Context: an optimization exercise on an open-source flow, tuned for small area and a short achievable clock period. The choices shown serve that exercise and are no tape-out recipe. RTL that was checked went through simulation tests only; none was proved equivalent to the original. The series may have gaps, and a smaller design here may also do less where the tests do not look. For runs 2 to 5, only the layout was checked, not whether the RTL still works.

**design/flow/design.v**
```verilog
module synchronizer(
    input  logic clk,
    input  logic rst_n,
    input  logic data_in,
    output logic data_out
    );
    logic ff_1;
  always_ff @(posedge clk, negedge rst_n)
    if (~rst_n) ff_1 <= 1'b0;
    else        ff_1 <= data_in;
  always_ff @(posedge clk, negedge rst_n)
    if (~rst_n) data_out <= 1'b0;
    else        data_out <= ff_1;
endmodule
module edge_counter
  ( input  logic	    clk,
    input  logic	    rst_n,
    input  logic	    gpio_in,
    input  logic        enable,
    input  logic        trig_enable,
    input  logic	    trig_in,
    output logic	    trig_out,
    input  logic	    cfg_trig_out,
    input  logic	    cfg_in_inv,
    output logic [31:0] d1_count,
    output logic [31:0] d2_count,
    output logic [31:0] d3_count
    );
  logic gpio_in_pol_sync;
  logic gpio_in_pol;
  logic trig_done;
  logic non_trig_done;
  logic d1_count_done;
  logic d1_count_done_hold;
  logic d2_count_done;
  logic d2_count_done_hold;
  logic d3_count_done;
  logic d3_count_done_hold;
  logic pos_edge_trig_out;
  logic neg_edge_trig_out;
  logic trig_out_hold;
  assign gpio_in_pol = (cfg_in_inv) ? ~gpio_in : gpio_in;
  synchronizer u_synchronizer_gpio_in
    ( .clk      (clk),
      .rst_n    (rst_n),
      .data_in  (gpio_in_pol),
      .data_out (gpio_in_pol_sync)
     );
  assign trig_done     =   trig_enable  &&   gpio_in_pol_sync;
  assign non_trig_done = (!trig_enable) && (!gpio_in_pol_sync);
  assign d1_count_done = (d1_count != 32'd0) && (trig_done || non_trig_done);
  always_ff @(posedge clk, negedge rst_n)
    if (~rst_n)             d1_count_done_hold <= 1'b0;
    else if (!enable)       d1_count_done_hold <= 1'b0;
    else if (d1_count_done) d1_count_done_hold <= 1'b1;
  always_ff @(posedge clk, negedge rst_n)
    if (~rst_n)                                                                     d1_count <= 32'd0;
    else if (!enable)                                                               d1_count <= 32'd0;
    else if ((d1_count == '1) || d1_count_done || d1_count_done_hold)               d1_count <= d1_count;
    else if ((d1_count == 32'd0) && ((trig_in && trig_enable) || gpio_in_pol_sync)) d1_count <= 32'd1;
    else if ((d1_count != 32'd0) &&   trig_enable  && (!gpio_in_pol_sync))          d1_count <= d1_count + 32'd1;
    else if ((d1_count != 32'd0) && (!trig_enable) &&   gpio_in_pol_sync)           d1_count <= d1_count + 32'd1;
  assign d2_count_done = (d2_count != 32'd0) && ((trig_enable && (!gpio_in_pol_sync)) || ((!trig_enable) && gpio_in_pol_sync));
  always_ff @(posedge clk, negedge rst_n)
    if (~rst_n)             d2_count_done_hold <= 1'b0;
    else if (!enable)       d2_count_done_hold <= 1'b0;
    else if (d2_count_done) d2_count_done_hold <= 1'b1;
  always_ff @(posedge clk, negedge rst_n)
    if (~rst_n)                                                            d2_count <= 32'd0;
    else if (!enable)                                                      d2_count <= 32'd0;
    else if ((d2_count == '1) || d2_count_done || d2_count_done_hold)      d2_count <= d2_count;
    else if ((d2_count == 32'd0) && d1_count_done)                         d2_count <= 32'd1;
    else if ((d2_count != 32'd0) &&   trig_enable  &&   gpio_in_pol_sync)  d2_count <= d2_count + 32'd1;
    else if ((d2_count != 32'd0) && (!trig_enable) && (!gpio_in_pol_sync)) d2_count <= d2_count + 32'd1;
  assign d3_count_done = (d3_count != 32'd0) && ((trig_enable && gpio_in_pol_sync) || ((~trig_enable) && (~gpio_in_pol_sync)));
  always_ff @(posedge clk, negedge rst_n)
    if (~rst_n)             d3_count_done_hold <= 1'b0;
    else if (!enable)       d3_count_done_hold <= 1'b0;
    else if (d3_count_done) d3_count_done_hold <= 1'b1;
  always_ff @(posedge clk, negedge rst_n)
    if (~rst_n)                                                            d3_count <= 32'd0;
    else if (!enable)                                                      d3_count <= 32'd0;
    else if ((d3_count == '1) || d3_count_done || d3_count_done_hold)      d3_count <= d3_count;
    else if ((d3_count == 32'd0) && d2_count_done)                         d3_count <= 32'd1;
    else if ((d3_count != 32'd0) &&   trig_enable  && (!gpio_in_pol_sync)) d3_count <= d3_count + 32'd1;
    else if ((d3_count != 32'd0) && (!trig_enable) &&   gpio_in_pol_sync)  d3_count <= d3_count + 32'd1;
  assign pos_edge_trig_out = (!cfg_trig_out) && (d1_count == 32'd0) &&   gpio_in_pol_sync;
  assign neg_edge_trig_out =   cfg_trig_out  && (d1_count != 32'd0) && (!gpio_in_pol_sync);
  always_ff @(posedge clk, negedge rst_n)
    if (~rst_n)                                                          trig_out <= 1'b0;
    else if (!enable)                                                    trig_out <= 1'b0;
    else if (!trig_out_hold && (pos_edge_trig_out || neg_edge_trig_out)) trig_out <= 1'b1;
    else                                                                 trig_out <= 1'b0;
  always_ff @(posedge clk, negedge rst_n)
    if (~rst_n)        trig_out_hold <= 1'b0;
    else if (!enable)  trig_out_hold <= 1'b0;
    else if (trig_out) trig_out_hold <= 1'b1;
endmodule
module scarf_regmap_2_edge_counters
  ( input  logic	    clk,
    input  logic	    rst_n_sync,
    input  logic  [7:0] data_in,
    input  logic	    data_in_valid,
    input  logic	    data_in_finished,
    input  logic  [6:0] slave_id,
    input  logic        rnw,
    output logic  [7:0] read_data_out,
    output logic  [3:0] cfg_trig_out,
    output logic  [3:0] cfg_in_inv,
    output logic  [3:0] enable,
    output logic  [3:0] trig_enable,
    input  logic [31:0] d1_count_0,
    input  logic [31:0] d2_count_0,
    input  logic [31:0] d3_count_0,
    input  logic [31:0] d1_count_1,
    input  logic [31:0] d2_count_1,
    input  logic [31:0] d3_count_1
    );
    parameter SLAVE_ID    = 7'h03;
    parameter MAX_ADDRESS = 6'd25;  
    parameter NUM_WRITE_REGS = 2;
    logic [7:0] registers [1:0];
    logic [5:0] address;
    logic       first_byte;
    logic       final_byte;
    logic       valid_slave;
    logic       valid_read;
    logic       valid_write;
    logic       first_byte_slave_id;
    assign valid_slave = (slave_id == SLAVE_ID);
    always_ff @(posedge clk, negedge rst_n_sync)
      if (~rst_n_sync)                       first_byte <= 1'd1;
      else if (data_in_finished)             first_byte <= 1'd1;
      else if (data_in_valid && valid_slave) first_byte <= 1'd0;
    always_ff @(posedge clk, negedge rst_n_sync)
        if (~rst_n_sync)                                                  address <= 'd0;
        else if (data_in_finished)                                        address <= 'd0;
        else if (valid_slave && data_in_valid && first_byte)              address <= data_in[5:0];
        else if (valid_slave && data_in_valid && (address < MAX_ADDRESS)) address <= address + 1'b1;
    always_ff @(posedge clk, negedge rst_n_sync)
        if (~rst_n_sync)                                                                    final_byte <= 1'b0;
        else if (data_in_finished)                                                          final_byte <= 1'b0;
        else if (valid_slave && data_in_valid && (!first_byte) && (address == MAX_ADDRESS)) final_byte <= 1'b1;
    assign valid_read = valid_slave && rnw && (!first_byte) && (!final_byte);
    assign first_byte_slave_id = valid_slave && rnw && first_byte;
    always_comb
      if (first_byte_slave_id)                   read_data_out[7:0] = {1'b0,SLAVE_ID};
      else if (valid_read && (address == 6'd0))  read_data_out[7:0] = registers[0][7:0];
      else if (valid_read && (address == 6'd1))  read_data_out[7:0] = registers[1][7:0];
      else if (valid_read && (address == 6'd2))  read_data_out[7:0] = d1_count_0[7:0];
      else if (valid_read && (address == 6'd3))  read_data_out[7:0] = d1_count_0[15:8];
      else if (valid_read && (address == 6'd4))  read_data_out[7:0] = d1_count_0[23:16];
      else if (valid_read && (address == 6'd5))  read_data_out[7:0] = d1_count_0[31:24];
      else if (valid_read && (address == 6'd6))  read_data_out[7:0] = d2_count_0[7:0];
      else if (valid_read && (address == 6'd7))  read_data_out[7:0] = d2_count_0[15:8];
      else if (valid_read && (address == 6'd8))  read_data_out[7:0] = d2_count_0[23:16];
      else if (valid_read && (address == 6'd9))  read_data_out[7:0] = d2_count_0[31:24];
      else if (valid_read && (address == 6'd10)) read_data_out[7:0] = d3_count_0[7:0];
      else if (valid_read && (address == 6'd11)) read_data_out[7:0] = d3_count_0[15:8];
      else if (valid_read && (address == 6'd12)) read_data_out[7:0] = d3_count_0[23:16];
      else if (valid_read && (address == 6'd13)) read_data_out[7:0] = d3_count_0[31:24];
      else if (valid_read && (address == 6'd14)) read_data_out[7:0] = d1_count_1[7:0];
      else if (valid_read && (address == 6'd15)) read_data_out[7:0] = d1_count_1[15:8];
      else if (valid_read && (address == 6'd16)) read_data_out[7:0] = d1_count_1[23:16];
      else if (valid_read && (address == 6'd17)) read_data_out[7:0] = d1_count_1[31:24];
      else if (valid_read && (address == 6'd18)) read_data_out[7:0] = d2_count_1[7:0];
      else if (valid_read && (address == 6'd19)) read_data_out[7:0] = d2_count_1[15:8];
      else if (valid_read && (address == 6'd20)) read_data_out[7:0] = d2_count_1[23:16];
      else if (valid_read && (address == 6'd21)) read_data_out[7:0] = d2_count_1[31:24];
      else if (valid_read && (address == 6'd22)) read_data_out[7:0] = d3_count_1[7:0];
      else if (valid_read && (address == 6'd23)) read_data_out[7:0] = d3_count_1[15:8];
      else if (valid_read && (address == 6'd24)) read_data_out[7:0] = d3_count_1[23:16];
      else if (valid_read && (address == 6'd25)) read_data_out[7:0] = d3_count_1[31:24];
      else                                       read_data_out[7:0] = 8'd0;
    assign valid_write = valid_slave && (!rnw) && data_in_valid && (!first_byte) && (!final_byte);
    integer i;
    always_ff @(posedge clk, negedge rst_n_sync)
      if (~rst_n_sync) for (i=0; i<NUM_WRITE_REGS; i=i+1) registers[i]       <= 8'h00;
      else if (valid_write && (address < 6'd2))           registers[address] <= data_in;
    always_comb begin
      enable       = registers[0][3:0];
      trig_enable  = registers[0][7:4];
      cfg_in_inv   = registers[1][3:0];
      cfg_trig_out = registers[1][7:4];
    end
endmodule
module scarf_2_edge_counters
  ( input  logic        clk,
    input  logic        rst_n_sync,
    input  logic  [7:0] data_in,
    input  logic        data_in_valid,
    input  logic        data_in_finished,
    input  logic  [6:0] slave_id,
    input  logic        rnw,
    output logic  [7:0] read_data_out,
    input  logic        gpio_0_in,
    input  logic        gpio_1_in
    );
   parameter SLAVE_ID = 7'd03;
   logic        trig_out_0;
   logic        trig_out_1;
   logic  [3:0] cfg_trig_out;
   logic  [3:0] cfg_in_inv;
   logic  [3:0] enable;
   logic  [3:0] trig_enable;
   logic [31:0] d1_count_0;
   logic [31:0] d2_count_0;
   logic [31:0] d3_count_0;
   logic [31:0] d1_count_1;
   logic [31:0] d2_count_1;
   logic [31:0] d3_count_1;
   scarf_regmap_2_edge_counters 
   # ( .SLAVE_ID( SLAVE_ID ) )
   u_scarf_regmap_4_edge_counters
     ( .clk,                    
       .rst_n_sync,             
       .data_in,                
       .data_in_valid,          
       .data_in_finished,       
       .slave_id,               
       .rnw,                    
       .read_data_out,          
       .cfg_trig_out,           
       .cfg_in_inv,             
       .enable,                 
       .trig_enable,            
       .d1_count_0,             
       .d2_count_0,             
       .d3_count_0,             
       .d1_count_1,             
       .d2_count_1,             
       .d3_count_1              
      );
   edge_counter u_edge_counter_0
     ( .clk,                                    
       .rst_n               (rst_n_sync),       
       .gpio_in             (gpio_0_in),        
       .enable              (enable[0]),        
       .trig_enable         (trig_enable[0]),   
       .trig_in             (trig_out_1),       
       .trig_out            (trig_out_0),       
       .cfg_trig_out        (cfg_trig_out[0]),  
       .cfg_in_inv          (cfg_in_inv[0]),    
       .d1_count            (d1_count_0),       
       .d2_count            (d2_count_0),       
       .d3_count            (d3_count_0)        
       );
   edge_counter u_edge_counter_1
     ( .clk,                                    
       .rst_n               (rst_n_sync),       
       .gpio_in             (gpio_1_in),        
       .enable              (enable[1]),        
       .trig_enable         (trig_enable[1]),   
       .trig_in             (trig_out_0),       
       .trig_out            (trig_out_1),       
       .cfg_trig_out        (cfg_trig_out[1]),  
       .cfg_in_inv          (cfg_in_inv[1]),    
       .d1_count            (d1_count_1),       
       .d2_count            (d2_count_1),       
       .d3_count            (d3_count_1)        
       );
   endmodule
```
**design/flow/run.sh**
```bash
#!/bin/bash
# synth_recipe.tcl (not shown) runs the flow's synth.tcl, then flattens the netlist and writes it again
# the make line also repeats each setting of config.mk as NAME=value (left out here)
make -C /OpenROAD-flow-scripts/flow DESIGN_CONFIG=/design/flow/config.mk WORK_HOME=/design/flow/orfs CLKGATE_MAP_FILE= SYNTH_SCRIPT=/design/flow/synth_recipe.tcl finish
```
**design/flow/config.mk**
```make
export PLATFORM = sky130hd
export DESIGN_NAME = scarf_2_edge_counters
export DESIGN_NICKNAME = scarf_2_edge_counters
export VERILOG_FILES = /design/flow/design.v
export SDC_FILE = /design/flow/constraint.sdc
export NUM_CORES = 4
export LEC_CHECK = 0
export CAP_MARGIN = 20
export CORE_MARGIN = 2
export CORE_UTILIZATION = 40
export SLEW_MARGIN = 20
```
**design/flow/constraint.sdc**
```tcl
create_clock -name core_clock -period 6.0 [get_ports {clk}]
set_input_delay 1.2000 -clock core_clock [delete_from_list [all_inputs] [get_ports {clk}]]
set_output_delay 1.2000 -clock core_clock [all_outputs]
set_load 0.01 [all_outputs]
```
Run 1, I/O pins on the die edge:
Pins as bars across the die edge, other pins in grey.
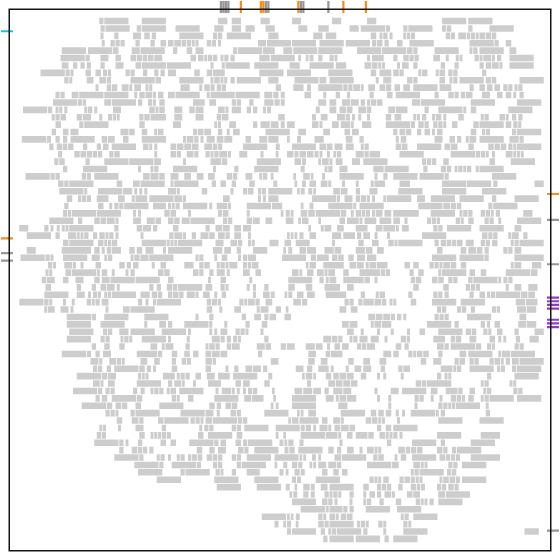
data_in -> orange  # pins 8, direction input, edge 6 top, 1 left, 1 right
slave_id -> purple  # pins 7, direction input, edge right
clk -> cyan  # pins 1, direction input, edge left
all pins by edge = 15 top, 11 right, 4 left
Port Buffers: 29
die height: 199 um
Die X-Extent: 199 um

Run 1, M2 wires:
Scale bar: 50 um.
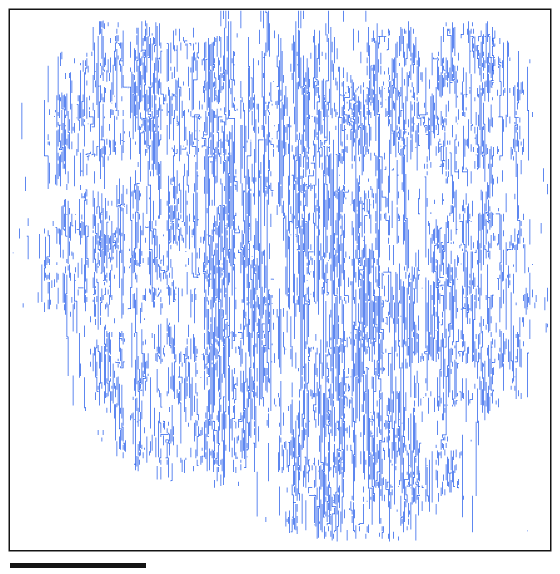
share of all routed wire = 43%
wire length on this layer = 22.8 mm
main direction = vertical
vias post-DR: 15822
final WL: 53200 um

Run 1, the worst timing path:
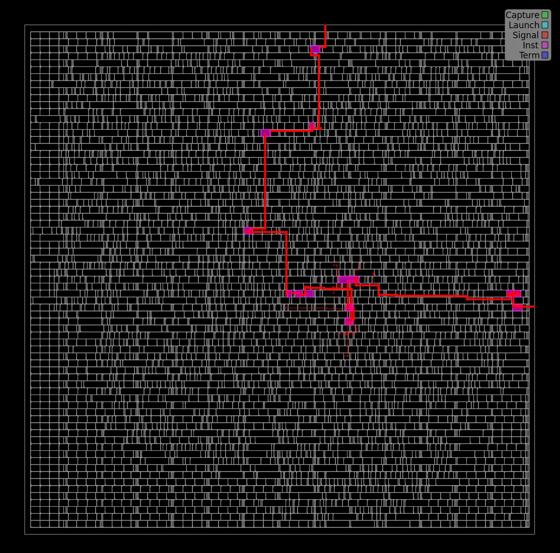
setup tns final: 0 ns
Final Util: 0.464
setup ws final: 0.0946 ns
Final Non-Filler Cells: 2496

==> metrics.md, run 1 <==
| Metric | Value |
|---|---|
| Initial antenna violation count | `1` |
| Routability cong. | `0.939` |
| Commonest non-fill, non-tap cells in the layout | `o21ai_0, dfrtp_1, nand2_1, nor2_1, nand3_1` |
| Synth Area in Simple Gates | `0.299` |
| WL/cell | `21.3 um` |
| Antenna viol nets, final | `0` |
| Rows | `71` |
| CP max stage cell | `clkdlybuf4s50_1` |
| Commonest non-fill, non-tap cell in the layout | `o21ai_0` |
| Die Area | `39400 um^2` |
| Mapped Nets | `1958` |
| Synthesized area | `15100 um^2` |
| Clock Skew | `0.0335 ns` |
| Final instance area | `17400 um^2` |
| Top delay family on crit path | `buffers and inverters` |
| I/O pin cnt | `30` |
| Clock Latency Late Sink | `0.58 ns` |
| Sink Count | `230` |
| Crit path time final | `5.91 ns` |
| Fin. Hold Viols | `0` |
| CP bufs+invs | `4` |
| Synth Area in XOR/XNOR | `0.0145` |
| Worst Tran Pin Value | `approximately 0.95 ns` |
| Max Clock Freq | `169 MHz` |
| WS Path Type | `in2out` |
| Post-Synth Adder-Cell Area | `0.0140` |
| Post-synth EDFFs | `0` |
| Largest net degree at the start of global routing | `approximately 100` |
| Clock Pin Slew Worst Setup and Hold Paths | `around 0.06 ns` |
| Mean Syn Cell Area | `7.89 um^2` |
| Worst min path class | `reg2reg` |
| Max Slew Vio Count | `0` |
| Crit-path max FO | `6` |
| WP data required | `around 4.8 ns` |
| Setup-failing EPs final | `0` |
| Async SR Flop Fraction | `1.00` |
| DRT iter0 DRCs | `1623` |
| Total Routing Usage GR | `0.271` |
| Seq/Total Area, Yosys | `0.380` |
| Total of max-cap violations | `0` |
| Drt pass-1 iters | `6` |
| Longest Clk Path Bufs | `3` |
| RSZ-0062 raised after global routing | `no` |
| Outcome | `finished clean` |
| Global-route wire length before repair | `84500 um` |
| Crit path DAT | `4.71 ns` |
| Dpl cell area | `16400 um^2` |
| Core Area | `37500 um^2` |
| Nets | `between 2000 and 2500` |
## run 1: timing repair
action                                  in CTS  in global routing
hold buffers                                 0                  0
setup buffers                                0                  2
gates resized for setup                      0                  9
endpoints found under the hold margin        0                  0
endpoints found under the setup margin       0                  6
## run 1: synthesized netlist by cell type (all sizes together), types with 12 or more instances
cell / count / area, um^2
o21ai: 302 / 1510
dfrtp: 229 / 5730
nand2: 209 / 787
nor2: 197 / 749
nand3: 104 / 521
clkbuf: 90 / 338
a21oi: 87 / 435
and3: 78 / 488
nand4: 78 / 488
nor4: 51 / 413
nor3: 44 / 231
a31oi: 42 / 275
o31ai: 37 / 278
inv: 36 / 135
and2: 24 / 150
buf: 24 / 123
xor2: 19 / 166
and4: 17 / 149
ha: 17 / 213
o221ai: 16 / 140
mux2: 14 / 158
nand2b: 13 / 81.3
o41ai: 12 / 105
## run 1: area by class of cell
cell class / instances / area [um^2] / share of cell area
clock buffers: 35 / 788 / 0.0453
clock inverters: 19 / 206 / 0.0119
inverters: 37 / 139 / 0.00798
flip-flops and latches: 230 / 5760 / 0.331
well taps: 511 / 639 / 0.0368
repair buffers: 126 / 1040 / 0.0597
multi-input cells: 1538 / 8830 / 0.507
## run 1: layer usage
metal / part of all wire / GRT usage / vias up
li1: - / - / 7305
met1: 0.47 / 0.401 / 7742
met2: 0.43 / 0.395 / 662
met3: 0.077 / 0.0478 / 111
met4: 0.028 / 0.0909 / 2
met5: 0.00024 / 0 / -
## run 1: path summary, 6_finish.rpt
| check | from | depth (start not counted) | slack, ns | endpoint |
|---|---|---|---|---|
| setup / recovery | slave_id[2] | 13 | 0.09 | read_data_out[7] |
| hold / removal | u_edge_counter_0.u_synchronizer_gpio_in.ff_1 | 0 | 0.35 | u_edge_counter_0.u_synchronizer_gpio_in.data_out |
| setup reg to reg | u_edge_counter_0.d1_count[1] | 12 | 2.34 | u_edge_counter_0.d1_count[23] |
| hold reg to reg | u_edge_counter_0.u_synchronizer_gpio_in.ff_1 | 0 | 0.35 | u_edge_counter_0.u_synchronizer_gpio_in.data_out |
| max in group asynchronous | rst_n_sync | 2 | 4.17 | u_edge_counter_0.d2_count[14] |
| min in group asynchronous | rst_n_sync | 1 | 0.61 | u_edge_counter_1.d3_count[14] |
Run 1, cells coloured by class:
Scale bar: 50 um.
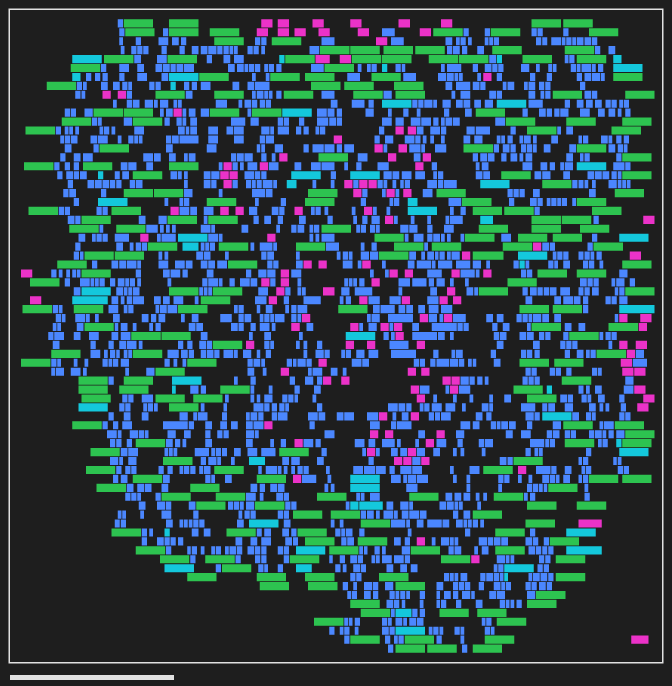

--- run 2 (changed files replaced; the others as in run 1) ---
==> design/flow/design.v <==
module synchronizer(
    input  logic clk,
    input  logic rst_n,
    input  logic data_in,
    output logic data_out
    );
  logic ff_1;
  always_ff @(posedge clk) begin
    ff_1     <= rst_n & data_in;
    data_out <= rst_n & ff_1;
  end
endmodule
module edge_counter
  #( parameter W = 32 )
  ( input  logic	    clk,
    input  logic	    rst_n,
    input  logic	    gpio_in,
    input  logic        enable,
    input  logic        trig_enable,
    input  logic	    trig_in,
    output logic	    trig_out,
    input  logic	    cfg_trig_out,
    input  logic	    cfg_in_inv,
    output logic [W-1:0] d1_count,
    output logic [W-1:0] d2_count,
    output logic [W-1:0] d3_count,
    output logic [W-1:0] d1_next,    
    output logic [W-1:0] d2_next,
    output logic [W-1:0] d3_next
    );
  logic s;           
  logic act;         
  logic nz1, nz2, nz3, h3, trig_out_hold;
  logic start1, done1, done2;
  logic inc1, inc2, inc3;
  synchronizer u_synchronizer_gpio_in
    ( .clk      (clk),
      .rst_n    (rst_n),
      .data_in  (cfg_in_inv ^ gpio_in),
      .data_out (s)
     );
  assign act    = s ^ trig_enable;
  assign start1 = (trig_in & trig_enable) | s;
  assign done1  = nz1 & ~act;
  assign done2  = nz2 & act;
  assign inc1 = nz1 ? (act  & ~nz2 & ~(&d1_count)) : start1;
  assign inc2 = nz2 ? (~act & ~nz3 & ~(&d2_count)) : done1;
  assign inc3 = nz3 ? (act  & ~h3  & ~(&d3_count)) : done2;
  function automatic [W-1:0] incr(input [W-1:0] q, input logic c);
    logic [W-1:0] r;
    logic         k;
    k = c;
    for (int i = 0; i < W; i++) begin
      r[i] = q[i] ^ k;
      k    = k & q[i];
    end
    incr = r;
  endfunction
  assign d1_next = enable ? incr(d1_count, inc1) : '0;
  assign d2_next = enable ? incr(d2_count, inc2) : '0;
  assign d3_next = enable ? incr(d3_count, inc3) : '0;
  always_ff @(posedge clk) begin
    d1_count      <= rst_n ? d1_next : '0;
    d2_count      <= rst_n ? d2_next : '0;
    d3_count      <= rst_n ? d3_next : '0;
    nz1           <= rst_n & enable & (nz1 | start1);
    nz2           <= rst_n & enable & (nz2 | done1);
    nz3           <= rst_n & enable & (nz3 | done2);
    h3            <= rst_n & enable & (h3 | (nz3 & ~act));
    trig_out      <= rst_n & enable & ~trig_out_hold &
                     ((~cfg_trig_out & ~nz1 & s) | (cfg_trig_out & nz1 & ~s));
    trig_out_hold <= rst_n & enable & (trig_out_hold | trig_out);
  end
endmodule
module scarf_regmap_2_edge_counters
  ( input  logic	    clk,
    input  logic	    rst_n_sync,
    input  logic  [7:0] data_in,
    input  logic	    data_in_valid,
    input  logic	    data_in_finished,
    input  logic  [6:0] slave_id,
    input  logic        rnw,
    output logic  [7:0] read_data_out,
    output logic  [3:0] cfg_trig_out,
    output logic  [3:0] cfg_in_inv,
    output logic  [3:0] enable,
    output logic  [3:0] trig_enable,
    input  logic [31:0] d1_next_0,
    input  logic [31:0] d2_next_0,
    input  logic [31:0] d3_next_0,
    input  logic [31:0] d1_next_1,
    input  logic [31:0] d2_next_1,
    input  logic [31:0] d3_next_1
    );
    parameter SLAVE_ID    = 7'h03;
    parameter MAX_ADDRESS = 6'd25;
    logic [7:0] reg0, reg1, reg0_n, reg1_n;
    logic [5:0] address, address_n;
    logic       first_byte, first_n;
    logic       final_byte, final_n;
    logic [7:0] rd_q, rd_n, byte_n;
    logic       valid_slave, vb, valid_write;
    assign valid_slave = (slave_id == SLAVE_ID);
    assign vb          = valid_slave && data_in_valid;
    assign valid_write = vb && (!rnw) && (!first_byte) && (!final_byte);
    always_comb begin
      first_n   = first_byte;
      final_n   = final_byte;
      address_n = address;
      if (data_in_finished) begin
        first_n   = 1'b1;
        final_n   = 1'b0;
        address_n = 6'd0;
      end else if (vb) begin
        first_n = 1'b0;
        if (first_byte)                  address_n = data_in[5:0];
        else if (address < MAX_ADDRESS)  address_n = address + 1'b1;
        if (!first_byte && (address == MAX_ADDRESS)) final_n = 1'b1;
      end
    end
    assign reg0_n = (valid_write && (address == 6'd0)) ? data_in : reg0;
    assign reg1_n = (valid_write && (address == 6'd1)) ? data_in : reg1;
    always_comb
      case (address_n)
        6'd0:    byte_n = reg0_n;
        6'd1:    byte_n = reg1_n;
        6'd2:    byte_n = d1_next_0[7:0];
        6'd3:    byte_n = d1_next_0[15:8];
        6'd4:    byte_n = d1_next_0[23:16];
        6'd5:    byte_n = d1_next_0[31:24];
        6'd6:    byte_n = d2_next_0[7:0];
        6'd7:    byte_n = d2_next_0[15:8];
        6'd8:    byte_n = d2_next_0[23:16];
        6'd9:    byte_n = d2_next_0[31:24];
        6'd10:   byte_n = d3_next_0[7:0];
        6'd11:   byte_n = d3_next_0[15:8];
        6'd12:   byte_n = d3_next_0[23:16];
        6'd13:   byte_n = d3_next_0[31:24];
        6'd14:   byte_n = d1_next_1[7:0];
        6'd15:   byte_n = d1_next_1[15:8];
        6'd16:   byte_n = d1_next_1[23:16];
        6'd17:   byte_n = d1_next_1[31:24];
        6'd18:   byte_n = d2_next_1[7:0];
        6'd19:   byte_n = d2_next_1[15:8];
        6'd20:   byte_n = d2_next_1[23:16];
        6'd21:   byte_n = d2_next_1[31:24];
        6'd22:   byte_n = d3_next_1[7:0];
        6'd23:   byte_n = d3_next_1[15:8];
        6'd24:   byte_n = d3_next_1[23:16];
        6'd25:   byte_n = d3_next_1[31:24];
        default: byte_n = 8'd0;
      endcase
    assign rd_n = first_n ? {1'b0, SLAVE_ID} : (final_n ? 8'd0 : byte_n);
    always_ff @(posedge clk) begin
      first_byte <= !rst_n_sync || first_n;
      final_byte <= rst_n_sync && final_n;
      address    <= rst_n_sync ? address_n : 6'd0;
      reg0       <= rst_n_sync ? reg0_n : 8'd0;
      reg1       <= rst_n_sync ? reg1_n : 8'd0;
    end
    always_ff @(posedge clk, negedge rst_n_sync)
      if (~rst_n_sync) rd_q <= {1'b0, SLAVE_ID};
      else             rd_q <= rd_n;
    assign read_data_out = (valid_slave && rnw) ? rd_q : 8'd0;
    always_comb begin
      enable       = reg0[3:0];
      trig_enable  = reg0[7:4];
      cfg_in_inv   = reg1[3:0];
      cfg_trig_out = reg1[7:4];
    end
endmodule
module scarf_2_edge_counters
  ( input  logic        clk,
    input  logic        rst_n_sync,
    input  logic  [7:0] data_in,
    input  logic        data_in_valid,
    input  logic        data_in_finished,
    input  logic  [6:0] slave_id,
    input  logic        rnw,
    output logic  [7:0] read_data_out,
    input  logic        gpio_0_in,
    input  logic        gpio_1_in
    );
   parameter SLAVE_ID = 7'd03;
   logic        trig_out_0;
   logic        trig_out_1;
   logic  [3:0] cfg_trig_out;
   logic  [3:0] cfg_in_inv;
   logic  [3:0] enable;
   logic  [3:0] trig_enable;
   logic [31:0] d1_count_0, d2_count_0, d3_count_0;
   logic [31:0] d1_count_1, d2_count_1, d3_count_1;
   logic [31:0] d1_next_0, d2_next_0, d3_next_0;
   logic [31:0] d1_next_1, d2_next_1, d3_next_1;
   scarf_regmap_2_edge_counters
   # ( .SLAVE_ID( SLAVE_ID ) )
   u_scarf_regmap_4_edge_counters
     ( .clk,
       .rst_n_sync,
       .data_in,
       .data_in_valid,
       .data_in_finished,
       .slave_id,
       .rnw,
       .read_data_out,
       .cfg_trig_out,
       .cfg_in_inv,
       .enable,
       .trig_enable,
       .d1_next_0,
       .d2_next_0,
       .d3_next_0,
       .d1_next_1,
       .d2_next_1,
       .d3_next_1
      );
   edge_counter u_edge_counter_0
     ( .clk,
       .rst_n               (rst_n_sync),
       .gpio_in             (gpio_0_in),
       .enable              (enable[0]),
       .trig_enable         (trig_enable[0]),
       .trig_in             (trig_out_1),
       .trig_out            (trig_out_0),
       .cfg_trig_out        (cfg_trig_out[0]),
       .cfg_in_inv          (cfg_in_inv[0]),
       .d1_count            (d1_count_0),
       .d2_count            (d2_count_0),
       .d3_count            (d3_count_0),
       .d1_next             (d1_next_0),
       .d2_next             (d2_next_0),
       .d3_next             (d3_next_0)
       );
   edge_counter u_edge_counter_1
     ( .clk,
       .rst_n               (rst_n_sync),
       .gpio_in             (gpio_1_in),
       .enable              (enable[1]),
       .trig_enable         (trig_enable[1]),
       .trig_in             (trig_out_0),
       .trig_out            (trig_out_1),
       .cfg_trig_out        (cfg_trig_out[1]),
       .cfg_in_inv          (cfg_in_inv[1]),
       .d1_count            (d1_count_1),
       .d2_count            (d2_count_1),
       .d3_count            (d3_count_1),
       .d1_next             (d1_next_1),
       .d2_next             (d2_next_1),
       .d3_next             (d3_next_1)
       );
endmodule
==> design/flow/config.mk <==
export PLATFORM = sky130hd
export DESIGN_NAME = scarf_2_edge_counters
export DESIGN_NICKNAME = scarf_2_edge_counters
export VERILOG_FILES = /design/flow/design.v
export SDC_FILE = /design/flow/constraint.sdc
export NUM_CORES = 4
export LEC_CHECK = 0
export CAP_MARGIN = 20
export CORE_MARGIN = 2
export CORE_UTILIZATION = 40
export SETUP_SLACK_MARGIN = 2.9
export SLEW_MARGIN = 20
Run 2, cells coloured by class:
Scale bar: 50 um.
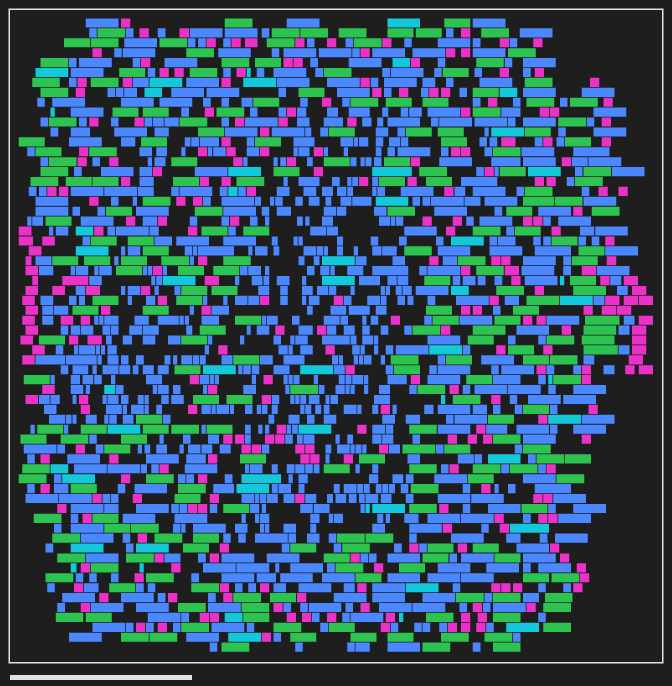
flip-flops -> green  # cells 240
other buffers and delay cells -> magenta  # cells 281
clock drivers and dummy loads -> cyan  # cells 50
all other logic -> blue  # cells 920
final instance area: 18500 um^2
Rows: 64
sequential cell area share: 0.270

Run 2, the worst timing path:
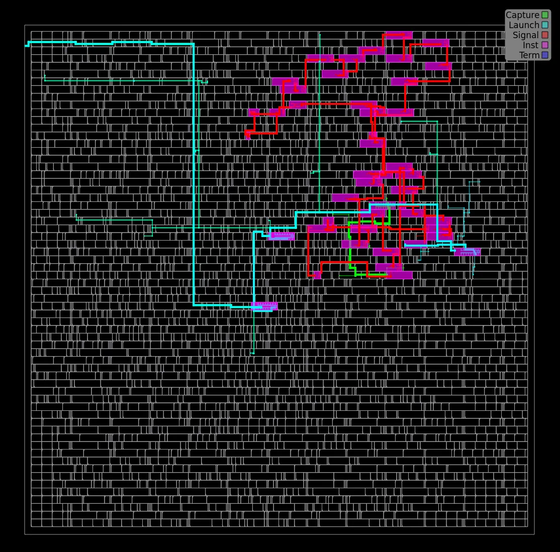
Final Non-Filler Cells: 1887
setup tns final: -12.77 ns
Final Util: 0.608

==> run 2 against run 1 <==
- the layout now fails its checks (setup timing)
- die area fell by 19%
- non-clock buffer count is 155 higher
- register-to-register slack lost 3.5 ns
- area after synthesis down 19%
==> metrics.md, run 2 <==
| Metric | Value |
|---|---|
| Outcome | `finished with violations` |
| Violated checks | `setup timing` |
| Fin. Hold Viols | `0 (unchanged)` |
| Antenna viol nets, final | `0 (unchanged)` |
| Die X-Extent | `179 um (-9.8%)` |
| Global Route met1 Usage | `0.407 (+0.00558)` |
| Seq/Total Area, Yosys | `0.396 (+0.0154)` |
| Setup ws final | `-1.14 ns (-1.24 ns)` |
| Max Slew Vio Count | `0 (unchanged)` |
| Largest net degree at the start of global routing | `98 (-3.9%)` |
| Mapped Nets | `1450 (-26%)` |
| Setup-failing EPs final | `30 (+30)` |
| Most used routing layer | `met2` |
| Core Area | `30300 um^2 (-19%)` |
| Total Routing Usage GR | `0.275 (+0.00471)` |
| Vias post-DR | `11183 (-29%)` |
| Commonest non-fill, non-tap cells in the layout | `buf_4, and3_1, ha_4, dfxtp_1, dfxtp_2` |
| CP max stage cell | `dfxtp_2` |
| Synthesized area | `12300 um^2 (-19%)` |
| Metal3 WL | `3090 um (-25%)` |
| Port Buffers | `29 (unchanged)` |
| Max Clock Freq | `140 MHz (-17%)` |
| Clock Pin Slew Worst Setup and Hold Paths | `0.06 ns (about the same)` |
| Count leader, synth | `dfxtp_1` |
| Async SR Flop Fraction | `0.0333 (-0.967)` |
| Initial antenna violation count | `0 (-1)` |
| Worst min path class | `reg2reg` |
| Clock Latency Late Sink | `0.54 ns (-0.04 ns)` |
| Commonest cells in the synthesized netlist | `dfxtp_1, ha_1, and3_1` |
| Die height | `179 um (-9.8%)` |
| Worst Tran Pin Value | `1.09 ns (+0.138 ns)` |
| Crit path DAT | `7.54 ns (+2.83 ns)` |
| Met3 Use GR | `0.0316 (-0.0162)` |
| Synth top area share | `0.379 (+0.000611)` |
| Synth top area cells | `dfxtp_1, ha_1, and3_1` |
| WP data required | `6.40 ns (+1.60 ns)` |
| DRT iter0 DRCs | `1192 (-27%)` |
| Post-synth EDFFs | `0 (unchanged)` |
[run 2: changes by cell type after synthesis, sizes merged, moves of 75 or more]
cell   delta
and3    +111
dfrtp   -223
dfxtp   +232
ha      +173
nand2   -145
nand3    -75
nor2    -115
o21ai   -284
[run 2: cell families after synthesis]
family,synth area share
AND/OR/NAND/NOR,0.231
flip-flops,0.396
adder cells (fa/ha/maj),0.194
AO/OA/AOI/OAI,0.105
buffers and inverters,0.0285
multiplexers,0.0372
XOR/XNOR,0.00858
[run 2: worst paths after layout]
path                                                     start                                      to  slack (ns)  cells past startpoint
min in group asynchronous                           rst_n_sync  u_scarf_regmap_4_edge_counters.rd_q[4]        1.03                      2
worst min-delay path            u_edge_counter_1.trig_out_hold               u_edge_counter_1.trig_out        0.43                      1
worst max-delay path             u_edge_counter_1.d3_count[29]  u_scarf_regmap_4_edge_counters.rd_q[6]       -1.14                     40
max in group asynchronous                           rst_n_sync  u_scarf_regmap_4_edge_counters.rd_q[7]        4.40                      2
worst min register to register  u_edge_counter_1.trig_out_hold               u_edge_counter_1.trig_out        0.43                      1
worst max register to register   u_edge_counter_1.d3_count[29]  u_scarf_regmap_4_edge_counters.rd_q[6]       -1.14                     40
[run 2: worst max-delay path: cells and delay by family (launching register included)]
| kind | cells | cell delay [ns] |
|---|---|---|
| AND/OR/NAND/NOR | 3 | 0.54 |
| multiplexers | 1 | 0.16 |
| buffers and inverters | 1 | 0.18 |
| AO/OA/AOI/OAI | 4 | 0.85 |
| adder cells (fa/ha/maj) | 31 | 4.84 |
| flip-flops | 1 | 0.33 |
[run 2: area by class of cell]
| class | instances | area (um^2) |
|---|---|---|
| repair buffers | 281 | 2230 |
| fillers | 2472 | 11900 |
| flip-flops and latches | 240 | 4990 |
| clock inverters | 6 | 111 |
| well taps | 396 | 495 |
| clock buffers | 44 | 852 |
| multi-input cells | 914 | 9760 |
| inverters | 6 | 22.5 |
[run 2: what timing repair did]
action,CTS,global route
endpoints found under the hold margin,0,0
endpoints found under the setup margin,169,160
gates resized for setup,105,40
setup buffers,16,3
pin swaps,34,22
Run 2, I/O pins on the die edge:
Pins as bars across the die edge, other pins in grey.
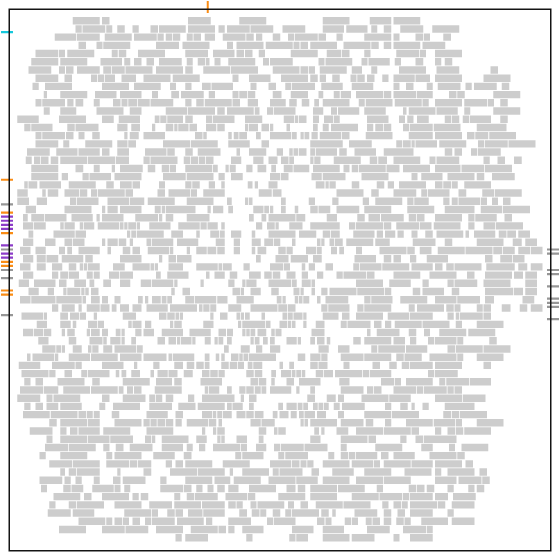

==> run 3, diff against run 2 <==
--- a/design/flow/config.mk
+++ b/design/flow/config.mk
@@ -8,5 +8,4 @@
 export CAP_MARGIN = 20
 export CORE_MARGIN = 2
 export CORE_UTILIZATION = 40
-export SETUP_SLACK_MARGIN = 2.9
 export SLEW_MARGIN = 20
Run 3, I/O pins on the die edge:
Pins as bars across the die edge, other pins in grey.
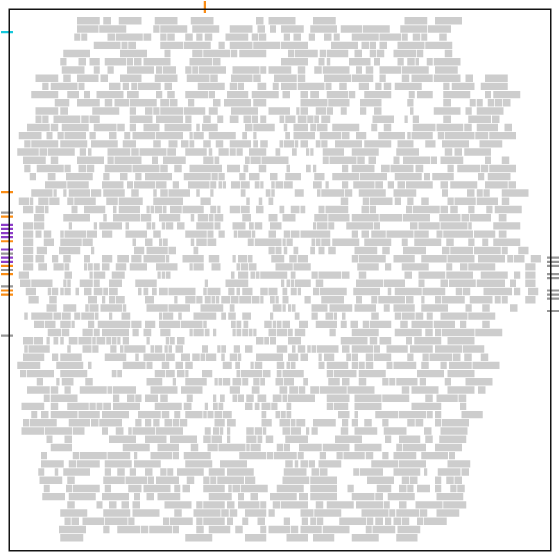
slave_id -> purple  # pins 7, direction input, edge left
data_in -> orange  # pins 8, direction input, edge 7 left, 1 top
clk -> cyan  # pins 1, direction input, edge left
all pins by edge = 20 left, 9 right, 1 top
die height: 179 um
Die X-Extent: 179 um

==> run 3 against run 2 <==
- highest routed layer unchanged
- clock-buffer cell count is 1 higher
- sequential cell count stayed put
- non-clock buffer count is 22 lower
- hold slack better by 0.0096 ns
- area after synthesis stayed put
- the layout still fails its checks (setup timing)
- routed wire length is 1.8% lower
- via count is 0.69% lower
- synthesized cell count stayed put
==> metrics.md, run 3 <==
| Metric | Value |
|---|---|
| R2r worst-path depth | `42 (+5.0%)` |
| Largest net degree at the start of global routing | `87 (-11%)` |
| Vias in the first global route | `around 11000` |
| Port Buffers | `29 (unchanged)` |
| Critical path depth in cells | `42 (+5.0%)` |
| WS Path Type | `reg2reg` |
| Worst Tran Pin Value | `1.12 ns (+0.0332 ns)` |
| Setup-failing EPs final | `29 (-3.3%)` |
| Flop2flop setup slack | `-1.12 ns (+0.03 ns)` |
| Outcome | `finished with violations` |
| Synth top area share | `0.379 (unchanged)` |
| WP data required | `6.40 ns (about the same)` |
| Count leader, synth | `dfxtp_1` |
| CP startpoint | `u_edge_counter_1.d2_count[13]` |
| Max Clock Freq | `141 MHz (+0.35%)` |
| Antenna viol nets, final | `0 (unchanged)` |
| Commonest non-fill, non-tap cells in the layout | `buf_4, and3_1, ha_4, dfxtp_1, dfxtp_2` |
| RR Endpoint | `u_scarf_regmap_4_edge_counters.rd_q[7]` |
| Filler Cell Count | `2537 (+2.6%)` |
| Critical path capture point | `u_scarf_regmap_4_edge_counters.rd_q[7]` |
| Fin. Hold Viols | `0 (unchanged)` |
| Async SR Flop Fraction | `0.0333 (unchanged)` |
| Setup ws final | `-1.12 ns (+0.0250 ns)` |
| Die Area | `~32000 um^2` |
| Synthesized area | `12300 um^2 (unchanged)` |
| Seq/Total Area, Yosys | `0.396 (unchanged)` |
| Min Hold Slack | `between 0.4 and 0.5 ns` |
| Violated checks | `setup timing` |
| Worst min path class | `reg2reg` |
| Clock Latency Late Sink | `0.55 ns (about the same)` |
| Commonest cells in the synthesized netlist | `dfxtp_1, ha_1, and3_1` |
| Synth top area cells | `dfxtp_1, ha_1, and3_1` |
| Rows | `64 (unchanged)` |
| CP max stage cell | `dfxtp_1` |
| Min-delay src | `u_edge_counter_0.trig_out_hold` |
| Hold Path Depth | `1 (unchanged)` |
| Max Slew Vio Count | `0 (unchanged)` |
| DRT iter0 DRCs | `1144 (-4.0%)` |
| RSZ-0062 raised after global routing | `yes` |
| Crit path DAT | `7.52 ns (-0.02 ns)` |
| Vias post-DR | `11106 (-0.69%)` |
| CP bufs+invs | `0 (-1)` |
| Total Routing Usage GR | `0.270 (-0.00559)` |
| Top delay family on crit path | `adder cells` |
| Worst Hold End | `u_edge_counter_0.trig_out` |
| Post-synth EDFFs | `0 (unchanged)` |
| Primary FF master, synth | `dfxtp_1` |
| Clock Pin Slew Worst Setup and Hold Paths | `0.06 ns (about the same)` |
| Core Area | `30300 um^2 (unchanged)` |
| Total of max-cap violations | `0` |
| Reg-to-Reg Start | `u_edge_counter_1.d2_count[13]` |
| Initial antenna violation count | `0 (unchanged)` |
| Mapped Nets | `1450 (unchanged)` |
Run 3, the worst timing path:
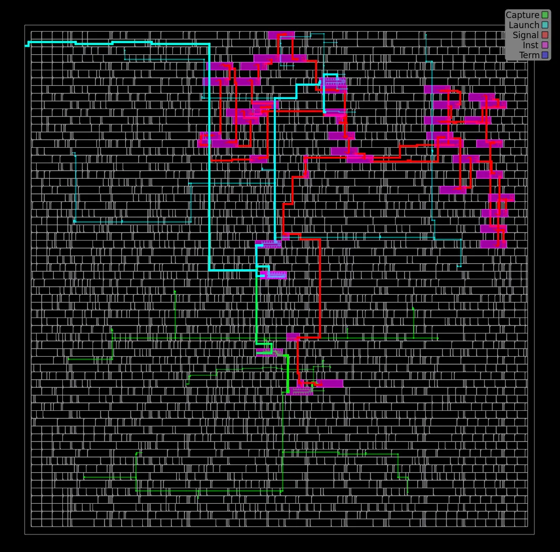
setup tns final: -11.40 ns
Final Non-Filler Cells: 1866
Final Util: 0.597
crit path time final: 7.12 ns

-- run 3: cell types whose count changed in the layout (fill, tap and decap cells not counted), sizes merged --
cell	previous run	this run
clkinvlp	1	0
buf	264	231
clkdlybuf4s50	16	28
inv	7	6
clkbuf	44	45
diode	0	2
clkdlybuf4s15	1	0
-- run 3: final cells by class --
| cell class | count | area, um^2 | area share |
|---|---|---|---|
| Antenna cell | 2 | 5.00 | 0.000276 |
| Inverter | 6 | 22.5 | 0.00124 |
| Clock buffer | 45 | 826 | 0.0456 |
| Timing Repair Buffer | 259 | 2020 | 0.111 |
| Clock inverter | 4 | 95.1 | 0.00525 |
| Multi-Input combinational cell | 914 | 9660 | 0.533 |
| Tap cell | 396 | 495 | 0.0274 |
| Sequential cell | 240 | 4990 | 0.275 |
-- run 3: per-stage QoR --
step	std cells	TNS (ns)	instance area [um^2]	worst slack, ns	utilization
floorplan	1238	-1.71	14600	-0.554	-
global placement	1810	-11.90	16800	-1.13	0.552
detailed placement	1810	-14.01	16800	-1.22	0.552
CTS	1861	-12.09	17900	-1.07	0.590
global route	1864	-17.95	18100	-1.42	0.597
finish	1866	-11.40	18100	-1.12	0.597
-- run 3: what timing repair did --
action / 4_1_cts / 5_1_grt
pin swaps: 22 / 26
buffers inserted: 2 / 3
setup endpoints to repair: 33 / 38
gates resized for setup: 39 / 43
-- run 3: cells by family (layout without fill, tap and decap cells) --
logic type / count (synthesis) / in the layout / share of synthesized area
muxes: 44 / 44 / 0.0372
buffers and inverters: 84 / 314 / 0.0285
other: 0 / 2 / 0
xor gates and xnor gates: 12 / 12 / 0.00858
DFF: 240 / 240 / 0.396
and+or+nand+nor: 496 / 496 / 0.231
AOI/OAI and AO/OA: 172 / 172 / 0.105
adders and majority gates: 190 / 190 / 0.194
-- run 3: per-layer routing --
metal | vias up | share of wire | track usage
met5 | - | 0 | 0
met4 | 0 | 0.040 | 0.102
met3 | 128 | 0.088 | 0.0464
met2 | 511 | 0.42 | 0.399
met1 | 5337 | 0.45 | 0.390
li1 | 5130 | - | -
Run 3, M2 wires:
Scale bar: 50 um.
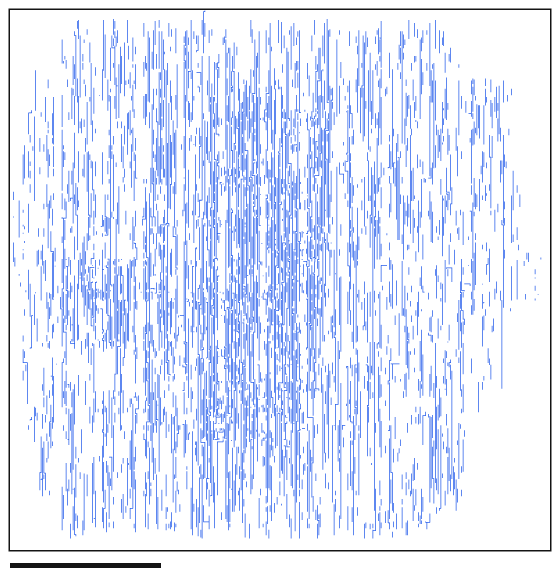

==> run 4, diff against run 3 <==
--- a/design/flow/design.v
+++ b/design/flow/design.v
@@ -48,11 +48,11 @@
   assign inc3 = nz3 ? (act  & ~h3  & ~(&d3_count)) : done2;
   function automatic [W-1:0] incr(input [W-1:0] q, input logic c);
     logic [W-1:0] r;
-    logic         k;
-    k = c;
+    logic [W-1:0] m;
     for (int i = 0; i < W; i++) begin
-      r[i] = q[i] ^ k;
-      k    = k & q[i];
+      m = '0;
+      for (int j = 0; j < i; j++) m[j] = 1'b1;
+      r[i] = q[i] ^ (c & (&(q | ~m)));
     end
     incr = r;
   endfunction
--- a/design/flow/config.mk
+++ b/design/flow/config.mk
@@ -8,4 +8,5 @@
 export CAP_MARGIN = 20
 export CORE_MARGIN = 2
 export CORE_UTILIZATION = 40
+export SETUP_SLACK_MARGIN = 2.9
 export SLEW_MARGIN = 20
Run 4, M2 wires:
Scale bar: 50 um.
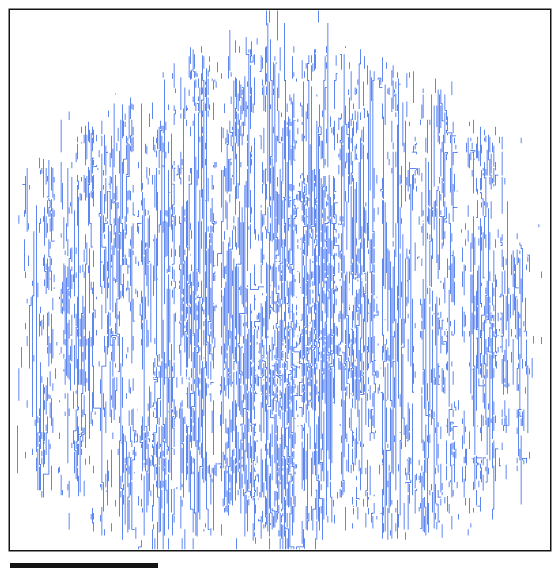
share of all routed wire = 44%
wire length on this layer = 21.8 mm
nets with wire on the layer = 1474
longest straight run = 87.0 um
final WL: 50000 um
met2 GRT Util: 0.472
vias post-DR: 12611

==> run 4 against run 3 <==
- now clean on timing, DRC and antenna
- hold slack got worse by 0.011 ns
- clock-buffer cell count fell by 2
- setup slack improved by 3.4 ns
- largest cell class unchanged
- first-iteration DRC count rose by 28%
- sequential share of layout area rose by 2.7 points
- fmax rose by 92%
- routed wire length rose by 16%
==> metrics.md, run 4 <==
| Metric | Value |
|---|---|
| Critical path capture point | `u_scarf_regmap_4_edge_counters.rd_q[6]` |
| Total of max-cap violations | `0 (unchanged)` |
| Min Hold Slack | `0.428 ns (-0.0106 ns)` |
| Antenna viol nets, final | `0 (unchanged)` |
| Async SR Flop Fraction | `0.0333 (unchanged)` |
| Primary FF master, synth | `dfxtp_1` |
| Total Routing Usage GR | `0.295 (+0.0252)` |
| Rows | `65 (+1.6%)` |
| Critical path depth in cells | `14 (-67%)` |
| WP data required | `6.45 ns (+0.05 ns)` |
| Seq/Total Area, Yosys | `0.380 (-0.0152)` |
| Port Buffers | `29 (unchanged)` |
| Clock Latency Late Sink | `0.57 ns (+0.02 ns)` |
| Outcome | `finished clean` |
| CP bufs+invs | `5 (+5)` |
| Synth top area share | `0.365 (-0.0146)` |
| Clock Pin Slew Worst Setup and Hold Paths | `0.06 ns (about the same)` |
| Die X-Extent | `182 um (+1.9%)` |
| Worst min path class | `reg2reg` |
| CP startpoint | `slave_id[6]` |
| Core Area | `31500 um^2 (+3.7%)` |
| Commonest cells in the synthesized netlist | `nor2_1, dfxtp_1, xor2_1` |
| Die height | `182 um (+1.9%)` |
| Setup ws final | `2.30 ns (+3.42 ns)` |
| Count leader, synth | `nor2_1` |
| Reg-to-Reg Start | `u_scarf_regmap_4_edge_counters.reg0[5]` |
| RSZ-0062 raised after global routing | `yes` |
| R2r worst-path depth | `9 (-79%)` |
| Largest net degree at the start of global routing | `98 (+13%)` |
| Fin. Hold Viols | `0 (unchanged)` |
| Vias in the first global route | `11823 (+9.1%)` |
| Initial antenna violation count | `0 (unchanged)` |
| Max Slew Vio Count | `0 (unchanged)` |
| Synthesized area | `12700 um^2 (+4.0%)` |
| Flop2flop setup slack | `2.39 ns (+3.51 ns)` |
| Final Non-Filler Cells | `2074 (+11%)` |
| Antenna cell count | `0 (-2)` |
| Post-place setup slack | `1.06 ns (+2.28 ns)` |
| Crit path time final | `3.70 ns (-3.42 ns)` |
| Post-synth EDFFs | `0 (unchanged)` |
| CP max stage cell | `or4_4` |
| Synth top area cells | `dfxtp_1, nor2_1, xor2_1` |
| Die Area | `33300 um^2 (+3.9%)` |
| RR Endpoint | `u_scarf_regmap_4_edge_counters.rd_q[6]` |
| Crit path DAT | `4.15 ns (-3.37 ns)` |
| Worst Tran Pin Value | `1.09 ns (-0.0341 ns)` |
| Dpl cell area | `13500 um^2 (-19%)` |
| Commonest non-fill, non-tap cells in the layout | `nor2_1, dfxtp_1, xor2_1, nand2_1, nand3_1` |
Run 4, the worst timing path:
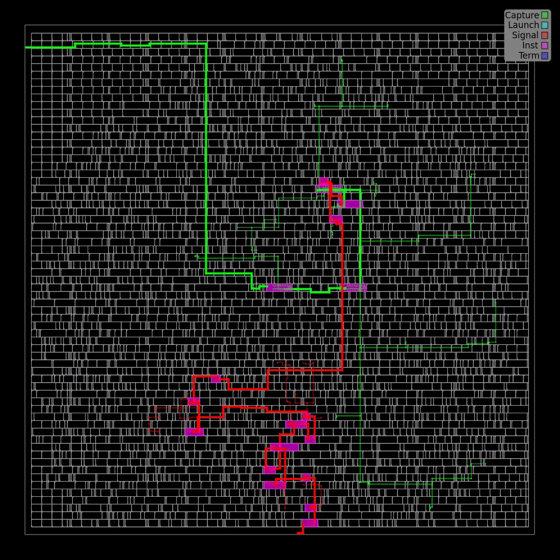
setup tns final: 0 ns
Final Util: 0.509

## run 4: changes by cell type in the layout (fill, tap and decap cells not counted), moves of 23 or more
cell and change:
nand2_1 +33, xnor2_1 +71, ha_4 -180, nor2_1 +187, xor2_1 +101, inv_1 +24, and3_1 -143, and4_1 +23
nand3_1 +55, buf_4 -152, dfxtp_1 +111, nor3_1 +29, nor2b_1 +42, dfxtp_2 -110
## run 4: worst register-to-register path, stage by stage, from the launching register on
cell and delay, ns:
dfxtp_1 0.63, xnor2_1 0.25, or3_1 0.48, a2111oi_4 0.49, nand4_1 0.23, xnor2_1 0.33, a2bb2oi_1 0.22, nand4b_1 0.32
nor4_2 0.36, a41oi_1 0.16
## run 4: metal layers
layer  track usage  up-vias  wire (um)
met1         0.395     6051      21500
met5             0        -          0
met3        0.0563      198       4130
met2         0.472      578      21800
li1              -     5784          -
met4         0.111        0       2620
## run 4: worst min path at each step
stage / from / to / slack (ns) / depth (start not counted)
after floorplan: u_edge_counter_1.trig_out_hold / u_edge_counter_1.trig_out / 0.40 / 1
after global placement: u_edge_counter_1.trig_out_hold / u_edge_counter_1.trig_out / 0.41 / 1
after detailed placement: u_edge_counter_0.trig_out_hold / u_edge_counter_0.trig_out / 0.41 / 1
after CTS: u_edge_counter_0.trig_out_hold / u_edge_counter_0.trig_out / 0.43 / 1
after global routing: u_edge_counter_0.trig_out_hold / u_edge_counter_0.trig_out / 0.44 / 1
final: u_edge_counter_0.trig_out_hold / u_edge_counter_0.trig_out / 0.43 / 1
## run 4: what timing repair did
item                       in CTS  in global routing
gates resized for setup       170                 72
cloned                          1                  0
buffers inserted               53                 29
pin swaps                      44                 43
setup endpoints to repair      27                 18
## run 4: cells by family after synthesis
group,after synthesis,synth area share
muxes,22,0.0176
DFF,240,0.380
and+or+nand+nor,803,0.324
buffers and inverters,86,0.0263
adders and majority gates,10,0.00982
AOI/OAI and AO/OA,209,0.119
xor gates and xnor gates,179,0.123
## run 4: layout make-up
type,instances,area [um^2]
inverters,31,116
fillers,3014,15400
repair buffers,128,1190
multi-input cells,1223,8450
clock buffers,43,868
clock inverters,7,62.6
well taps,402,503
flip-flops and latches,240,4850
Run 4, cells coloured by class:
Scale bar: 50 um.
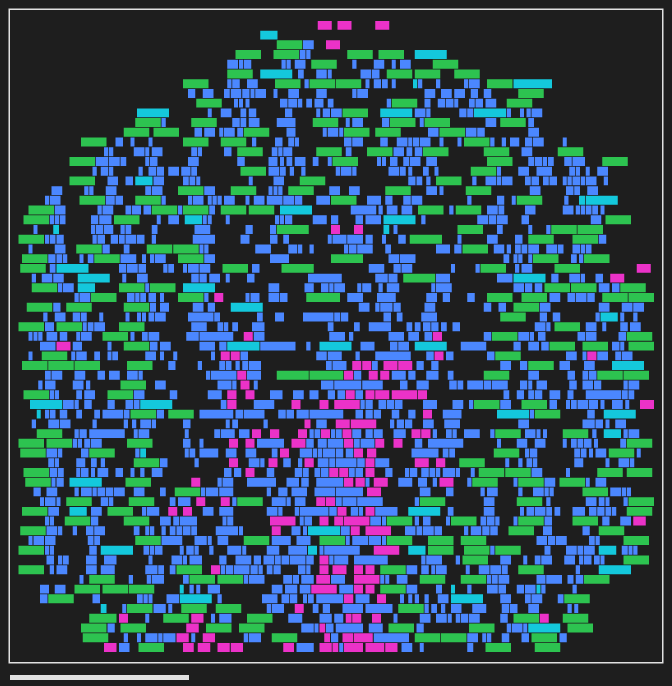

==> run 5, diff against run 4 <==
--- a/design/flow/config.mk
+++ b/design/flow/config.mk
@@ -8,5 +8,4 @@
 export CAP_MARGIN = 20
 export CORE_MARGIN = 2
 export CORE_UTILIZATION = 40
-export SETUP_SLACK_MARGIN = 2.9
 export SLEW_MARGIN = 20
Run 5, cells coloured by class:
Scale bar: 50 um.
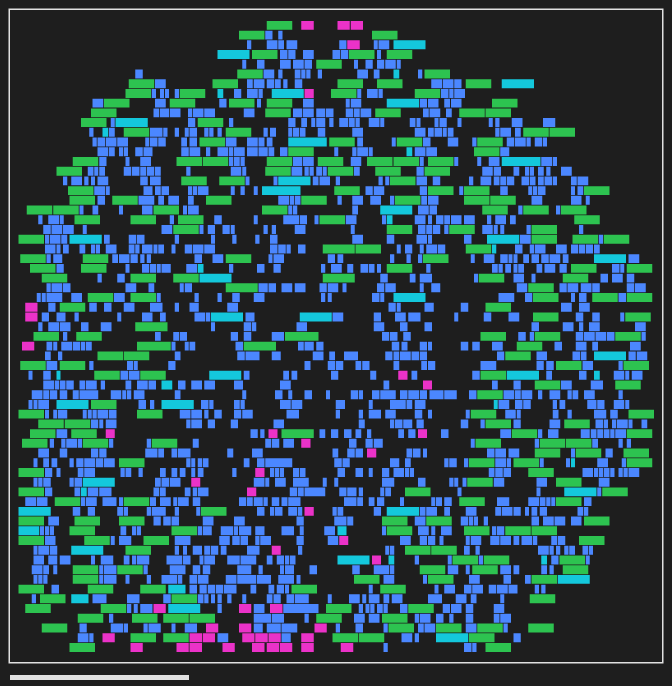
flip-flops -> green  # cells 240
clock drivers and dummy loads -> cyan  # cells 51
all other logic -> blue  # cells 1254
other buffers and delay cells -> magenta  # cells 44
Final Util: 0.457
Core Area: 31500 um^2
Rows: 65

==> run 5 against run 4 <==
- area after synthesis unchanged
- critical endpoint is now read_data_out[1]
- hold slack got worse by 0.011 ns
- critical path depth decreased by 9
- clock-buffer cell count decreased by 8
- die area unchanged
- design area decreased by 10%
- sequential cell count unchanged
- register-to-register slack got worse by 0.33 ns
- synthesized cell count unchanged
- utilization decreased by 5.2 points
- global-route usage decreased by 1.1 points
- highest routed layer is now met5
==> metrics.md, run 5 <==
| Metric | Value |
|---|---|
| Total Routing Usage GR | `0.284 (-0.0106)` |
| R2r worst-path depth | `9 (unchanged)` |
| Vias post-DR | `12104 (-4.0%)` |
| Synth top area share | `0.365 (unchanged)` |
| Synth top area cells | `dfxtp_1, nor2_1, xor2_1` |
| Die X-Extent | `182 um (unchanged)` |
| Setup Buffers After CTS | `0 (-100%)` |
| Commonest non-fill, non-tap cells in the layout | `nor2_1, dfxtp_1, xor2_1, nand2_1, nand3_1` |
| Count leader, synth | `nor2_1` |
| Primary FF master, synth | `dfxtp_1` |
| Initial antenna violation count | `2 (+2)` |
| Crit path DAT | `3.90 ns (-0.25 ns)` |
| Final WL | `47600 um (-4.9%)` |
| CTS resizes | `0 (-100%)` |
| Worst Tran Pin Value | `1.06 ns (-0.0215 ns)` |
| Synthesized area | `12700 um^2 (unchanged)` |
| Outcome | `finished clean` |
| Port Buffers | `29 (unchanged)` |
| Die height | `182 um (unchanged)` |
| Max Slew Vio Count | `0 (unchanged)` |
| Routability cong. | `1.08` |
| Vias in the first global route | `11424 (-3.4%)` |
| Setup tns final | `0 ns (unchanged)` |
| Mapped Nets | `roughly 1600` |
| Worst Hold End | `u_edge_counter_0.trig_out` |
| Min-delay src | `u_edge_counter_0.trig_out_hold` |
| Flop2flop setup slack | `2.06 ns (-0.33 ns)` |
| Die Area | `33300 um^2 (unchanged)` |
| Longest Clk Path Bufs | `3` |
| Seq/Total Area, Yosys | `0.380 (unchanged)` |
| Dpl cell area | `13400 um^2 (-0.79%)` |
| RR Endpoint | `u_scarf_regmap_4_edge_counters.rd_q[3]` |
| Antenna viol nets, final | `0 (unchanged)` |
| WP data required | `4.80 ns (-1.65 ns)` |
| Num CTS Buffers | `28` |
| Mean Syn Cell Area | `8.22 um^2` |
| Largest net degree at the start of global routing | `98 (unchanged)` |
| Clock Pin Slew Worst Setup and Hold Paths | `0.06 ns (about the same)` |
| Worst min path class | `reg2reg` |
| Total of max-cap violations | `0 (unchanged)` |
| Commonest cells in the synthesized netlist | `nor2_1, dfxtp_1, xor2_1` |
| Post-synth EDFFs | `0 (unchanged)` |
| Hold Path Depth | `1 (unchanged)` |
| RSZ-0062 raised after global routing | `no` |
| Async SR Flop Fraction | `0.0333 (unchanged)` |
| Fin. Hold Viols | `0 (unchanged)` |
| CP max stage cell | `nor2_1` |
| Relative slew margins | `0.290` |
Run 5, the worst timing path:
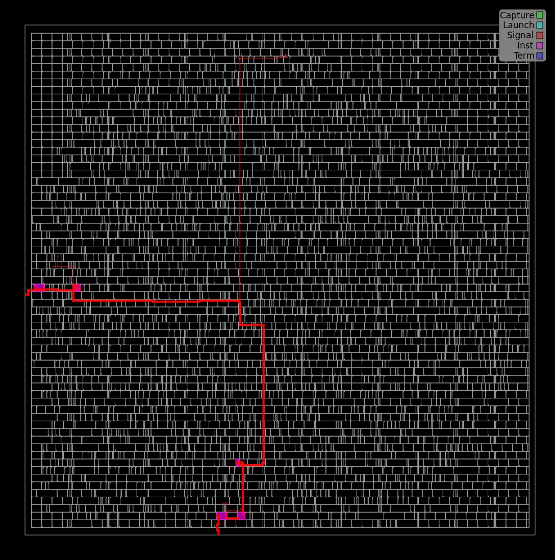
crit path time final: 5.10 ns
Final Non-Filler Cells: 1992

[run 5: how the worst max path moves through the flow]
stage,startpoint,endpoint,slack (ns),cells after the start
2_1_floorplan,slave_id[3],u_scarf_regmap_4_edge_counters.rd_q[5],2.16,11
3_3_place_gp,slave_id[2],read_data_out[3],0.94,5
3_5_place_dp,slave_id[5],read_data_out[3],0.96,5
4_1_cts,slave_id[5],read_data_out[3],0.96,5
5_1_grt,slave_id[2],read_data_out[0],0.88,5
6_report,slave_id[5],read_data_out[1],0.90,5
[run 5: cell families (layout without fill, tap and decap cells)]
kind of cell             Yosys count  count (layout)  synth area share
other                              0               1                 0
multiplexers                      22              22            0.0176
buffers and inverters             86             126            0.0263
flip-flops                       240             240             0.380
AND/OR/NAND/NOR                  803             803             0.324
XOR/XNOR                         179             179             0.123
adder cells (fa/ha/maj)           10              10           0.00982
AO/OA/AOI/OAI                    209             209             0.119
[run 5: cell type report]
class                           instances  area (um^2)  share of cell area
Antenna cell                            1         2.50            0.000174
Clock buffer                           35          768              0.0534
Clock inverter                         16          173              0.0120
Inverter                               31          116             0.00809
Multi-Input combinational cell       1223         7570               0.526
Sequential cell                       240         4850               0.337
Tap cell                              402          503              0.0350
Timing Repair Buffer                   44          403              0.0280
[run 5: routing by layer]
metal	up-vias	track usage	share of wire
met5	-	0	0.00025
met4	2	0.106	0.044
met3	117	0.0387	0.071
met2	543	0.454	0.44
met1	5813	0.391	0.44
li1	5629	-	-
[run 5: stage by stage]
step / setup slack, ns / hold slack, ns / cells
3_5_place_dp: 0.959 / 0.411 / 1940
6_report: 0.895 / 0.417 / 1992
5_1_grt: 0.878 / 0.423 / 1991
3_3_place_gp: 0.943 / 0.413 / 1940
4_1_cts: 0.959 / 0.419 / 1991
2_1_floorplan: 2.16 / 0.402 / 1549
Run 5, I/O pins on the die edge:
Pins as bars across the die edge, other pins in grey.
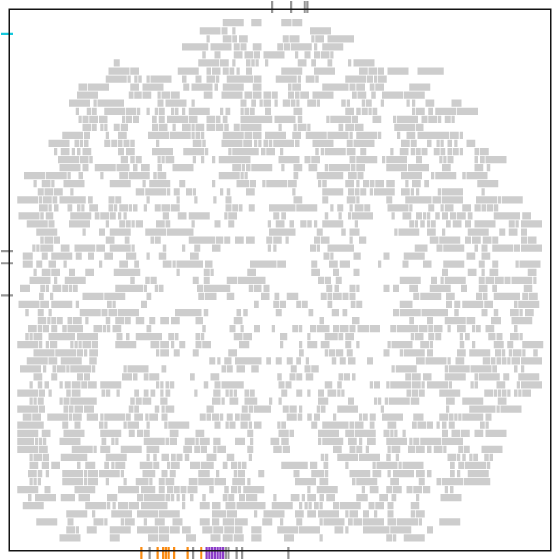

==> run 6, diff against run 5 <==
--- a/design/flow/design.v
+++ b/design/flow/design.v
@@ -56,20 +56,22 @@
     end
     incr = r;
   endfunction
-  assign d1_next = enable ? incr(d1_count, inc1) : '0;
-  assign d2_next = enable ? incr(d2_count, inc2) : '0;
-  assign d3_next = enable ? incr(d3_count, inc3) : '0;
+  logic clear_n;
+  assign clear_n = rst_n & enable;
+  assign d1_next = clear_n ? incr(d1_count, inc1) : '0;
+  assign d2_next = clear_n ? incr(d2_count, inc2) : '0;
+  assign d3_next = clear_n ? incr(d3_count, inc3) : '0;
   always_ff @(posedge clk) begin
-    d1_count      <= rst_n ? d1_next : '0;
-    d2_count      <= rst_n ? d2_next : '0;
-    d3_count      <= rst_n ? d3_next : '0;
-    nz1           <= rst_n & enable & (nz1 | start1);
-    nz2           <= rst_n & enable & (nz2 | done1);
-    nz3           <= rst_n & enable & (nz3 | done2);
-    h3            <= rst_n & enable & (h3 | (nz3 & ~act));
-    trig_out      <= rst_n & enable & ~trig_out_hold &
+    d1_count      <= d1_next;
+    d2_count      <= d2_next;
+    d3_count      <= d3_next;
+    nz1           <= clear_n & (nz1 | start1);
+    nz2           <= clear_n & (nz2 | done1);
+    nz3           <= clear_n & (nz3 | done2);
+    h3            <= clear_n & (h3 | (nz3 & ~act));
+    trig_out      <= clear_n & ~trig_out_hold &
                      ((~cfg_trig_out & ~nz1 & s) | (cfg_trig_out & nz1 & ~s));
-    trig_out_hold <= rst_n & enable & (trig_out_hold | trig_out);
+    trig_out_hold <= clear_n & (trig_out_hold | trig_out);
   end
 endmodule
 module scarf_regmap_2_edge_counters
@@ -118,8 +120,8 @@
         if (!first_byte && (address == MAX_ADDRESS)) final_n = 1'b1;
       end
     end
-    assign reg0_n = (valid_write && (address == 6'd0)) ? data_in : reg0;
-    assign reg1_n = (valid_write && (address == 6'd1)) ? data_in : reg1;
+    assign reg0_n = !rst_n_sync ? 8'd0 : (valid_write && (address == 6'd0)) ? data_in : reg0;
+    assign reg1_n = !rst_n_sync ? 8'd0 : (valid_write && (address == 6'd1)) ? data_in : reg1;
     always_comb
       case (address_n)
         6'd0:    byte_n = reg0_n;
@@ -155,8 +157,8 @@
       first_byte <= !rst_n_sync || first_n;
       final_byte <= rst_n_sync && final_n;
       address    <= rst_n_sync ? address_n : 6'd0;
-      reg0       <= rst_n_sync ? reg0_n : 8'd0;
-      reg1       <= rst_n_sync ? reg1_n : 8'd0;
+      reg0       <= reg0_n;
+      reg1       <= reg1_n;
     end
     always_ff @(posedge clk, negedge rst_n_sync)
       if (~rst_n_sync) rd_q <= {1'b0, SLAVE_ID};
--- a/design/flow/config.mk
+++ b/design/flow/config.mk
@@ -8,4 +8,5 @@
 export CAP_MARGIN = 20
 export CORE_MARGIN = 2
 export CORE_UTILIZATION = 40
+export SETUP_SLACK_MARGIN = 2.9
 export SLEW_MARGIN = 20
Run 6, I/O pins on the die edge:
Pins as bars across the die edge, other pins in grey.
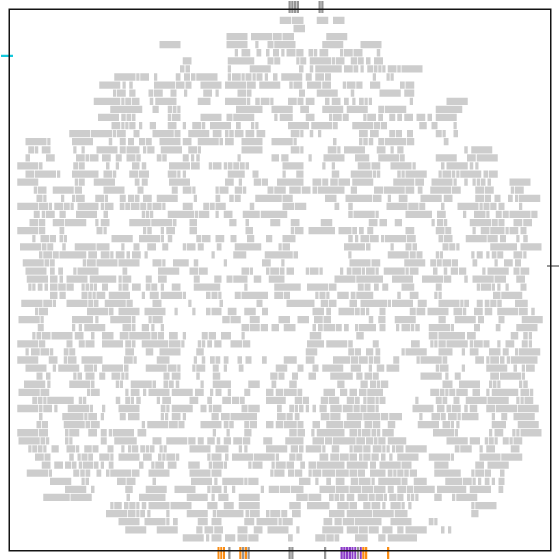
slave_id -> purple  # pins 7, direction input, edge bottom
data_in -> orange  # pins 8, direction input, edge bottom
clk -> cyan  # pins 1, direction input, edge left
all pins by edge = 22 bottom, 6 top, 1 left, 1 right
Die X-Extent: 182 um
die height: 182 um

Run 6, M2 wires:
Scale bar: 50 um.
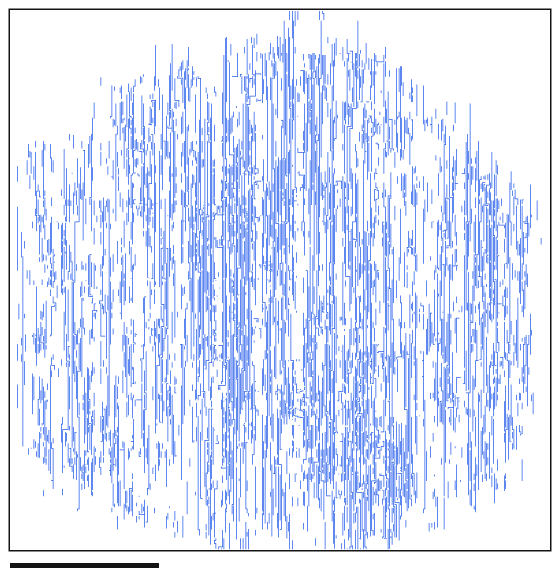
nets with wire on the layer = 1446
main direction = vertical
final WL: 47700 um
vias post-DR: 12340

==> run 6 against run 5 <==
- still clean
- sequential cell count stayed put
- utilization is 3.3 points higher
- die area is 0.87% lower
- clock skew is 0.019 ns higher
- clock-buffer cell count is 1 higher
- final cell count is 3.4% higher
- critical path depth is 7 higher
- design area is 6.7% higher
- area after synthesis is 0.89% lower
- sequential share of layout area is 2.1 points lower
- fmax is 31% higher
- largest cell class unchanged
==> metrics.md, run 6 <==
| Metric | Value |
|---|---|
| Outcome | `finished clean` |
| Crit path DAT | `4.34 ns (+0.44 ns)` |
| Global Route met1 Usage | `0.394 (+0.00315)` |
| Met1 WL | `21300 um (+0.98%)` |
| Vias in the first global route | `11775 (+3.1%)` |
| Largest net degree at the start of global routing | `67 (-32%)` |
| Clock Pin Slew Worst Setup and Hold Paths | `0.07 ns (about the same)` |
| CP max stage cell | `or4_4` |
| Core Area | `31300 um^2 (-0.52%)` |
| Most used routing layer | `met2` |
| Met3 Use GR | `0.0515 (+0.0128)` |
| Flop2flop setup slack | `2.26 ns (+0.20 ns)` |
| Num CTS Buffers | `28 (unchanged)` |
| Initial antenna violation count | `0 (-2)` |
| Count leader, synth | `nor2_1` |
| Met2 GRT Util | `0.444 (-0.00970)` |
| Placed Instances | `1954 (+0.72%)` |
| Total Routing Usage GR | `0.286 (+0.00110)` |
| Post-synth EDFFs | `0 (unchanged)` |
| Async SR Flop Fraction | `0.0333 (unchanged)` |
| RSZ-0062 raised after global routing | `yes` |
| Mean Syn Cell Area | `8.16 um^2 (-0.77%)` |
| Final Non-Filler Cells | `2060 (+3.4%)` |
| Met2 WL | `20800 um (-0.89%)` |
| Die Area | `33000 um^2 (-0.87%)` |
| Metal3 WL | `3590 um (+6.9%)` |
| Relative slew margins | `0.417 (+0.126)` |
| Max Slew Vio Count | `0 (unchanged)` |
| Seq/Total Area, Yosys | `0.384 (+0.00343)` |
| Antenna viol nets, final | `0 (unchanged)` |
| Dpl cell area | `13400 um^2 (about the same)` |
| Worst Hold End | `u_edge_counter_1.trig_out` |
| Min-delay src | `u_edge_counter_1.trig_out_hold` |
| Post-place setup slack | `0.759 ns (-0.200 ns)` |
| CP startpoint | `slave_id[2]` |
run 6: changes by cell type after synthesis, moves of 10 or more:
| cell | before | now |
|---|---|---|
| nand3_1 | 86 | 76 |
| buf_1 | 0 | 13 |
| nor2_1 | 273 | 283 |
| o22ai_1 | 39 | 10 |
| nand2_1 | 102 | 135 |
| xor2_1 | 104 | 76 |
| nand4_1 | 73 | 63 |
| nor2b_1 | 45 | 10 |
| nor3_1 | 46 | 60 |
| xnor2_1 | 75 | 88 |
| clkbuf_1 | 45 | 32 |
run 6: worst max path at each step:
stage,to,slack (ns),cells after the start
floorplan,u_scarf_regmap_4_edge_counters.rd_q[2],1.86,10
global placement,u_scarf_regmap_4_edge_counters.rd_q[2],0.83,12
detailed placement,u_scarf_regmap_4_edge_counters.rd_q[2],0.76,12
CTS,u_scarf_regmap_4_edge_counters.rd_q[2],2.06,12
global route,u_scarf_regmap_4_edge_counters.rd_q[2],2.05,12
finish,u_scarf_regmap_4_edge_counters.rd_q[2],2.10,12
run 6: layout make-up:
cell class / instances / area, um^2 / area share
Inverter: 35 / 131 / 0.00855
Sequential cell: 240 / 4850 / 0.316
Tap cell: 402 / 503 / 0.0328
Multi-Input combinational cell: 1226 / 8020 / 0.522
Timing Repair Buffer: 107 / 948 / 0.0618
Clock buffer: 36 / 791 / 0.0515
Clock inverter: 14 / 116 / 0.00758
run 6: through the flow:
| stage | utilization | hold WS (ns) |
|---|---|---|
| after detailed placement | 0.429 | 0.415 |
| after global placement | 0.429 | 0.413 |
| final | 0.490 | 0.426 |
| after CTS | 0.484 | 0.426 |
| after global routing | 0.490 | 0.436 |
| after floorplan | - | 0.402 |
run 6: repair_timing:
| item | in CTS | in global routing |
|---|---|---|
| hold buffers | 0 | 0 |
| setup endpoints to repair | 22 | 17 |
| pin swaps | 42 | 18 |
| resized for setup | 166 | 21 |
| setup buffers | 43 | 12 |
| endpoints found under the hold margin | 0 | 0 |
| gates cloned | 1 | 0 |
run 6: logic make-up after synthesis:
family,count (synthesis),synth area share
and+or+nand+nor,820,0.325
DFF,240,0.384
AOI/OAI and AO/OA,212,0.127
xor gates and xnor gates,164,0.114
buffers and inverters,82,0.0251
muxes,19,0.0151
adders and majority gates,10,0.00991
Run 6, the worst timing path:
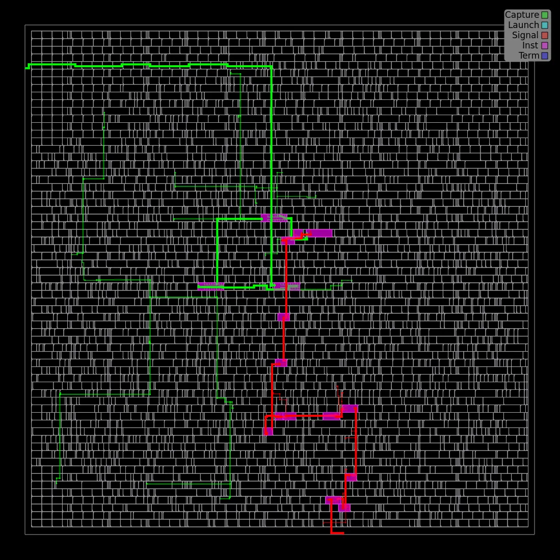

==> run 7, diff against run 6 <==
--- a/design/flow/config.mk
+++ b/design/flow/config.mk
@@ -8,5 +8,5 @@
 export CAP_MARGIN = 20
 export CORE_MARGIN = 2
 export CORE_UTILIZATION = 40
-export SETUP_SLACK_MARGIN = 2.9
+export SETUP_SLACK_MARGIN = 3.2
 export SLEW_MARGIN = 20
Run 7, the worst timing path:
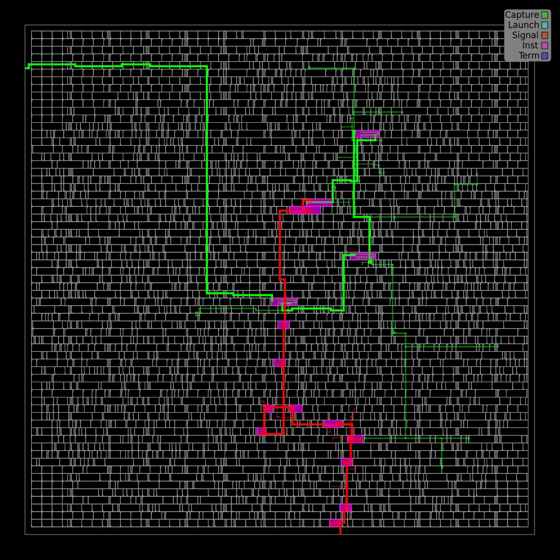
setup ws final: 2.10 ns
crit path time final: 3.90 ns
Final Non-Filler Cells: 2061
Final Util: 0.493

Run 7, M2 wires:
Scale bar: 50 um.
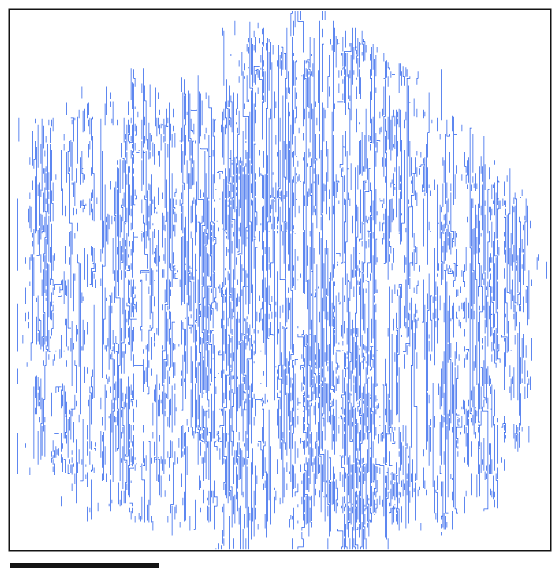
share of all routed wire = 44%
main direction = vertical
nets with wire on the layer = 1459
vias post-DR: 12392
met2 GRT Util: 0.451

==> run 7 against run 6 <==
- still clean
- first-iteration DRC count down 2.5%
- final cell count about the same
==> metrics.md, run 7 <==
| Metric | Value |
|---|---|
| Outcome | `finished clean` |
| Max Slew Vio Count | `0 (unchanged)` |
| Synth Instances | `1547` |
| Post-synth EDFFs | `0 (unchanged)` |
| Final WL | `48200 um (+1.0%)` |
| Longest Clk Path Bufs | `3` |
| Total Routing Usage GR | `0.286 (+0.000946)` |
| Largest net degree at the start of global routing | `44 (-34%)` |
| Core Area | `31300 um^2 (unchanged)` |
| Sink Count | `240` |
| Num CTS Buffers | `27 (-3.6%)` |
| Commonest cells in the synthesized netlist | `nor2_1, dfxtp_1, nand2_1` |
| Mapped Nets | `1579` |
| Max stage delay on crit path | `0.56 ns` |
| Seq/Total Area, Yosys | `0.384 (unchanged)` |
| Critical Path Sink Type | `flip-flop` |
| CP max stage cell | `or4_4` |
| Commonest non-fill, non-tap cell in the layout | `nor2_1` |
| Async SR Flop Fraction | `0.0333 (unchanged)` |
| Final period util | `0.650` |
| Crit-path max FO | `4` |
| Layout cells sized above 1 | `0.161` |
| Drt pass-1 iters | `5` |
| Max Clock Freq | `256 MHz` |
| I/O pin cnt | `30` |
| Clock Pin Slew Worst Setup and Hold Paths | `0.06 ns (about the same)` |
| Initial antenna violation count | `1 (+1)` |
| Die height | `182 um (unchanged)` |
| Final instance area | `15400 um^2` |
| Relative slew margins | `0.487 (+0.0702)` |
| DRT iter0 DRCs | `1194` |
| CTS tree | `done` |
| Min Hold Slack | `0.427 ns (+0.00123 ns)` |
| Die X-Extent | `182 um (unchanged)` |
| Crit path DAT | `4.32 ns (-0.02 ns)` |
| Reg-to-Reg Start | `u_scarf_regmap_4_edge_counters.first_byte` |
| RSZ-0062 raised after global routing | `yes` |
| Cell repeated most along the worst path | `or4_4` |
| Min-delay src | `u_edge_counter_0.trig_out_hold` |
| Worst Tran Pin Value | `approximately 0.77 ns` |
| Clock Latency Late Sink | `~0.57 ns` |
| Crit-path cells | `buf_6 > or3_4 > or4_4 > a21o_4 > o21ai_4 > a211oi_2 > buf_4 > a22o_1 > or4_4 > or4_4 > a211oi_2 > a41oi_2` |
| Total of max-cap violations | `0` |
| DRC viols | `0` |
| Via density | `around 6` |
| Die Area | `33000 um^2 (unchanged)` |
| Vias in the first global route | `11684 (-0.77%)` |
| Count leader, synth | `nor2_1` |
| Cell chosen for the clock root | `clkbuf_16` |
| Antenna viol nets, final | `0 (unchanged)` |
| Hold-fix buffers at CTS | `0 (unchanged)` |
| Commonest non-fill, non-tap cells in the layout | `nor2_1, dfxtp_1, nand2_1, xnor2_1, xor2_1` |
| GRT overflow | `0` |
| Synthesized area | `12600 um^2` |
| Dpl cell area | `13500 um^2 (about the same)` |
| CP startpoint | `slave_id[3]` |
| Mean Syn Cell Area | `8.16 um^2 (unchanged)` |
==> run 7: cell counts after synthesis <==
Identical to the previous run, type by type.
==> run 7: layout make-up <==
cell class / instances / area, um^2 / share of cell area
repair buffers: 106 / 887 / 0.0575
flip-flops and latches: 240 / 4850 / 0.315
clock buffers: 35 / 746 / 0.0483
diodes: 1 / 2.50 / 0.000162
inverters: 35 / 131 / 0.00852
clock inverters: 15 / 148 / 0.00957
well taps: 402 / 503 / 0.0326
multi-input cells: 1227 / 8160 / 0.529
==> run 7: routing by layer <==
layer	track usage	routed length, um
met5	0	0
met4	0.101	1970
met3	0.0570	3770
met2	0.451	21100
met1	0.391	21400
==> run 7: repair_timing <==
| item | 4_1_cts | 5_1_grt |
|---|---|---|
| pin swaps | 28 | 21 |
| gates cloned | 1 | 1 |
| resized for setup | 157 | 54 |
| endpoints found under the hold margin | 0 | 0 |
| endpoints found under the setup margin | 92 | 51 |
| buffers inserted | 35 | 18 |
==> run 7: path summary, 6_finish.rpt <==
kind | cells past startpoint | end | slack [ns]
max | 12 | u_scarf_regmap_4_edge_counters.rd_q[2] | 2.10
max reg2reg | 11 | u_scarf_regmap_4_edge_counters.rd_q[2] | 2.25
min in group asynchronous | 3 | u_scarf_regmap_4_edge_counters.rd_q[7] | 1.10
min | 1 | u_edge_counter_0.trig_out | 0.43
min reg2reg | 1 | u_edge_counter_0.trig_out | 0.43
max in group asynchronous | 3 | u_scarf_regmap_4_edge_counters.rd_q[1] | 4.64
==> run 7: cells by family after synthesis <==
logic type	Yosys count	synth area share
adders and majority gates	10	0.00991
muxes	19	0.0151
DFF	240	0.384
buffers and inverters	82	0.0251
AOI/OAI and AO/OA	212	0.127
and+or+nand+nor	820	0.325
xor gates and xnor gates	164	0.114
==> run 7: per-stage QoR <==
step / setup WS [ns] / utilization / cells
6_report: 2.10 / 0.493 / 2061
5_1_grt: 2.04 / 0.493 / 2061
4_1_cts: 1.99 / 0.481 / 2041
3_5_place_dp: 0.708 / 0.430 / 1955
3_3_place_gp: 0.766 / 0.430 / 1955
2_1_floorplan: 1.86 / - / 1547
Run 7, nets reached from selected ports:
Scale bar: 50 um.
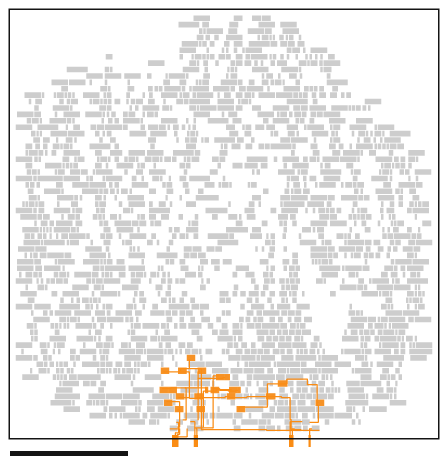

==> run 8, diff against run 7 <==
==> design/flow/flow/run.sh (new file) <==
#!/bin/bash
# Standard layout, with slow wide OR cells (and for some versions other
# stacked cells) added to the don't-use list so that synthesis maps the
# read-data logic to faster gates. Each tool's output stays in orfs/logs.
set -euo pipefail
EXTRA=" sky130_fd_sc_hd__or4_1 sky130_fd_sc_hd__or4_2 sky130_fd_sc_hd__or4_4 sky130_fd_sc_hd__or4b_1 sky130_fd_sc_hd__or4b_2 sky130_fd_sc_hd__or4b_4 sky130_fd_sc_hd__or4bb_1 sky130_fd_sc_hd__or4bb_2 sky130_fd_sc_hd__or4bb_4 sky130_fd_sc_hd__or3_1 sky130_fd_sc_hd__or3_2 sky130_fd_sc_hd__or3_4 sky130_fd_sc_hd__or3b_1 sky130_fd_sc_hd__or3b_2 sky130_fd_sc_hd__or3b_4"
PLATFORM_DONT_USE="sky130_fd_sc_hd__probe_p_8 sky130_fd_sc_hd__probec_p_8 sky130_fd_sc_hd__lpflow_bleeder_1 sky130_fd_sc_hd__lpflow_clkbufkapwr_1 sky130_fd_sc_hd__lpflow_clkbufkapwr_16 sky130_fd_sc_hd__lpflow_clkbufkapwr_2 sky130_fd_sc_hd__lpflow_clkbufkapwr_4 sky130_fd_sc_hd__lpflow_clkbufkapwr_8 sky130_fd_sc_hd__lpflow_clkinvkapwr_1 sky130_fd_sc_hd__lpflow_clkinvkapwr_16 sky130_fd_sc_hd__lpflow_clkinvkapwr_2 sky130_fd_sc_hd__lpflow_clkinvkapwr_4 sky130_fd_sc_hd__lpflow_clkinvkapwr_8 sky130_fd_sc_hd__lpflow_decapkapwr_12 sky130_fd_sc_hd__lpflow_decapkapwr_3 sky130_fd_sc_hd__lpflow_decapkapwr_4 sky130_fd_sc_hd__lpflow_decapkapwr_6 sky130_fd_sc_hd__lpflow_decapkapwr_8 sky130_fd_sc_hd__lpflow_inputiso0n_1 sky130_fd_sc_hd__lpflow_inputiso0p_1 sky130_fd_sc_hd__lpflow_inputiso1n_1 sky130_fd_sc_hd__lpflow_inputiso1p_1 sky130_fd_sc_hd__lpflow_inputisolatch_1 sky130_fd_sc_hd__lpflow_isobufsrc_1 sky130_fd_sc_hd__lpflow_isobufsrc_16 sky130_fd_sc_hd__lpflow_isobufsrc_2 sky130_fd_sc_hd__lpflow_isobufsrc_4 sky130_fd_sc_hd__lpflow_isobufsrc_8 sky130_fd_sc_hd__lpflow_isobufsrckapwr_16 sky130_fd_sc_hd__lpflow_lsbuf_lh_hl_isowell_tap_1 sky130_fd_sc_hd__lpflow_lsbuf_lh_hl_isowell_tap_2 sky130_fd_sc_hd__lpflow_lsbuf_lh_hl_isowell_tap_4 sky130_fd_sc_hd__lpflow_lsbuf_lh_isowell_4 sky130_fd_sc_hd__lpflow_lsbuf_lh_isowell_tap_1 sky130_fd_sc_hd__lpflow_lsbuf_lh_isowell_tap_2 sky130_fd_sc_hd__lpflow_lsbuf_lh_isowell_tap_4 "
bash standard.sh DONT_USE_CELLS="$PLATFORM_DONT_USE $EXTRA" finish > standard.log 2>&1
==> design/flow/standard.sh (new file) <==
#!/bin/bash
# synth_recipe.tcl (not shown) runs the flow's synth.tcl, then flattens the netlist and writes it again
# the make line also repeats each setting of config.mk as NAME=value (left out here)
make -C /OpenROAD-flow-scripts/flow DESIGN_CONFIG=/design/flow/config.mk WORK_HOME=/design/flow/orfs CLKGATE_MAP_FILE= SYNTH_SCRIPT=/design/flow/synth_recipe.tcl "${@:-finish}"
--- a/design/flow/config.mk
+++ b/design/flow/config.mk
@@ -7,6 +7,7 @@
 export LEC_CHECK = 0
 export CAP_MARGIN = 20
 export CORE_MARGIN = 2
-export CORE_UTILIZATION = 40
-export SETUP_SLACK_MARGIN = 3.2
+export CORE_UTILIZATION = 55
+export CTS_BUF_LIST = sky130_fd_sc_hd__clkbuf_8
+export SETUP_SLACK_MARGIN = 2.9
 export SLEW_MARGIN = 20
removed: design/flow/run.sh
Run 8, nets reached from selected ports:
Scale bar: 50 um.
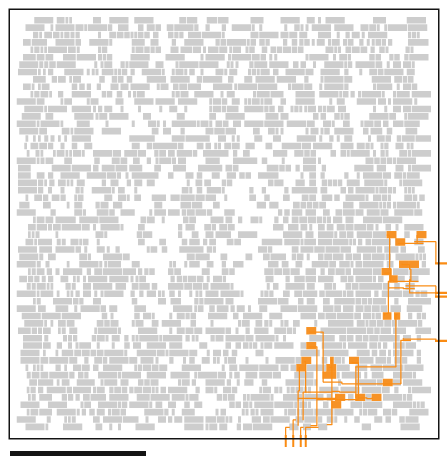
data_in -> orange  # bits 8, direction input, edge 4 right, 4 bottom, end cells 22, buffers 8, wire 457 um
I/O pin cnt: 30

==> run 8 against run 7 <==
- area after synthesis grew 2.6%
- hold slack gained 0.0047 ns
- final cell count decreased by 3.0%
- largest cell class unchanged
- utilization up 18 points
- sequential cell count is the same
- sequential share of layout area down 0.57 points
- setup slack better by 0.37 ns
- clock skew shrank 0.0076 ns
- fmax increased by 11%
==> metrics.md, run 8 <==
| Metric | Value |
|---|---|
| Reg-to-Reg Start | `u_scarf_regmap_4_edge_counters.address[0]` |
| Synth Instances | `1544 (-0.19%)` |
| Antenna viol nets, final | `0 (unchanged)` |
| DRT iter0 DRCs | `1157 (-3.1%)` |
| Mean Syn Cell Area | `8.39 um^2 (+2.8%)` |
| Synthesized area | `12900 um^2 (+2.6%)` |
| Outcome | `finished clean` |
| Initial antenna violation count | `0 (-1)` |
| RR Endpoint | `u_scarf_regmap_4_edge_counters.rd_q[2]` |
| DRC viols | `0 (unchanged)` |
| Max Slew Vio Count | `0 (unchanged)` |
| Vias in the first global route | `11482 (-1.7%)` |
| Area of the multi-input gates | `8480 um^2 (+4.0%)` |
| Crit-path cells | `buf_6 > and4bb_4 > and3_4 > buf_6 > buf_6 > and2_4 > buf_6` |
| Async SR Flop Fraction | `0.0333 (unchanged)` |
| Via density | `6.28 (+4.4%)` |
| Commonest non-fill, non-tap cells in the layout | `nor2_1, dfxtp_1, nand2_1, xor2_1, nand3_1` |
| Sink Count | `240 (unchanged)` |
| Sequential Area | `4850 um^2 (about the same)` |
| Layout cells sized above 1 | `0.201 (+0.0396)` |
| Total Routing Usage GR | `0.372 (+0.0859)` |
| Hold-fix buffers at CTS | `0 (unchanged)` |
| Post-synth EDFFs | `0 (unchanged)` |
| Drt pass-1 iters | `5 (unchanged)` |
| Longest Clk Path Bufs | `3 (unchanged)` |
| CP max stage cell | `and4bb_4` |
Run 8, cells coloured by class:
Scale bar: 50 um.
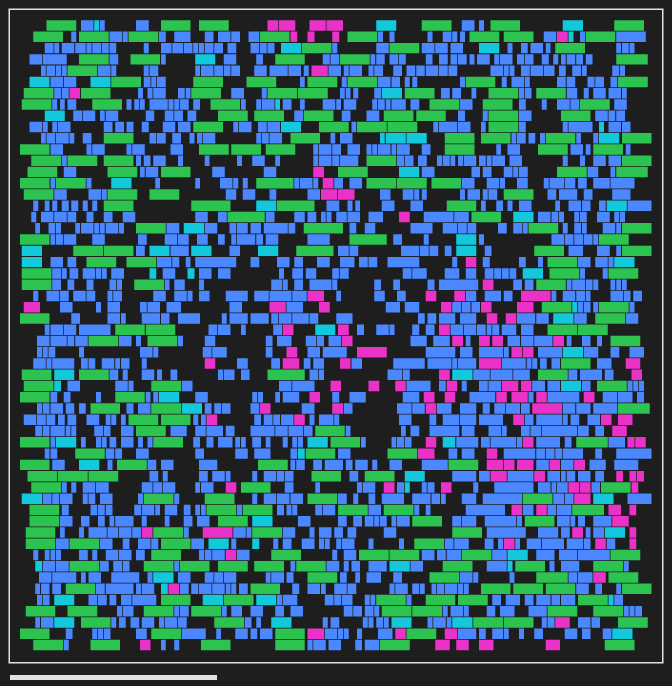
all other logic -> blue  # cells 1249
clock drivers and dummy loads -> cyan  # cells 73
flip-flops -> green  # cells 240
other buffers and delay cells -> magenta  # cells 118
final instance area: 15700 um^2
Final Util: 0.676
Core Area: 23300 um^2
sequential cell area share: 0.309
Rows: 56

run 8: kinds of logic after synthesis:
logic type                 share of synthesized area
xor gates and xnor gates                       0.112
adders and majority gates                    0.00966
buffers and inverters                         0.0273
DFF                                            0.374
AOI/OAI and AO/OA                              0.137
muxes                                         0.0163
and+or+nand+nor                                0.323
run 8: timing repair:
item / in CTS / in global routing
setup buffers: 62 / 15
pin swaps: 39 / 26
gates resized for setup: 192 / 42
gates cloned: 3 / 1
setup endpoints to repair: 27 / 16
run 8: metrics by stage:
stage          cells  cell area, um^2  setup slack, ns
2_1_floorplan   1544            13100             2.66
3_3_place_gp    1845            13600             1.08
3_5_place_dp    1845            13600             1.10
4_1_cts         1983            15400             2.49
5_1_grt         1999            15700             2.47
6_report        1999            15700             2.47
run 8: layout make-up:
| cell class | instances | share of cell area |
|---|---|---|
| Timing Repair Buffer | 118 | 0.0645 |
| Tap cell | 319 | 0.0254 |
| Clock inverter | 17 | 0.00494 |
| Inverter | 30 | 0.00740 |
| Sequential cell | 240 | 0.309 |
| Multi-Input combinational cell | 1219 | 0.540 |
| Clock buffer | 56 | 0.0490 |
run 8: worst max-delay path by stage:
| stage | start | endpoint | slack (ns) | cells after the start |
|---|---|---|---|---|
| floorplan | slave_id[5] | u_scarf_regmap_4_edge_counters.rd_q[4] | 2.66 | 11 |
| global placement | slave_id[5] | u_scarf_regmap_4_edge_counters.rd_q[3] | 1.08 | 11 |
| detailed placement | slave_id[5] | u_scarf_regmap_4_edge_counters.rd_q[3] | 1.10 | 11 |
| CTS | slave_id[4] | read_data_out[3] | 2.49 | 7 |
| global route | slave_id[4] | read_data_out[6] | 2.47 | 7 |
| finish | slave_id[4] | read_data_out[1] | 2.47 | 7 |
run 8: layer usage:
layer | GRT usage | up-vias
li1 | - | 5820
met1 | 0.499 | 6029
met2 | 0.595 | 563
met3 | 0.0653 | 139
met4 | 0.151 | 0
met5 | 0 | -
Run 8, the worst timing path:
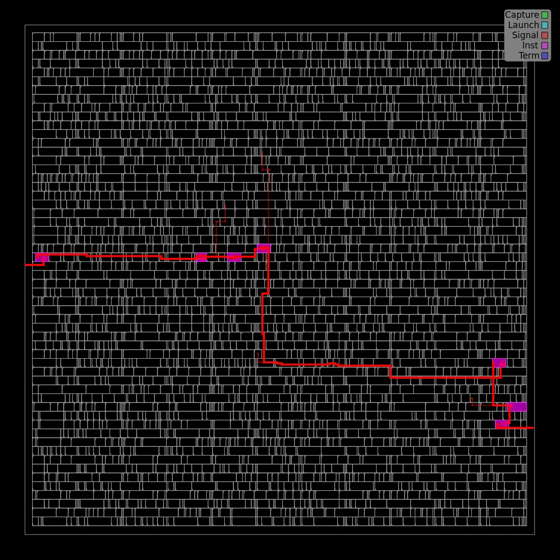

==> run 9, diff against run 8 <==
--- a/design/flow/config.mk
+++ b/design/flow/config.mk
@@ -7,7 +7,6 @@
 export LEC_CHECK = 0
 export CAP_MARGIN = 20
 export CORE_MARGIN = 2
-export CORE_UTILIZATION = 55
-export CTS_BUF_LIST = sky130_fd_sc_hd__clkbuf_8
+export CORE_UTILIZATION = 40
 export SETUP_SLACK_MARGIN = 2.9
 export SLEW_MARGIN = 20
Run 9, the worst timing path:
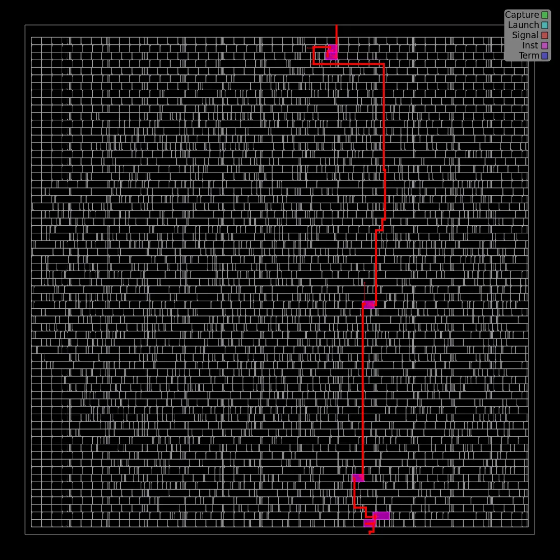
Final Util: 0.492
Final Non-Filler Cells: 2038
crit path time final: 3.40 ns
setup ws final: 2.60 ns

==> run 9 against run 8 <==
- clock skew grew 0.00073 ns
- first-iteration DRC count is 27% higher
- register-to-register slack barely moved
- global-route usage decreased by 9.7 points
- sequential share of layout area up 0.20 points
- sequential cell count unchanged
- area after synthesis stayed put
- routed wire length rose by 0.65%
- design area down 0.61%
==> metrics.md, run 9 <==
| Metric | Value |
|---|---|
| Mean Syn Cell Area | `8.39 um^2 (unchanged)` |
| DRT iter0 DRCs | `1474 (+27%)` |
| Clock Skew | `0.0152 ns` |
| Synthesized area | `12900 um^2 (unchanged)` |
| Antenna viol nets, final | `0 (unchanged)` |
| Hold-fix buffers at CTS | `0 (unchanged)` |
| Post-place setup slack | `1.04 ns (-0.0564 ns)` |
| Sink Count | `240 (unchanged)` |
| I/O pin cnt | `30 (unchanged)` |
| Longest Clk Path Bufs | `3 (unchanged)` |
| Drt pass-1 iters | `6 (+1)` |
| Worst min path class | `reg2reg` |
| Yosys top cell by area | `dfxtp_1` |
| Outcome | `finished clean` |
| Synth Instances | `1544 (unchanged)` |
| Initial antenna violation count | `1 (+1)` |
| Total Routing Usage GR | `0.275 (-0.0973)` |
| Crit-path cells | `buf_6 > and4bb_4 > and3_4 > buf_6 > and2_4 > buf_6` |
| Vias in the first global route | `11757 (+2.4%)` |
| Seq/Total Area, Yosys | `0.374` |
| Core Area | `31700 um^2 (+36%)` |
| DRC viols | `0 (unchanged)` |
| CP max stage cell | `and4bb_4` |
| Commonest non-fill, non-tap cells in the layout | `nor2_1, dfxtp_1, nand2_1, xor2_1, nand3_1` |
| Async SR Flop Fraction | `0.0333 (unchanged)` |
| Max Slew Vio Count | `0 (unchanged)` |
Run 9, cells coloured by class:
Scale bar: 50 um.
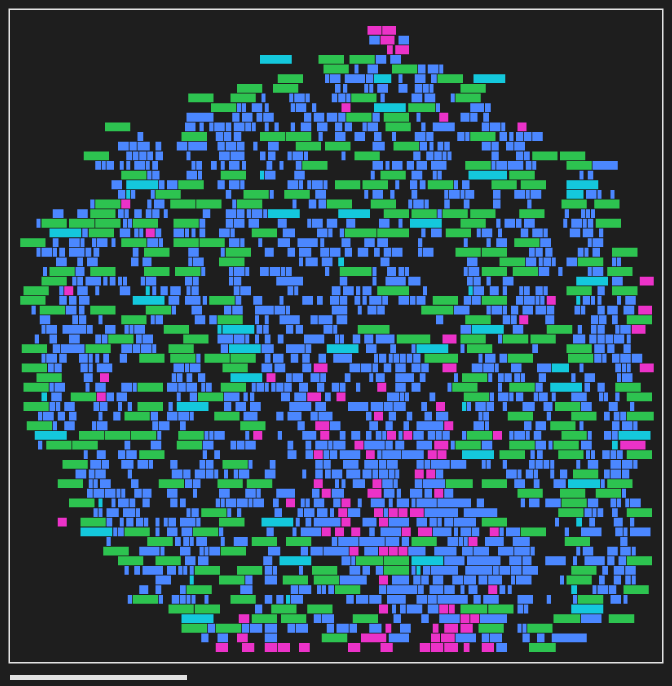
flip-flops -> green  # cells 240
other buffers and delay cells -> magenta  # cells 98
clock drivers and dummy loads -> cyan  # cells 49
all other logic -> blue  # cells 1249
Rows: 65
final instance area: 15600 um^2

run 9: cell counts after synthesis:
No cell type changed its count.
run 9: timing repair:
action	4_1_cts	5_1_grt
hold endpoints to repair	0	0
pin swaps	42	25
setup buffers	46	12
gates cloned	1	0
setup endpoints to repair	16	16
resized for setup	172	43
run 9: final cells by class:
class	count	area [um^2]
repair buffers	98	851
well taps	402	503
clock buffers	43	808
flip-flops and latches	240	4860
inverters	30	116
multi-input cells	1219	8430
fillers	3085	16100
clock inverters	6	55.1
run 9: worst max-delay path: cells and delay by family:
| kind | cells | cell delay (ns) |
|---|---|---|
| and+or+nand+nor | 3 | 0.69 |
| buffers and inverters | 3 | 0.31 |
run 9: per-stage QoR:
step / utilization / area, um^2 / cells
global placement: 0.432 / 13700 / 1930
floorplan: - / 13100 / 1544
global route: 0.492 / 15600 / 2038
CTS: 0.484 / 15300 / 2026
detailed placement: 0.432 / 13700 / 1930
finish: 0.492 / 15600 / 2038
run 9: cells by family after synthesis:
group,count (synthesis),synth area share
xor gates and xnor gates,164,0.112
buffers and inverters,86,0.0273
DFF,240,0.374
adders and majority gates,10,0.00966
and+or+nand+nor,801,0.323
muxes,21,0.0163
AOI/OAI and AO/OA,222,0.137
run 9: path summary, 6_finish.rpt:
check | from | end | slack (ns)
max in group asynchronous | rst_n_sync | u_scarf_regmap_4_edge_counters.rd_q[1] | 4.58
hold / removal | u_edge_counter_0.trig_out_hold | u_edge_counter_0.trig_out | 0.42
min in group asynchronous | rst_n_sync | u_scarf_regmap_4_edge_counters.rd_q[2] | 0.65
hold reg to reg | u_edge_counter_0.trig_out_hold | u_edge_counter_0.trig_out | 0.42
setup / recovery | slave_id[4] | read_data_out[4] | 2.60
setup reg to reg | u_scarf_regmap_4_edge_counters.reg0[4] | u_scarf_regmap_4_edge_counters.rd_q[7] | 2.74
run 9: per-layer routing:
metal	global-route usage	routed length [um]	part of all wire	vias to the layer above
met2	0.420	19800	0.42	612
li1	-	-	-	5728
met4	0.117	2420	0.052	2
met1	0.381	20600	0.44	6011
met3	0.0483	4030	0.086	162
met5	0	13	0.00028	-
Run 9, M2 wires:
Scale bar: 50 um.
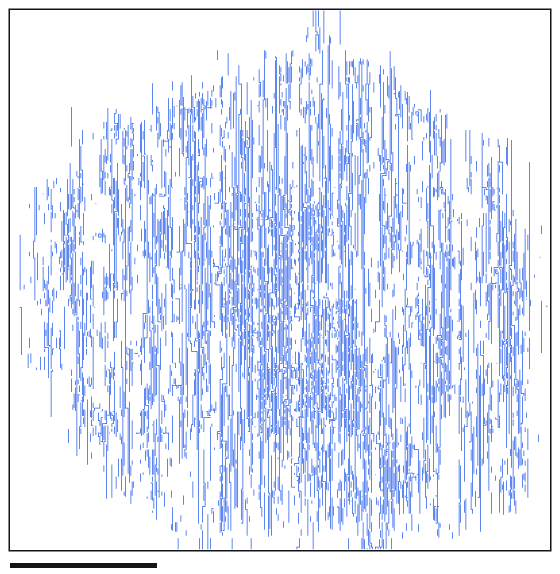

==> run 10, diff against run 9 <==
--- a/design/flow/config.mk
+++ b/design/flow/config.mk
@@ -8,5 +8,6 @@
 export CAP_MARGIN = 20
 export CORE_MARGIN = 2
 export CORE_UTILIZATION = 40
+export CTS_BUF_LIST = sky130_fd_sc_hd__clkbuf_4
 export SETUP_SLACK_MARGIN = 2.9
 export SLEW_MARGIN = 20
Run 10, M2 wires:
Scale bar: 50 um.
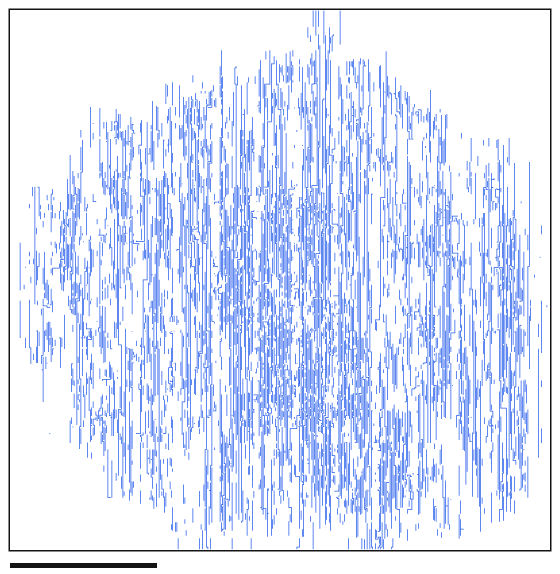
main direction = vertical
longest straight run = 60.0 um
met2 GRT Util: 0.426
vias post-DR: 13098
final WL: 48100 um

Run 10, I/O pins on the die edge:
Pins as bars across the die edge, other pins in grey.
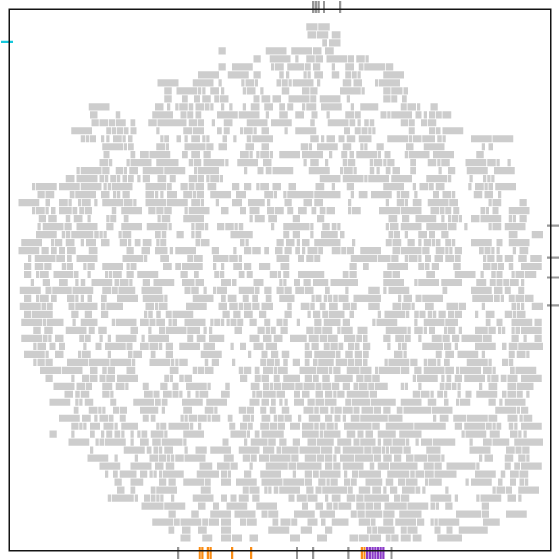
data_in -> orange  # pins 8, direction input, edge bottom
slave_id -> purple  # pins 7, direction input, edge bottom
clk -> cyan  # pins 1, direction input, edge left
all pins by edge = 20 bottom, 5 top, 4 right, 1 left
Die X-Extent: 184 um
die height: 184 um

==> run 10 against run 9 <==
- still clean on timing, DRC and antenna
- area after synthesis stayed put
- utilization is 1.7 points higher
- hold slack better by 0.010 ns
- non-clock buffer count is 44 higher
- die area stayed put
==> metrics.md, run 10 <==
| Metric | Value |
|---|---|
| Outcome | `finished clean` |
| Commonest non-fill, non-tap cells in the layout | `nor2_1, dfxtp_1, nand2_1, clkbuf_4, buf_4` |
| Worst min path class | `reg2reg` |
| Critical Path Sink Type | `output pin` |
| Mean Syn Cell Area | `8.39 um^2 (unchanged)` |
| DRC viols | `0 (unchanged)` |
| Mapped Nets | `around 1600` |
| Reg-to-Reg Start | `u_scarf_regmap_4_edge_counters.address[3]` |
| Global-route wire length before repair | `72200 um` |
| CP max stage cell | `and4bb_4` |
| Final instance area | `16200 um^2 (+3.5%)` |
| Antenna viol nets, final | `0 (unchanged)` |
| Sink Count | `240 (unchanged)` |
| Crit path time final | `3.38 ns (-0.0179 ns)` |
| CP bufs+invs | `3 (unchanged)` |
| Max Clock Freq | `slightly below 300 MHz` |
| Total of max-cap violations | `0` |
| Rows | `65 (unchanged)` |
| Seq/Total Area, Yosys | `0.374 (unchanged)` |
| Post-place setup slack | `1.04 ns (unchanged)` |
| Max Slew Vio Count | `0 (unchanged)` |
| Drt pass-1 iters | `6 (unchanged)` |
| Min-delay src | `u_edge_counter_0.trig_out_hold` |
| Vias in the first global route | `12229 (+4.0%)` |
| Core Area | `31700 um^2 (unchanged)` |
| Longest Clk Path Bufs | `3 (unchanged)` |
| Primary FF master, synth | `dfxtp_1` |
| Total Routing Usage GR | `0.282 (+0.00726)` |
| Clock Skew | `0.0491 ns (+0.0339 ns)` |
| Clock Pin Slew Worst Setup and Hold Paths | `0.08 ns` |
| Flop2flop setup slack | `2.85 ns (+0.11 ns)` |
| Worst Hold End | `u_edge_counter_0.trig_out` |
| I/O pin cnt | `30 (unchanged)` |
| Initial antenna violation count | `1 (unchanged)` |
| Synth Instances | `1544 (unchanged)` |
| Yosys top cell by area | `dfxtp_1` |
| Setup ws final | `2.62 ns (+0.0179 ns)` |
| Top delay family on crit path | `simple AND/OR/NAND/NOR gates` |
| Initial Utilization | `0.408` |
| Crit-path cells | `buf_6 > and4bb_4 > and3_4 > buf_6 > and2_4 > buf_6` |
| Async SR Flop Fraction | `0.0333 (unchanged)` |
| DRT iter0 DRCs | `1383 (-6.2%)` |
| Dpl cell area | `13700 um^2 (unchanged)` |
| RR Endpoint | `u_scarf_regmap_4_edge_counters.rd_q[5]` |
==> run 10: cell types whose count changed in the layout (fill, tap and decap cells not counted), moves of 11 or more <==
| cell | change |
|---|---|
| clkinv_1 | +12 |
| buf_4 | +40 |
| clkbuf_4 | +104 |
| clkbuf_16 | -29 |
| clkbuf_1 | -11 |
==> run 10: cell type report <==
type	count	area, um^2
fill	3047	15500
clock inverter	18	95.1
tap	402	503
clock buffer	104	781
antenna	1	2.50
timing repair buffer	142	1200
sequential	240	4870
multi-input combinational	1219	8600
inverter	30	116
==> run 10: how the worst max path moves through the flow <==
stage,slack (ns),endpoint,cells past startpoint,from
3_5_place_dp,1.04,u_scarf_regmap_4_edge_counters.rd_q[3],11,slave_id[5]
4_1_cts,2.61,read_data_out[3],6,slave_id[4]
6_report,2.62,read_data_out[4],6,slave_id[4]
2_1_floorplan,2.66,u_scarf_regmap_4_edge_counters.rd_q[4],11,slave_id[5]
5_1_grt,2.58,read_data_out[4],6,slave_id[4]
3_3_place_gp,1.06,u_scarf_regmap_4_edge_counters.rd_q[3],11,slave_id[6]
==> run 10: timing repair <==
action,4_1_cts,5_1_grt
gates resized for setup,175,74
pin swaps,38,45
setup endpoints to repair,16,16
hold buffers,0,0
buffers inserted,60,42
gates cloned,1,0
endpoints found under the hold margin,0,0
==> run 10: layer usage <==
layer / routed length [um] / track usage / vias to the layer above
met5: 0 / 0 / -
met4: 2520 / 0.133 / 0
met3: 4600 / 0.0723 / 190
met2: 20500 / 0.426 / 719
met1: 20400 / 0.376 / 6227
li1: - / - / 5962
==> run 10: metrics by stage <==
stage / hold WS [ns] / cells
2_1_floorplan: 0.402 / 1544
3_3_place_gp: 0.410 / 1930
3_5_place_dp: 0.420 / 1930
4_1_cts: 0.436 / 2113
5_1_grt: 0.420 / 2156
6_report: 0.434 / 2156
==> run 10: kinds of logic (layout without fill, tap and decap cells) <==
group / after synthesis / in the layout / share of synthesized area
other cells: 0 / 1 / 0
compound gates: 222 / 222 / 0.137
mux: 21 / 21 / 0.0163
buf+inv: 86 / 294 / 0.0273
xor+xnor: 164 / 164 / 0.112
simple gates: 801 / 802 / 0.323
fa+ha+maj: 10 / 10 / 0.00966
flops: 240 / 240 / 0.374
Run 10, cells coloured by class:
Scale bar: 50 um.
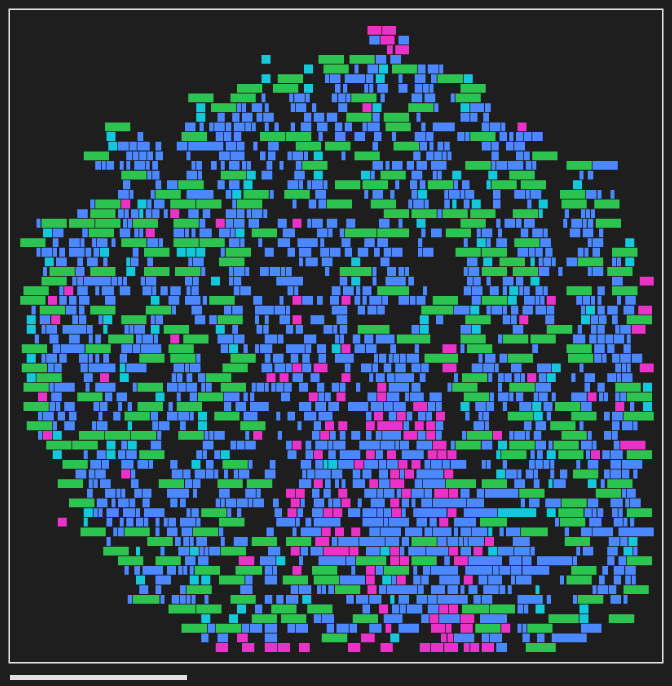

==> run 11, diff against run 10 <==
--- a/design/flow/config.mk
+++ b/design/flow/config.mk
@@ -8,6 +8,6 @@
 export CAP_MARGIN = 20
 export CORE_MARGIN = 2
 export CORE_UTILIZATION = 40
-export CTS_BUF_LIST = sky130_fd_sc_hd__clkbuf_4
 export SETUP_SLACK_MARGIN = 2.9
 export SLEW_MARGIN = 20
+export TNS_END_PERCENT = 5
Run 11, cells coloured by class:
Scale bar: 50 um.
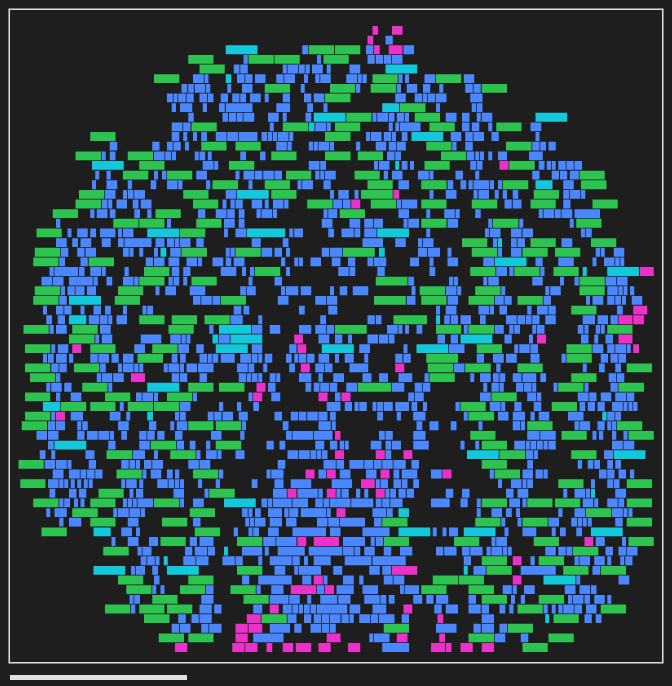
clock drivers and dummy loads -> cyan  # cells 52
other buffers and delay cells -> magenta  # cells 70
flip-flops -> green  # cells 240
all other logic -> blue  # cells 1249
final instance area: 15100 um^2
Core Area: 31700 um^2
Final Util: 0.477

Run 11, nets reached from selected ports:
Scale bar: 50 um.
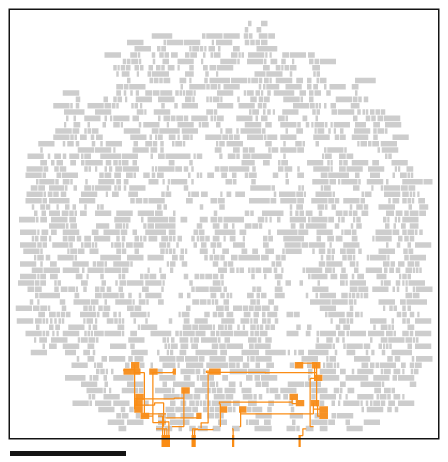
data_in -> orange  # bits 8, direction input, edge bottom, end cells 22, buffers 8, wire 478 um

==> run 11 against run 10 <==
- still clean on timing, DRC and antenna
- first-iteration DRC count decreased by 15%
- clock-buffer cell count decreased by 60
- non-clock buffer count decreased by 72
- sequential share of layout area increased by 1.9 points
- global-route usage decreased by 1.1 points
- setup slack got worse by 0.15 ns
- routed wire length decreased by 3.9%
- clock skew decreased by 0.040 ns
- critical path type unchanged
- largest cell class unchanged
==> metrics.md, run 11 <==
| Metric | Value |
|---|---|
| Post-place setup slack | `1.16 ns (+0.115 ns)` |
| Global-route wire length before repair | `69700 um (-3.4%)` |
| Rows | `65 (unchanged)` |
| Total Routing Usage GR | `0.271 (-0.0113)` |
| Vias post-DR | `12172 (-7.1%)` |
| Seq/Total Area, Yosys | `0.374 (unchanged)` |
| Sink Count | `240 (unchanged)` |
| Clock Pin Slew Worst Setup and Hold Paths | `0.06 ns (-0.02 ns)` |
| Vias in the first global route | `11347 (-7.2%)` |
| Yosys top cell by area | `dfxtp_1` |
| Met2 WL | `19900 um (-2.9%)` |
| Dpl cell area | `13700 um^2 (-0.24%)` |
| Max Slew Vio Count | `0 (unchanged)` |
| Outcome | `finished clean` |
| Initial antenna violation count | `0 (-1)` |
| Critical Path Sink Type | `output pin` |
| Longest Clk Path Bufs | `3 (unchanged)` |
| I/O pin cnt | `30 (unchanged)` |
| Crit path time final | `3.54 ns (+0.154 ns)` |
| Met1 WL | `20600 um (+0.71%)` |
| Final WL | `46200 um (-3.9%)` |
| Drt pass-1 iters | `6 (unchanged)` |
| CP max stage cell | `and4bb_4` |
| Clock Skew | `0.00957 ns (-0.0395 ns)` |
| Setup ws final | `2.46 ns (-0.154 ns)` |
| Commonest non-fill, non-tap cells in the layout | `nor2_1, dfxtp_1, nand2_1, xor2_1, nand3_1` |
| Placed Instances | `1928 (-0.10%)` |
| Mapped Nets | `1576 (unchanged)` |
| DRT iter0 DRCs | `1181 (-15%)` |
| Max Clock Freq | `283 MHz (-4.4%)` |
| Primary FF master, synth | `dfxtp_1` |
| Die height | `184 um (unchanged)` |
run 11: cell counts after synthesis:
Identical to the previous run, type by type.
run 11: logic make-up after synthesis:
kind of cell,count (synthesis),synth area share
AOI/OAI and AO/OA,222,0.137
muxes,21,0.0163
adders and majority gates,10,0.00966
buffers and inverters,86,0.0273
xor gates and xnor gates,164,0.112
DFF,240,0.374
and+or+nand+nor,801,0.323
run 11: metal layers:
metal,vias up,global-route usage
met4,0,0.0893
met2,511,0.421
met3,124,0.0531
met5,-,0
met1,5860,0.376
li1,5677,-
run 11: path summary, 6_finish.rpt:
check	to	slack, ns	start	depth (start not counted)
setup / recovery	read_data_out[6]	2.46	slave_id[4]	7
hold / removal	u_edge_counter_0.trig_out	0.42	u_edge_counter_0.trig_out_hold	1
setup reg to reg	u_scarf_regmap_4_edge_counters.rd_q[7]	2.54	u_scarf_regmap_4_edge_counters.first_byte	10
hold reg to reg	u_edge_counter_0.trig_out	0.42	u_edge_counter_0.trig_out_hold	1
max in group asynchronous	u_scarf_regmap_4_edge_counters.rd_q[0]	5.01	rst_n_sync	1
min in group asynchronous	u_scarf_regmap_4_edge_counters.rd_q[4]	0.62	rst_n_sync	1
run 11: cell type report:
cell class | instances | area, um^2
Clock inverter | 8 | 68.8
Inverter | 30 | 113
Clock buffer | 44 | 832
Timing Repair Buffer | 70 | 612
Fill cell | 3101 | 16600
Multi-Input combinational cell | 1219 | 8150
Sequential cell | 240 | 4850
Tap cell | 402 | 503
run 11: what timing repair did:
action	CTS	global route
hold buffers	0	0
pin swaps	21	6
setup endpoints to repair	16	17
hold endpoints to repair	0	0
resized for setup	103	28
buffers inserted	29	2
gates cloned	2	0
Run 11, the worst timing path:
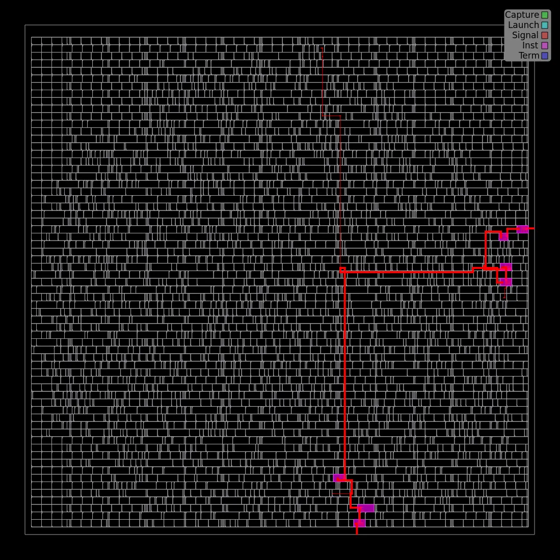

==> run 12, diff against run 11 <==
--- a/design/flow/config.mk
+++ b/design/flow/config.mk
@@ -7,7 +7,7 @@
 export LEC_CHECK = 0
 export CAP_MARGIN = 20
 export CORE_MARGIN = 2
-export CORE_UTILIZATION = 40
+export CORE_UTILIZATION = 60
 export SETUP_SLACK_MARGIN = 2.9
 export SLEW_MARGIN = 20
 export TNS_END_PERCENT = 5
Run 12, the worst timing path:
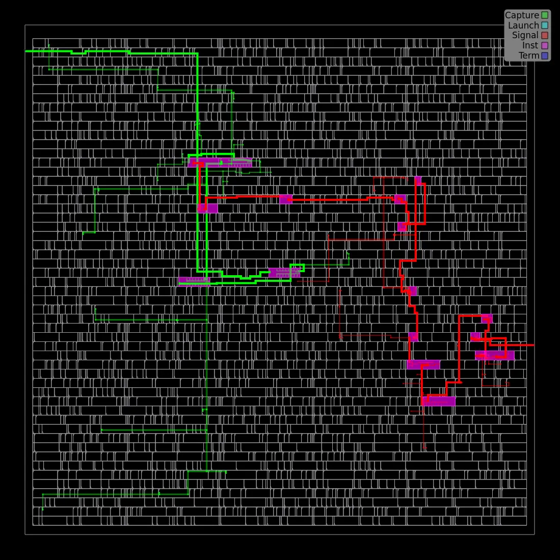
Final Non-Filler Cells: 1927
Final Util: 0.733

==> run 12 against run 11 <==
- die area decreased by 33%
- area after synthesis stayed put
- still clean
- via count is 6.5% higher
- global-route usage up 13 points
- synthesized cell count is the same
- clock skew up 0.015 ns
- critical path depth increased by 6
- design area up 2.2%
- clock-buffer cell count decreased by 9
- highest routed layer unchanged
- final cell count shrank 4.3%
==> metrics.md, run 12 <==
| Metric | Value |
|---|---|
| Placed Instances | `1805 (-6.4%)` |
| Vias post-DR | `12959 (+6.5%)` |
| Commonest non-fill, non-tap cells in the layout | `nor2_1, dfxtp_1, nand2_1, xor2_1` |
| R2r worst-path depth | `12 (+2)` |
| Mapped Nets | `1576 (unchanged)` |
| Die height | `151 um (-18%)` |
| Clock Pin Slew Worst Setup and Hold Paths | `0.06 ns (about the same)` |
| Max Clock Freq | `285 MHz (+0.75%)` |
| Outcome | `finished clean` |
| Total Routing Usage GR | `0.396 (+0.125)` |
| Vias in the first global route | `11576 (+2.0%)` |
| Initial antenna violation count | `0 (unchanged)` |
| Hold-fix buffers at CTS | `0 (unchanged)` |
| Flop2flop setup slack | `2.54 ns (about the same)` |
| Critical Path Sink Type | `flip-flop` |
| Setup ws final | `2.49 ns (+0.0264 ns)` |
| DRT iter0 DRCs | `1456 (+23%)` |
| Yosys top cell by area | `dfxtp_1` |
| Sink Count | `240 (unchanged)` |
| Rows | `53 (-18%)` |
| Longest Clk Path Bufs | `3 (unchanged)` |
| CP startpoint | `slave_id[3]` |
| Final WL | `47500 um (+2.8%)` |
| Clock Skew | `0.0248 ns (+0.0153 ns)` |
| Seq/Total Area, Yosys | `0.374 (unchanged)` |
| Post-place setup slack | `1.20 ns (+0.0471 ns)` |
| CTS resizes | `134 (+30%)` |
| Reg-to-Reg Start | `u_scarf_regmap_4_edge_counters.address[0]` |
| Max Slew Vio Count | `0 (unchanged)` |
Run 12, nets reached from selected ports:
Scale bar: 50 um.
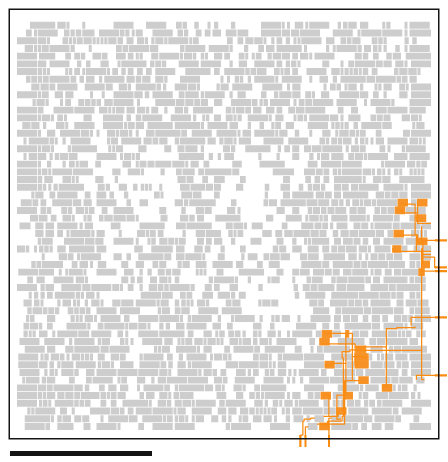
data_in -> orange  # bits 8, direction input, edge 5 right, 3 bottom, end cells 22, buffers 8, wire 441 um

run 12: area by class of cell:
cell class	count	area, um^2
inverter	30	116
fill	1606	5630
multi-input combinational	1220	8370
clock buffer	35	754
timing repair buffer	114	917
tap	275	344
clock inverter	13	96.3
sequential	240	4850
run 12: worst min-delay path by stage:
stage                                            startpoint                                               end  cells past startpoint
2_1_floorplan                u_edge_counter_1.trig_out_hold                         u_edge_counter_1.trig_out                      1
3_3_place_gp                 u_edge_counter_1.trig_out_hold                         u_edge_counter_1.trig_out                      1
3_5_place_dp   u_edge_counter_1.u_synchronizer_gpio_in.ff_1  u_edge_counter_1.u_synchronizer_gpio_in.data_out                      1
4_1_cts                      u_edge_counter_0.trig_out_hold                         u_edge_counter_0.trig_out                      1
5_1_grt        u_edge_counter_0.u_synchronizer_gpio_in.ff_1  u_edge_counter_0.u_synchronizer_gpio_in.data_out                      1
6_report                     u_edge_counter_0.trig_out_hold                         u_edge_counter_0.trig_out                      1
run 12: per-layer routing:
| layer | vias to the layer above | GRT usage | part of all wire |
|---|---|---|---|
| li1 | 5786 | - | - |
| met1 | 6222 | 0.525 | 0.39 |
| met2 | 756 | 0.620 | 0.44 |
| met3 | 195 | 0.0786 | 0.10 |
| met4 | 0 | 0.192 | 0.062 |
| met5 | - | 0 | 0 |
run 12: critical path, stage by stage:
cell,delay (ns)
buf_4,0.13
nor4b_4,0.26
buf_4,0.18
and2_4,0.21
o2111ai_4,0.20
a221oi_4,0.45
buf_4,0.21
nand4_1,0.30
nor3_1,0.31
nor4_1,0.11
o2111ai_1,0.17
nor3_2,0.09
a41oi_2,0.15
run 12: cell families (layout without fill, tap and decap cells):
group | count (synthesis) | count (layout) | share of synthesized area
flops | 240 | 240 | 0.374
fa+ha+maj | 10 | 10 | 0.00966
compound gates | 222 | 223 | 0.137
simple gates | 801 | 802 | 0.323
xor+xnor | 164 | 164 | 0.112
buf+inv | 86 | 192 | 0.0273
mux | 21 | 21 | 0.0163
run 12: metrics by stage:
stage / area (um^2) / util / hold slack, ns
6_report: 15500 / 0.733 / 0.429
5_1_grt: 15500 / 0.733 / 0.454
4_1_cts: 15000 / 0.710 / 0.438
3_5_place_dp: 13600 / 0.643 / 0.419
3_3_place_gp: 13600 / 0.643 / 0.412
2_1_floorplan: 13100 / - / 0.402

-- port drivers added, routing unchanged --
The results above use ideal ports. As a check the final layouts listed here were re-extracted and re-timed, cells and wires unchanged.
Step 1 assumes that a clkbuf_16 drives the clock port and a buf_2 every other input.
Step 2 adds t to the input delays and takes it off the output delays; t is the mean of the earliest and latest rising clock arrival at the registers after step 1. Input paths then give back, and output paths get back, about the clock's delay inside the block.
Slacks: ideal ports / drivers / drivers and shift; pairs: ideal ports / drivers.
run	t, ns	slack for setup (ns)	worst setup path at the end
run 1	0.625	0.095 / 0.070 / 0.070	input to output
run 2	0.595	-1.141 / -1.141 / -1.141	register to register
run 3	0.595	-1.116 / -1.116 / -1.116	register to register
run 4	0.603	2.301 / 2.306 / 1.710	input to register
run 5	0.599	0.895 / 0.873 / 0.811	input to register
run 6	0.607	2.104 / 2.092 / 1.503	input to register
run 7	0.607	2.100 / 2.115 / 1.508	input to register
run 8	0.599	2.471 / 2.436 / 1.951	input to register
run 9	0.603	2.599 / 2.567 / 2.060	input to register
run 10	0.756	2.616 / 2.584 / 1.997	input to register
run 11	0.593	2.462 / 2.432 / 1.942	input to register
run 12	0.595	2.489 / 2.505 / 1.910	input to register
The setup slack of run 10, which loses most, moves by -0.032 ns with the drivers and by -0.619 ns with both steps.
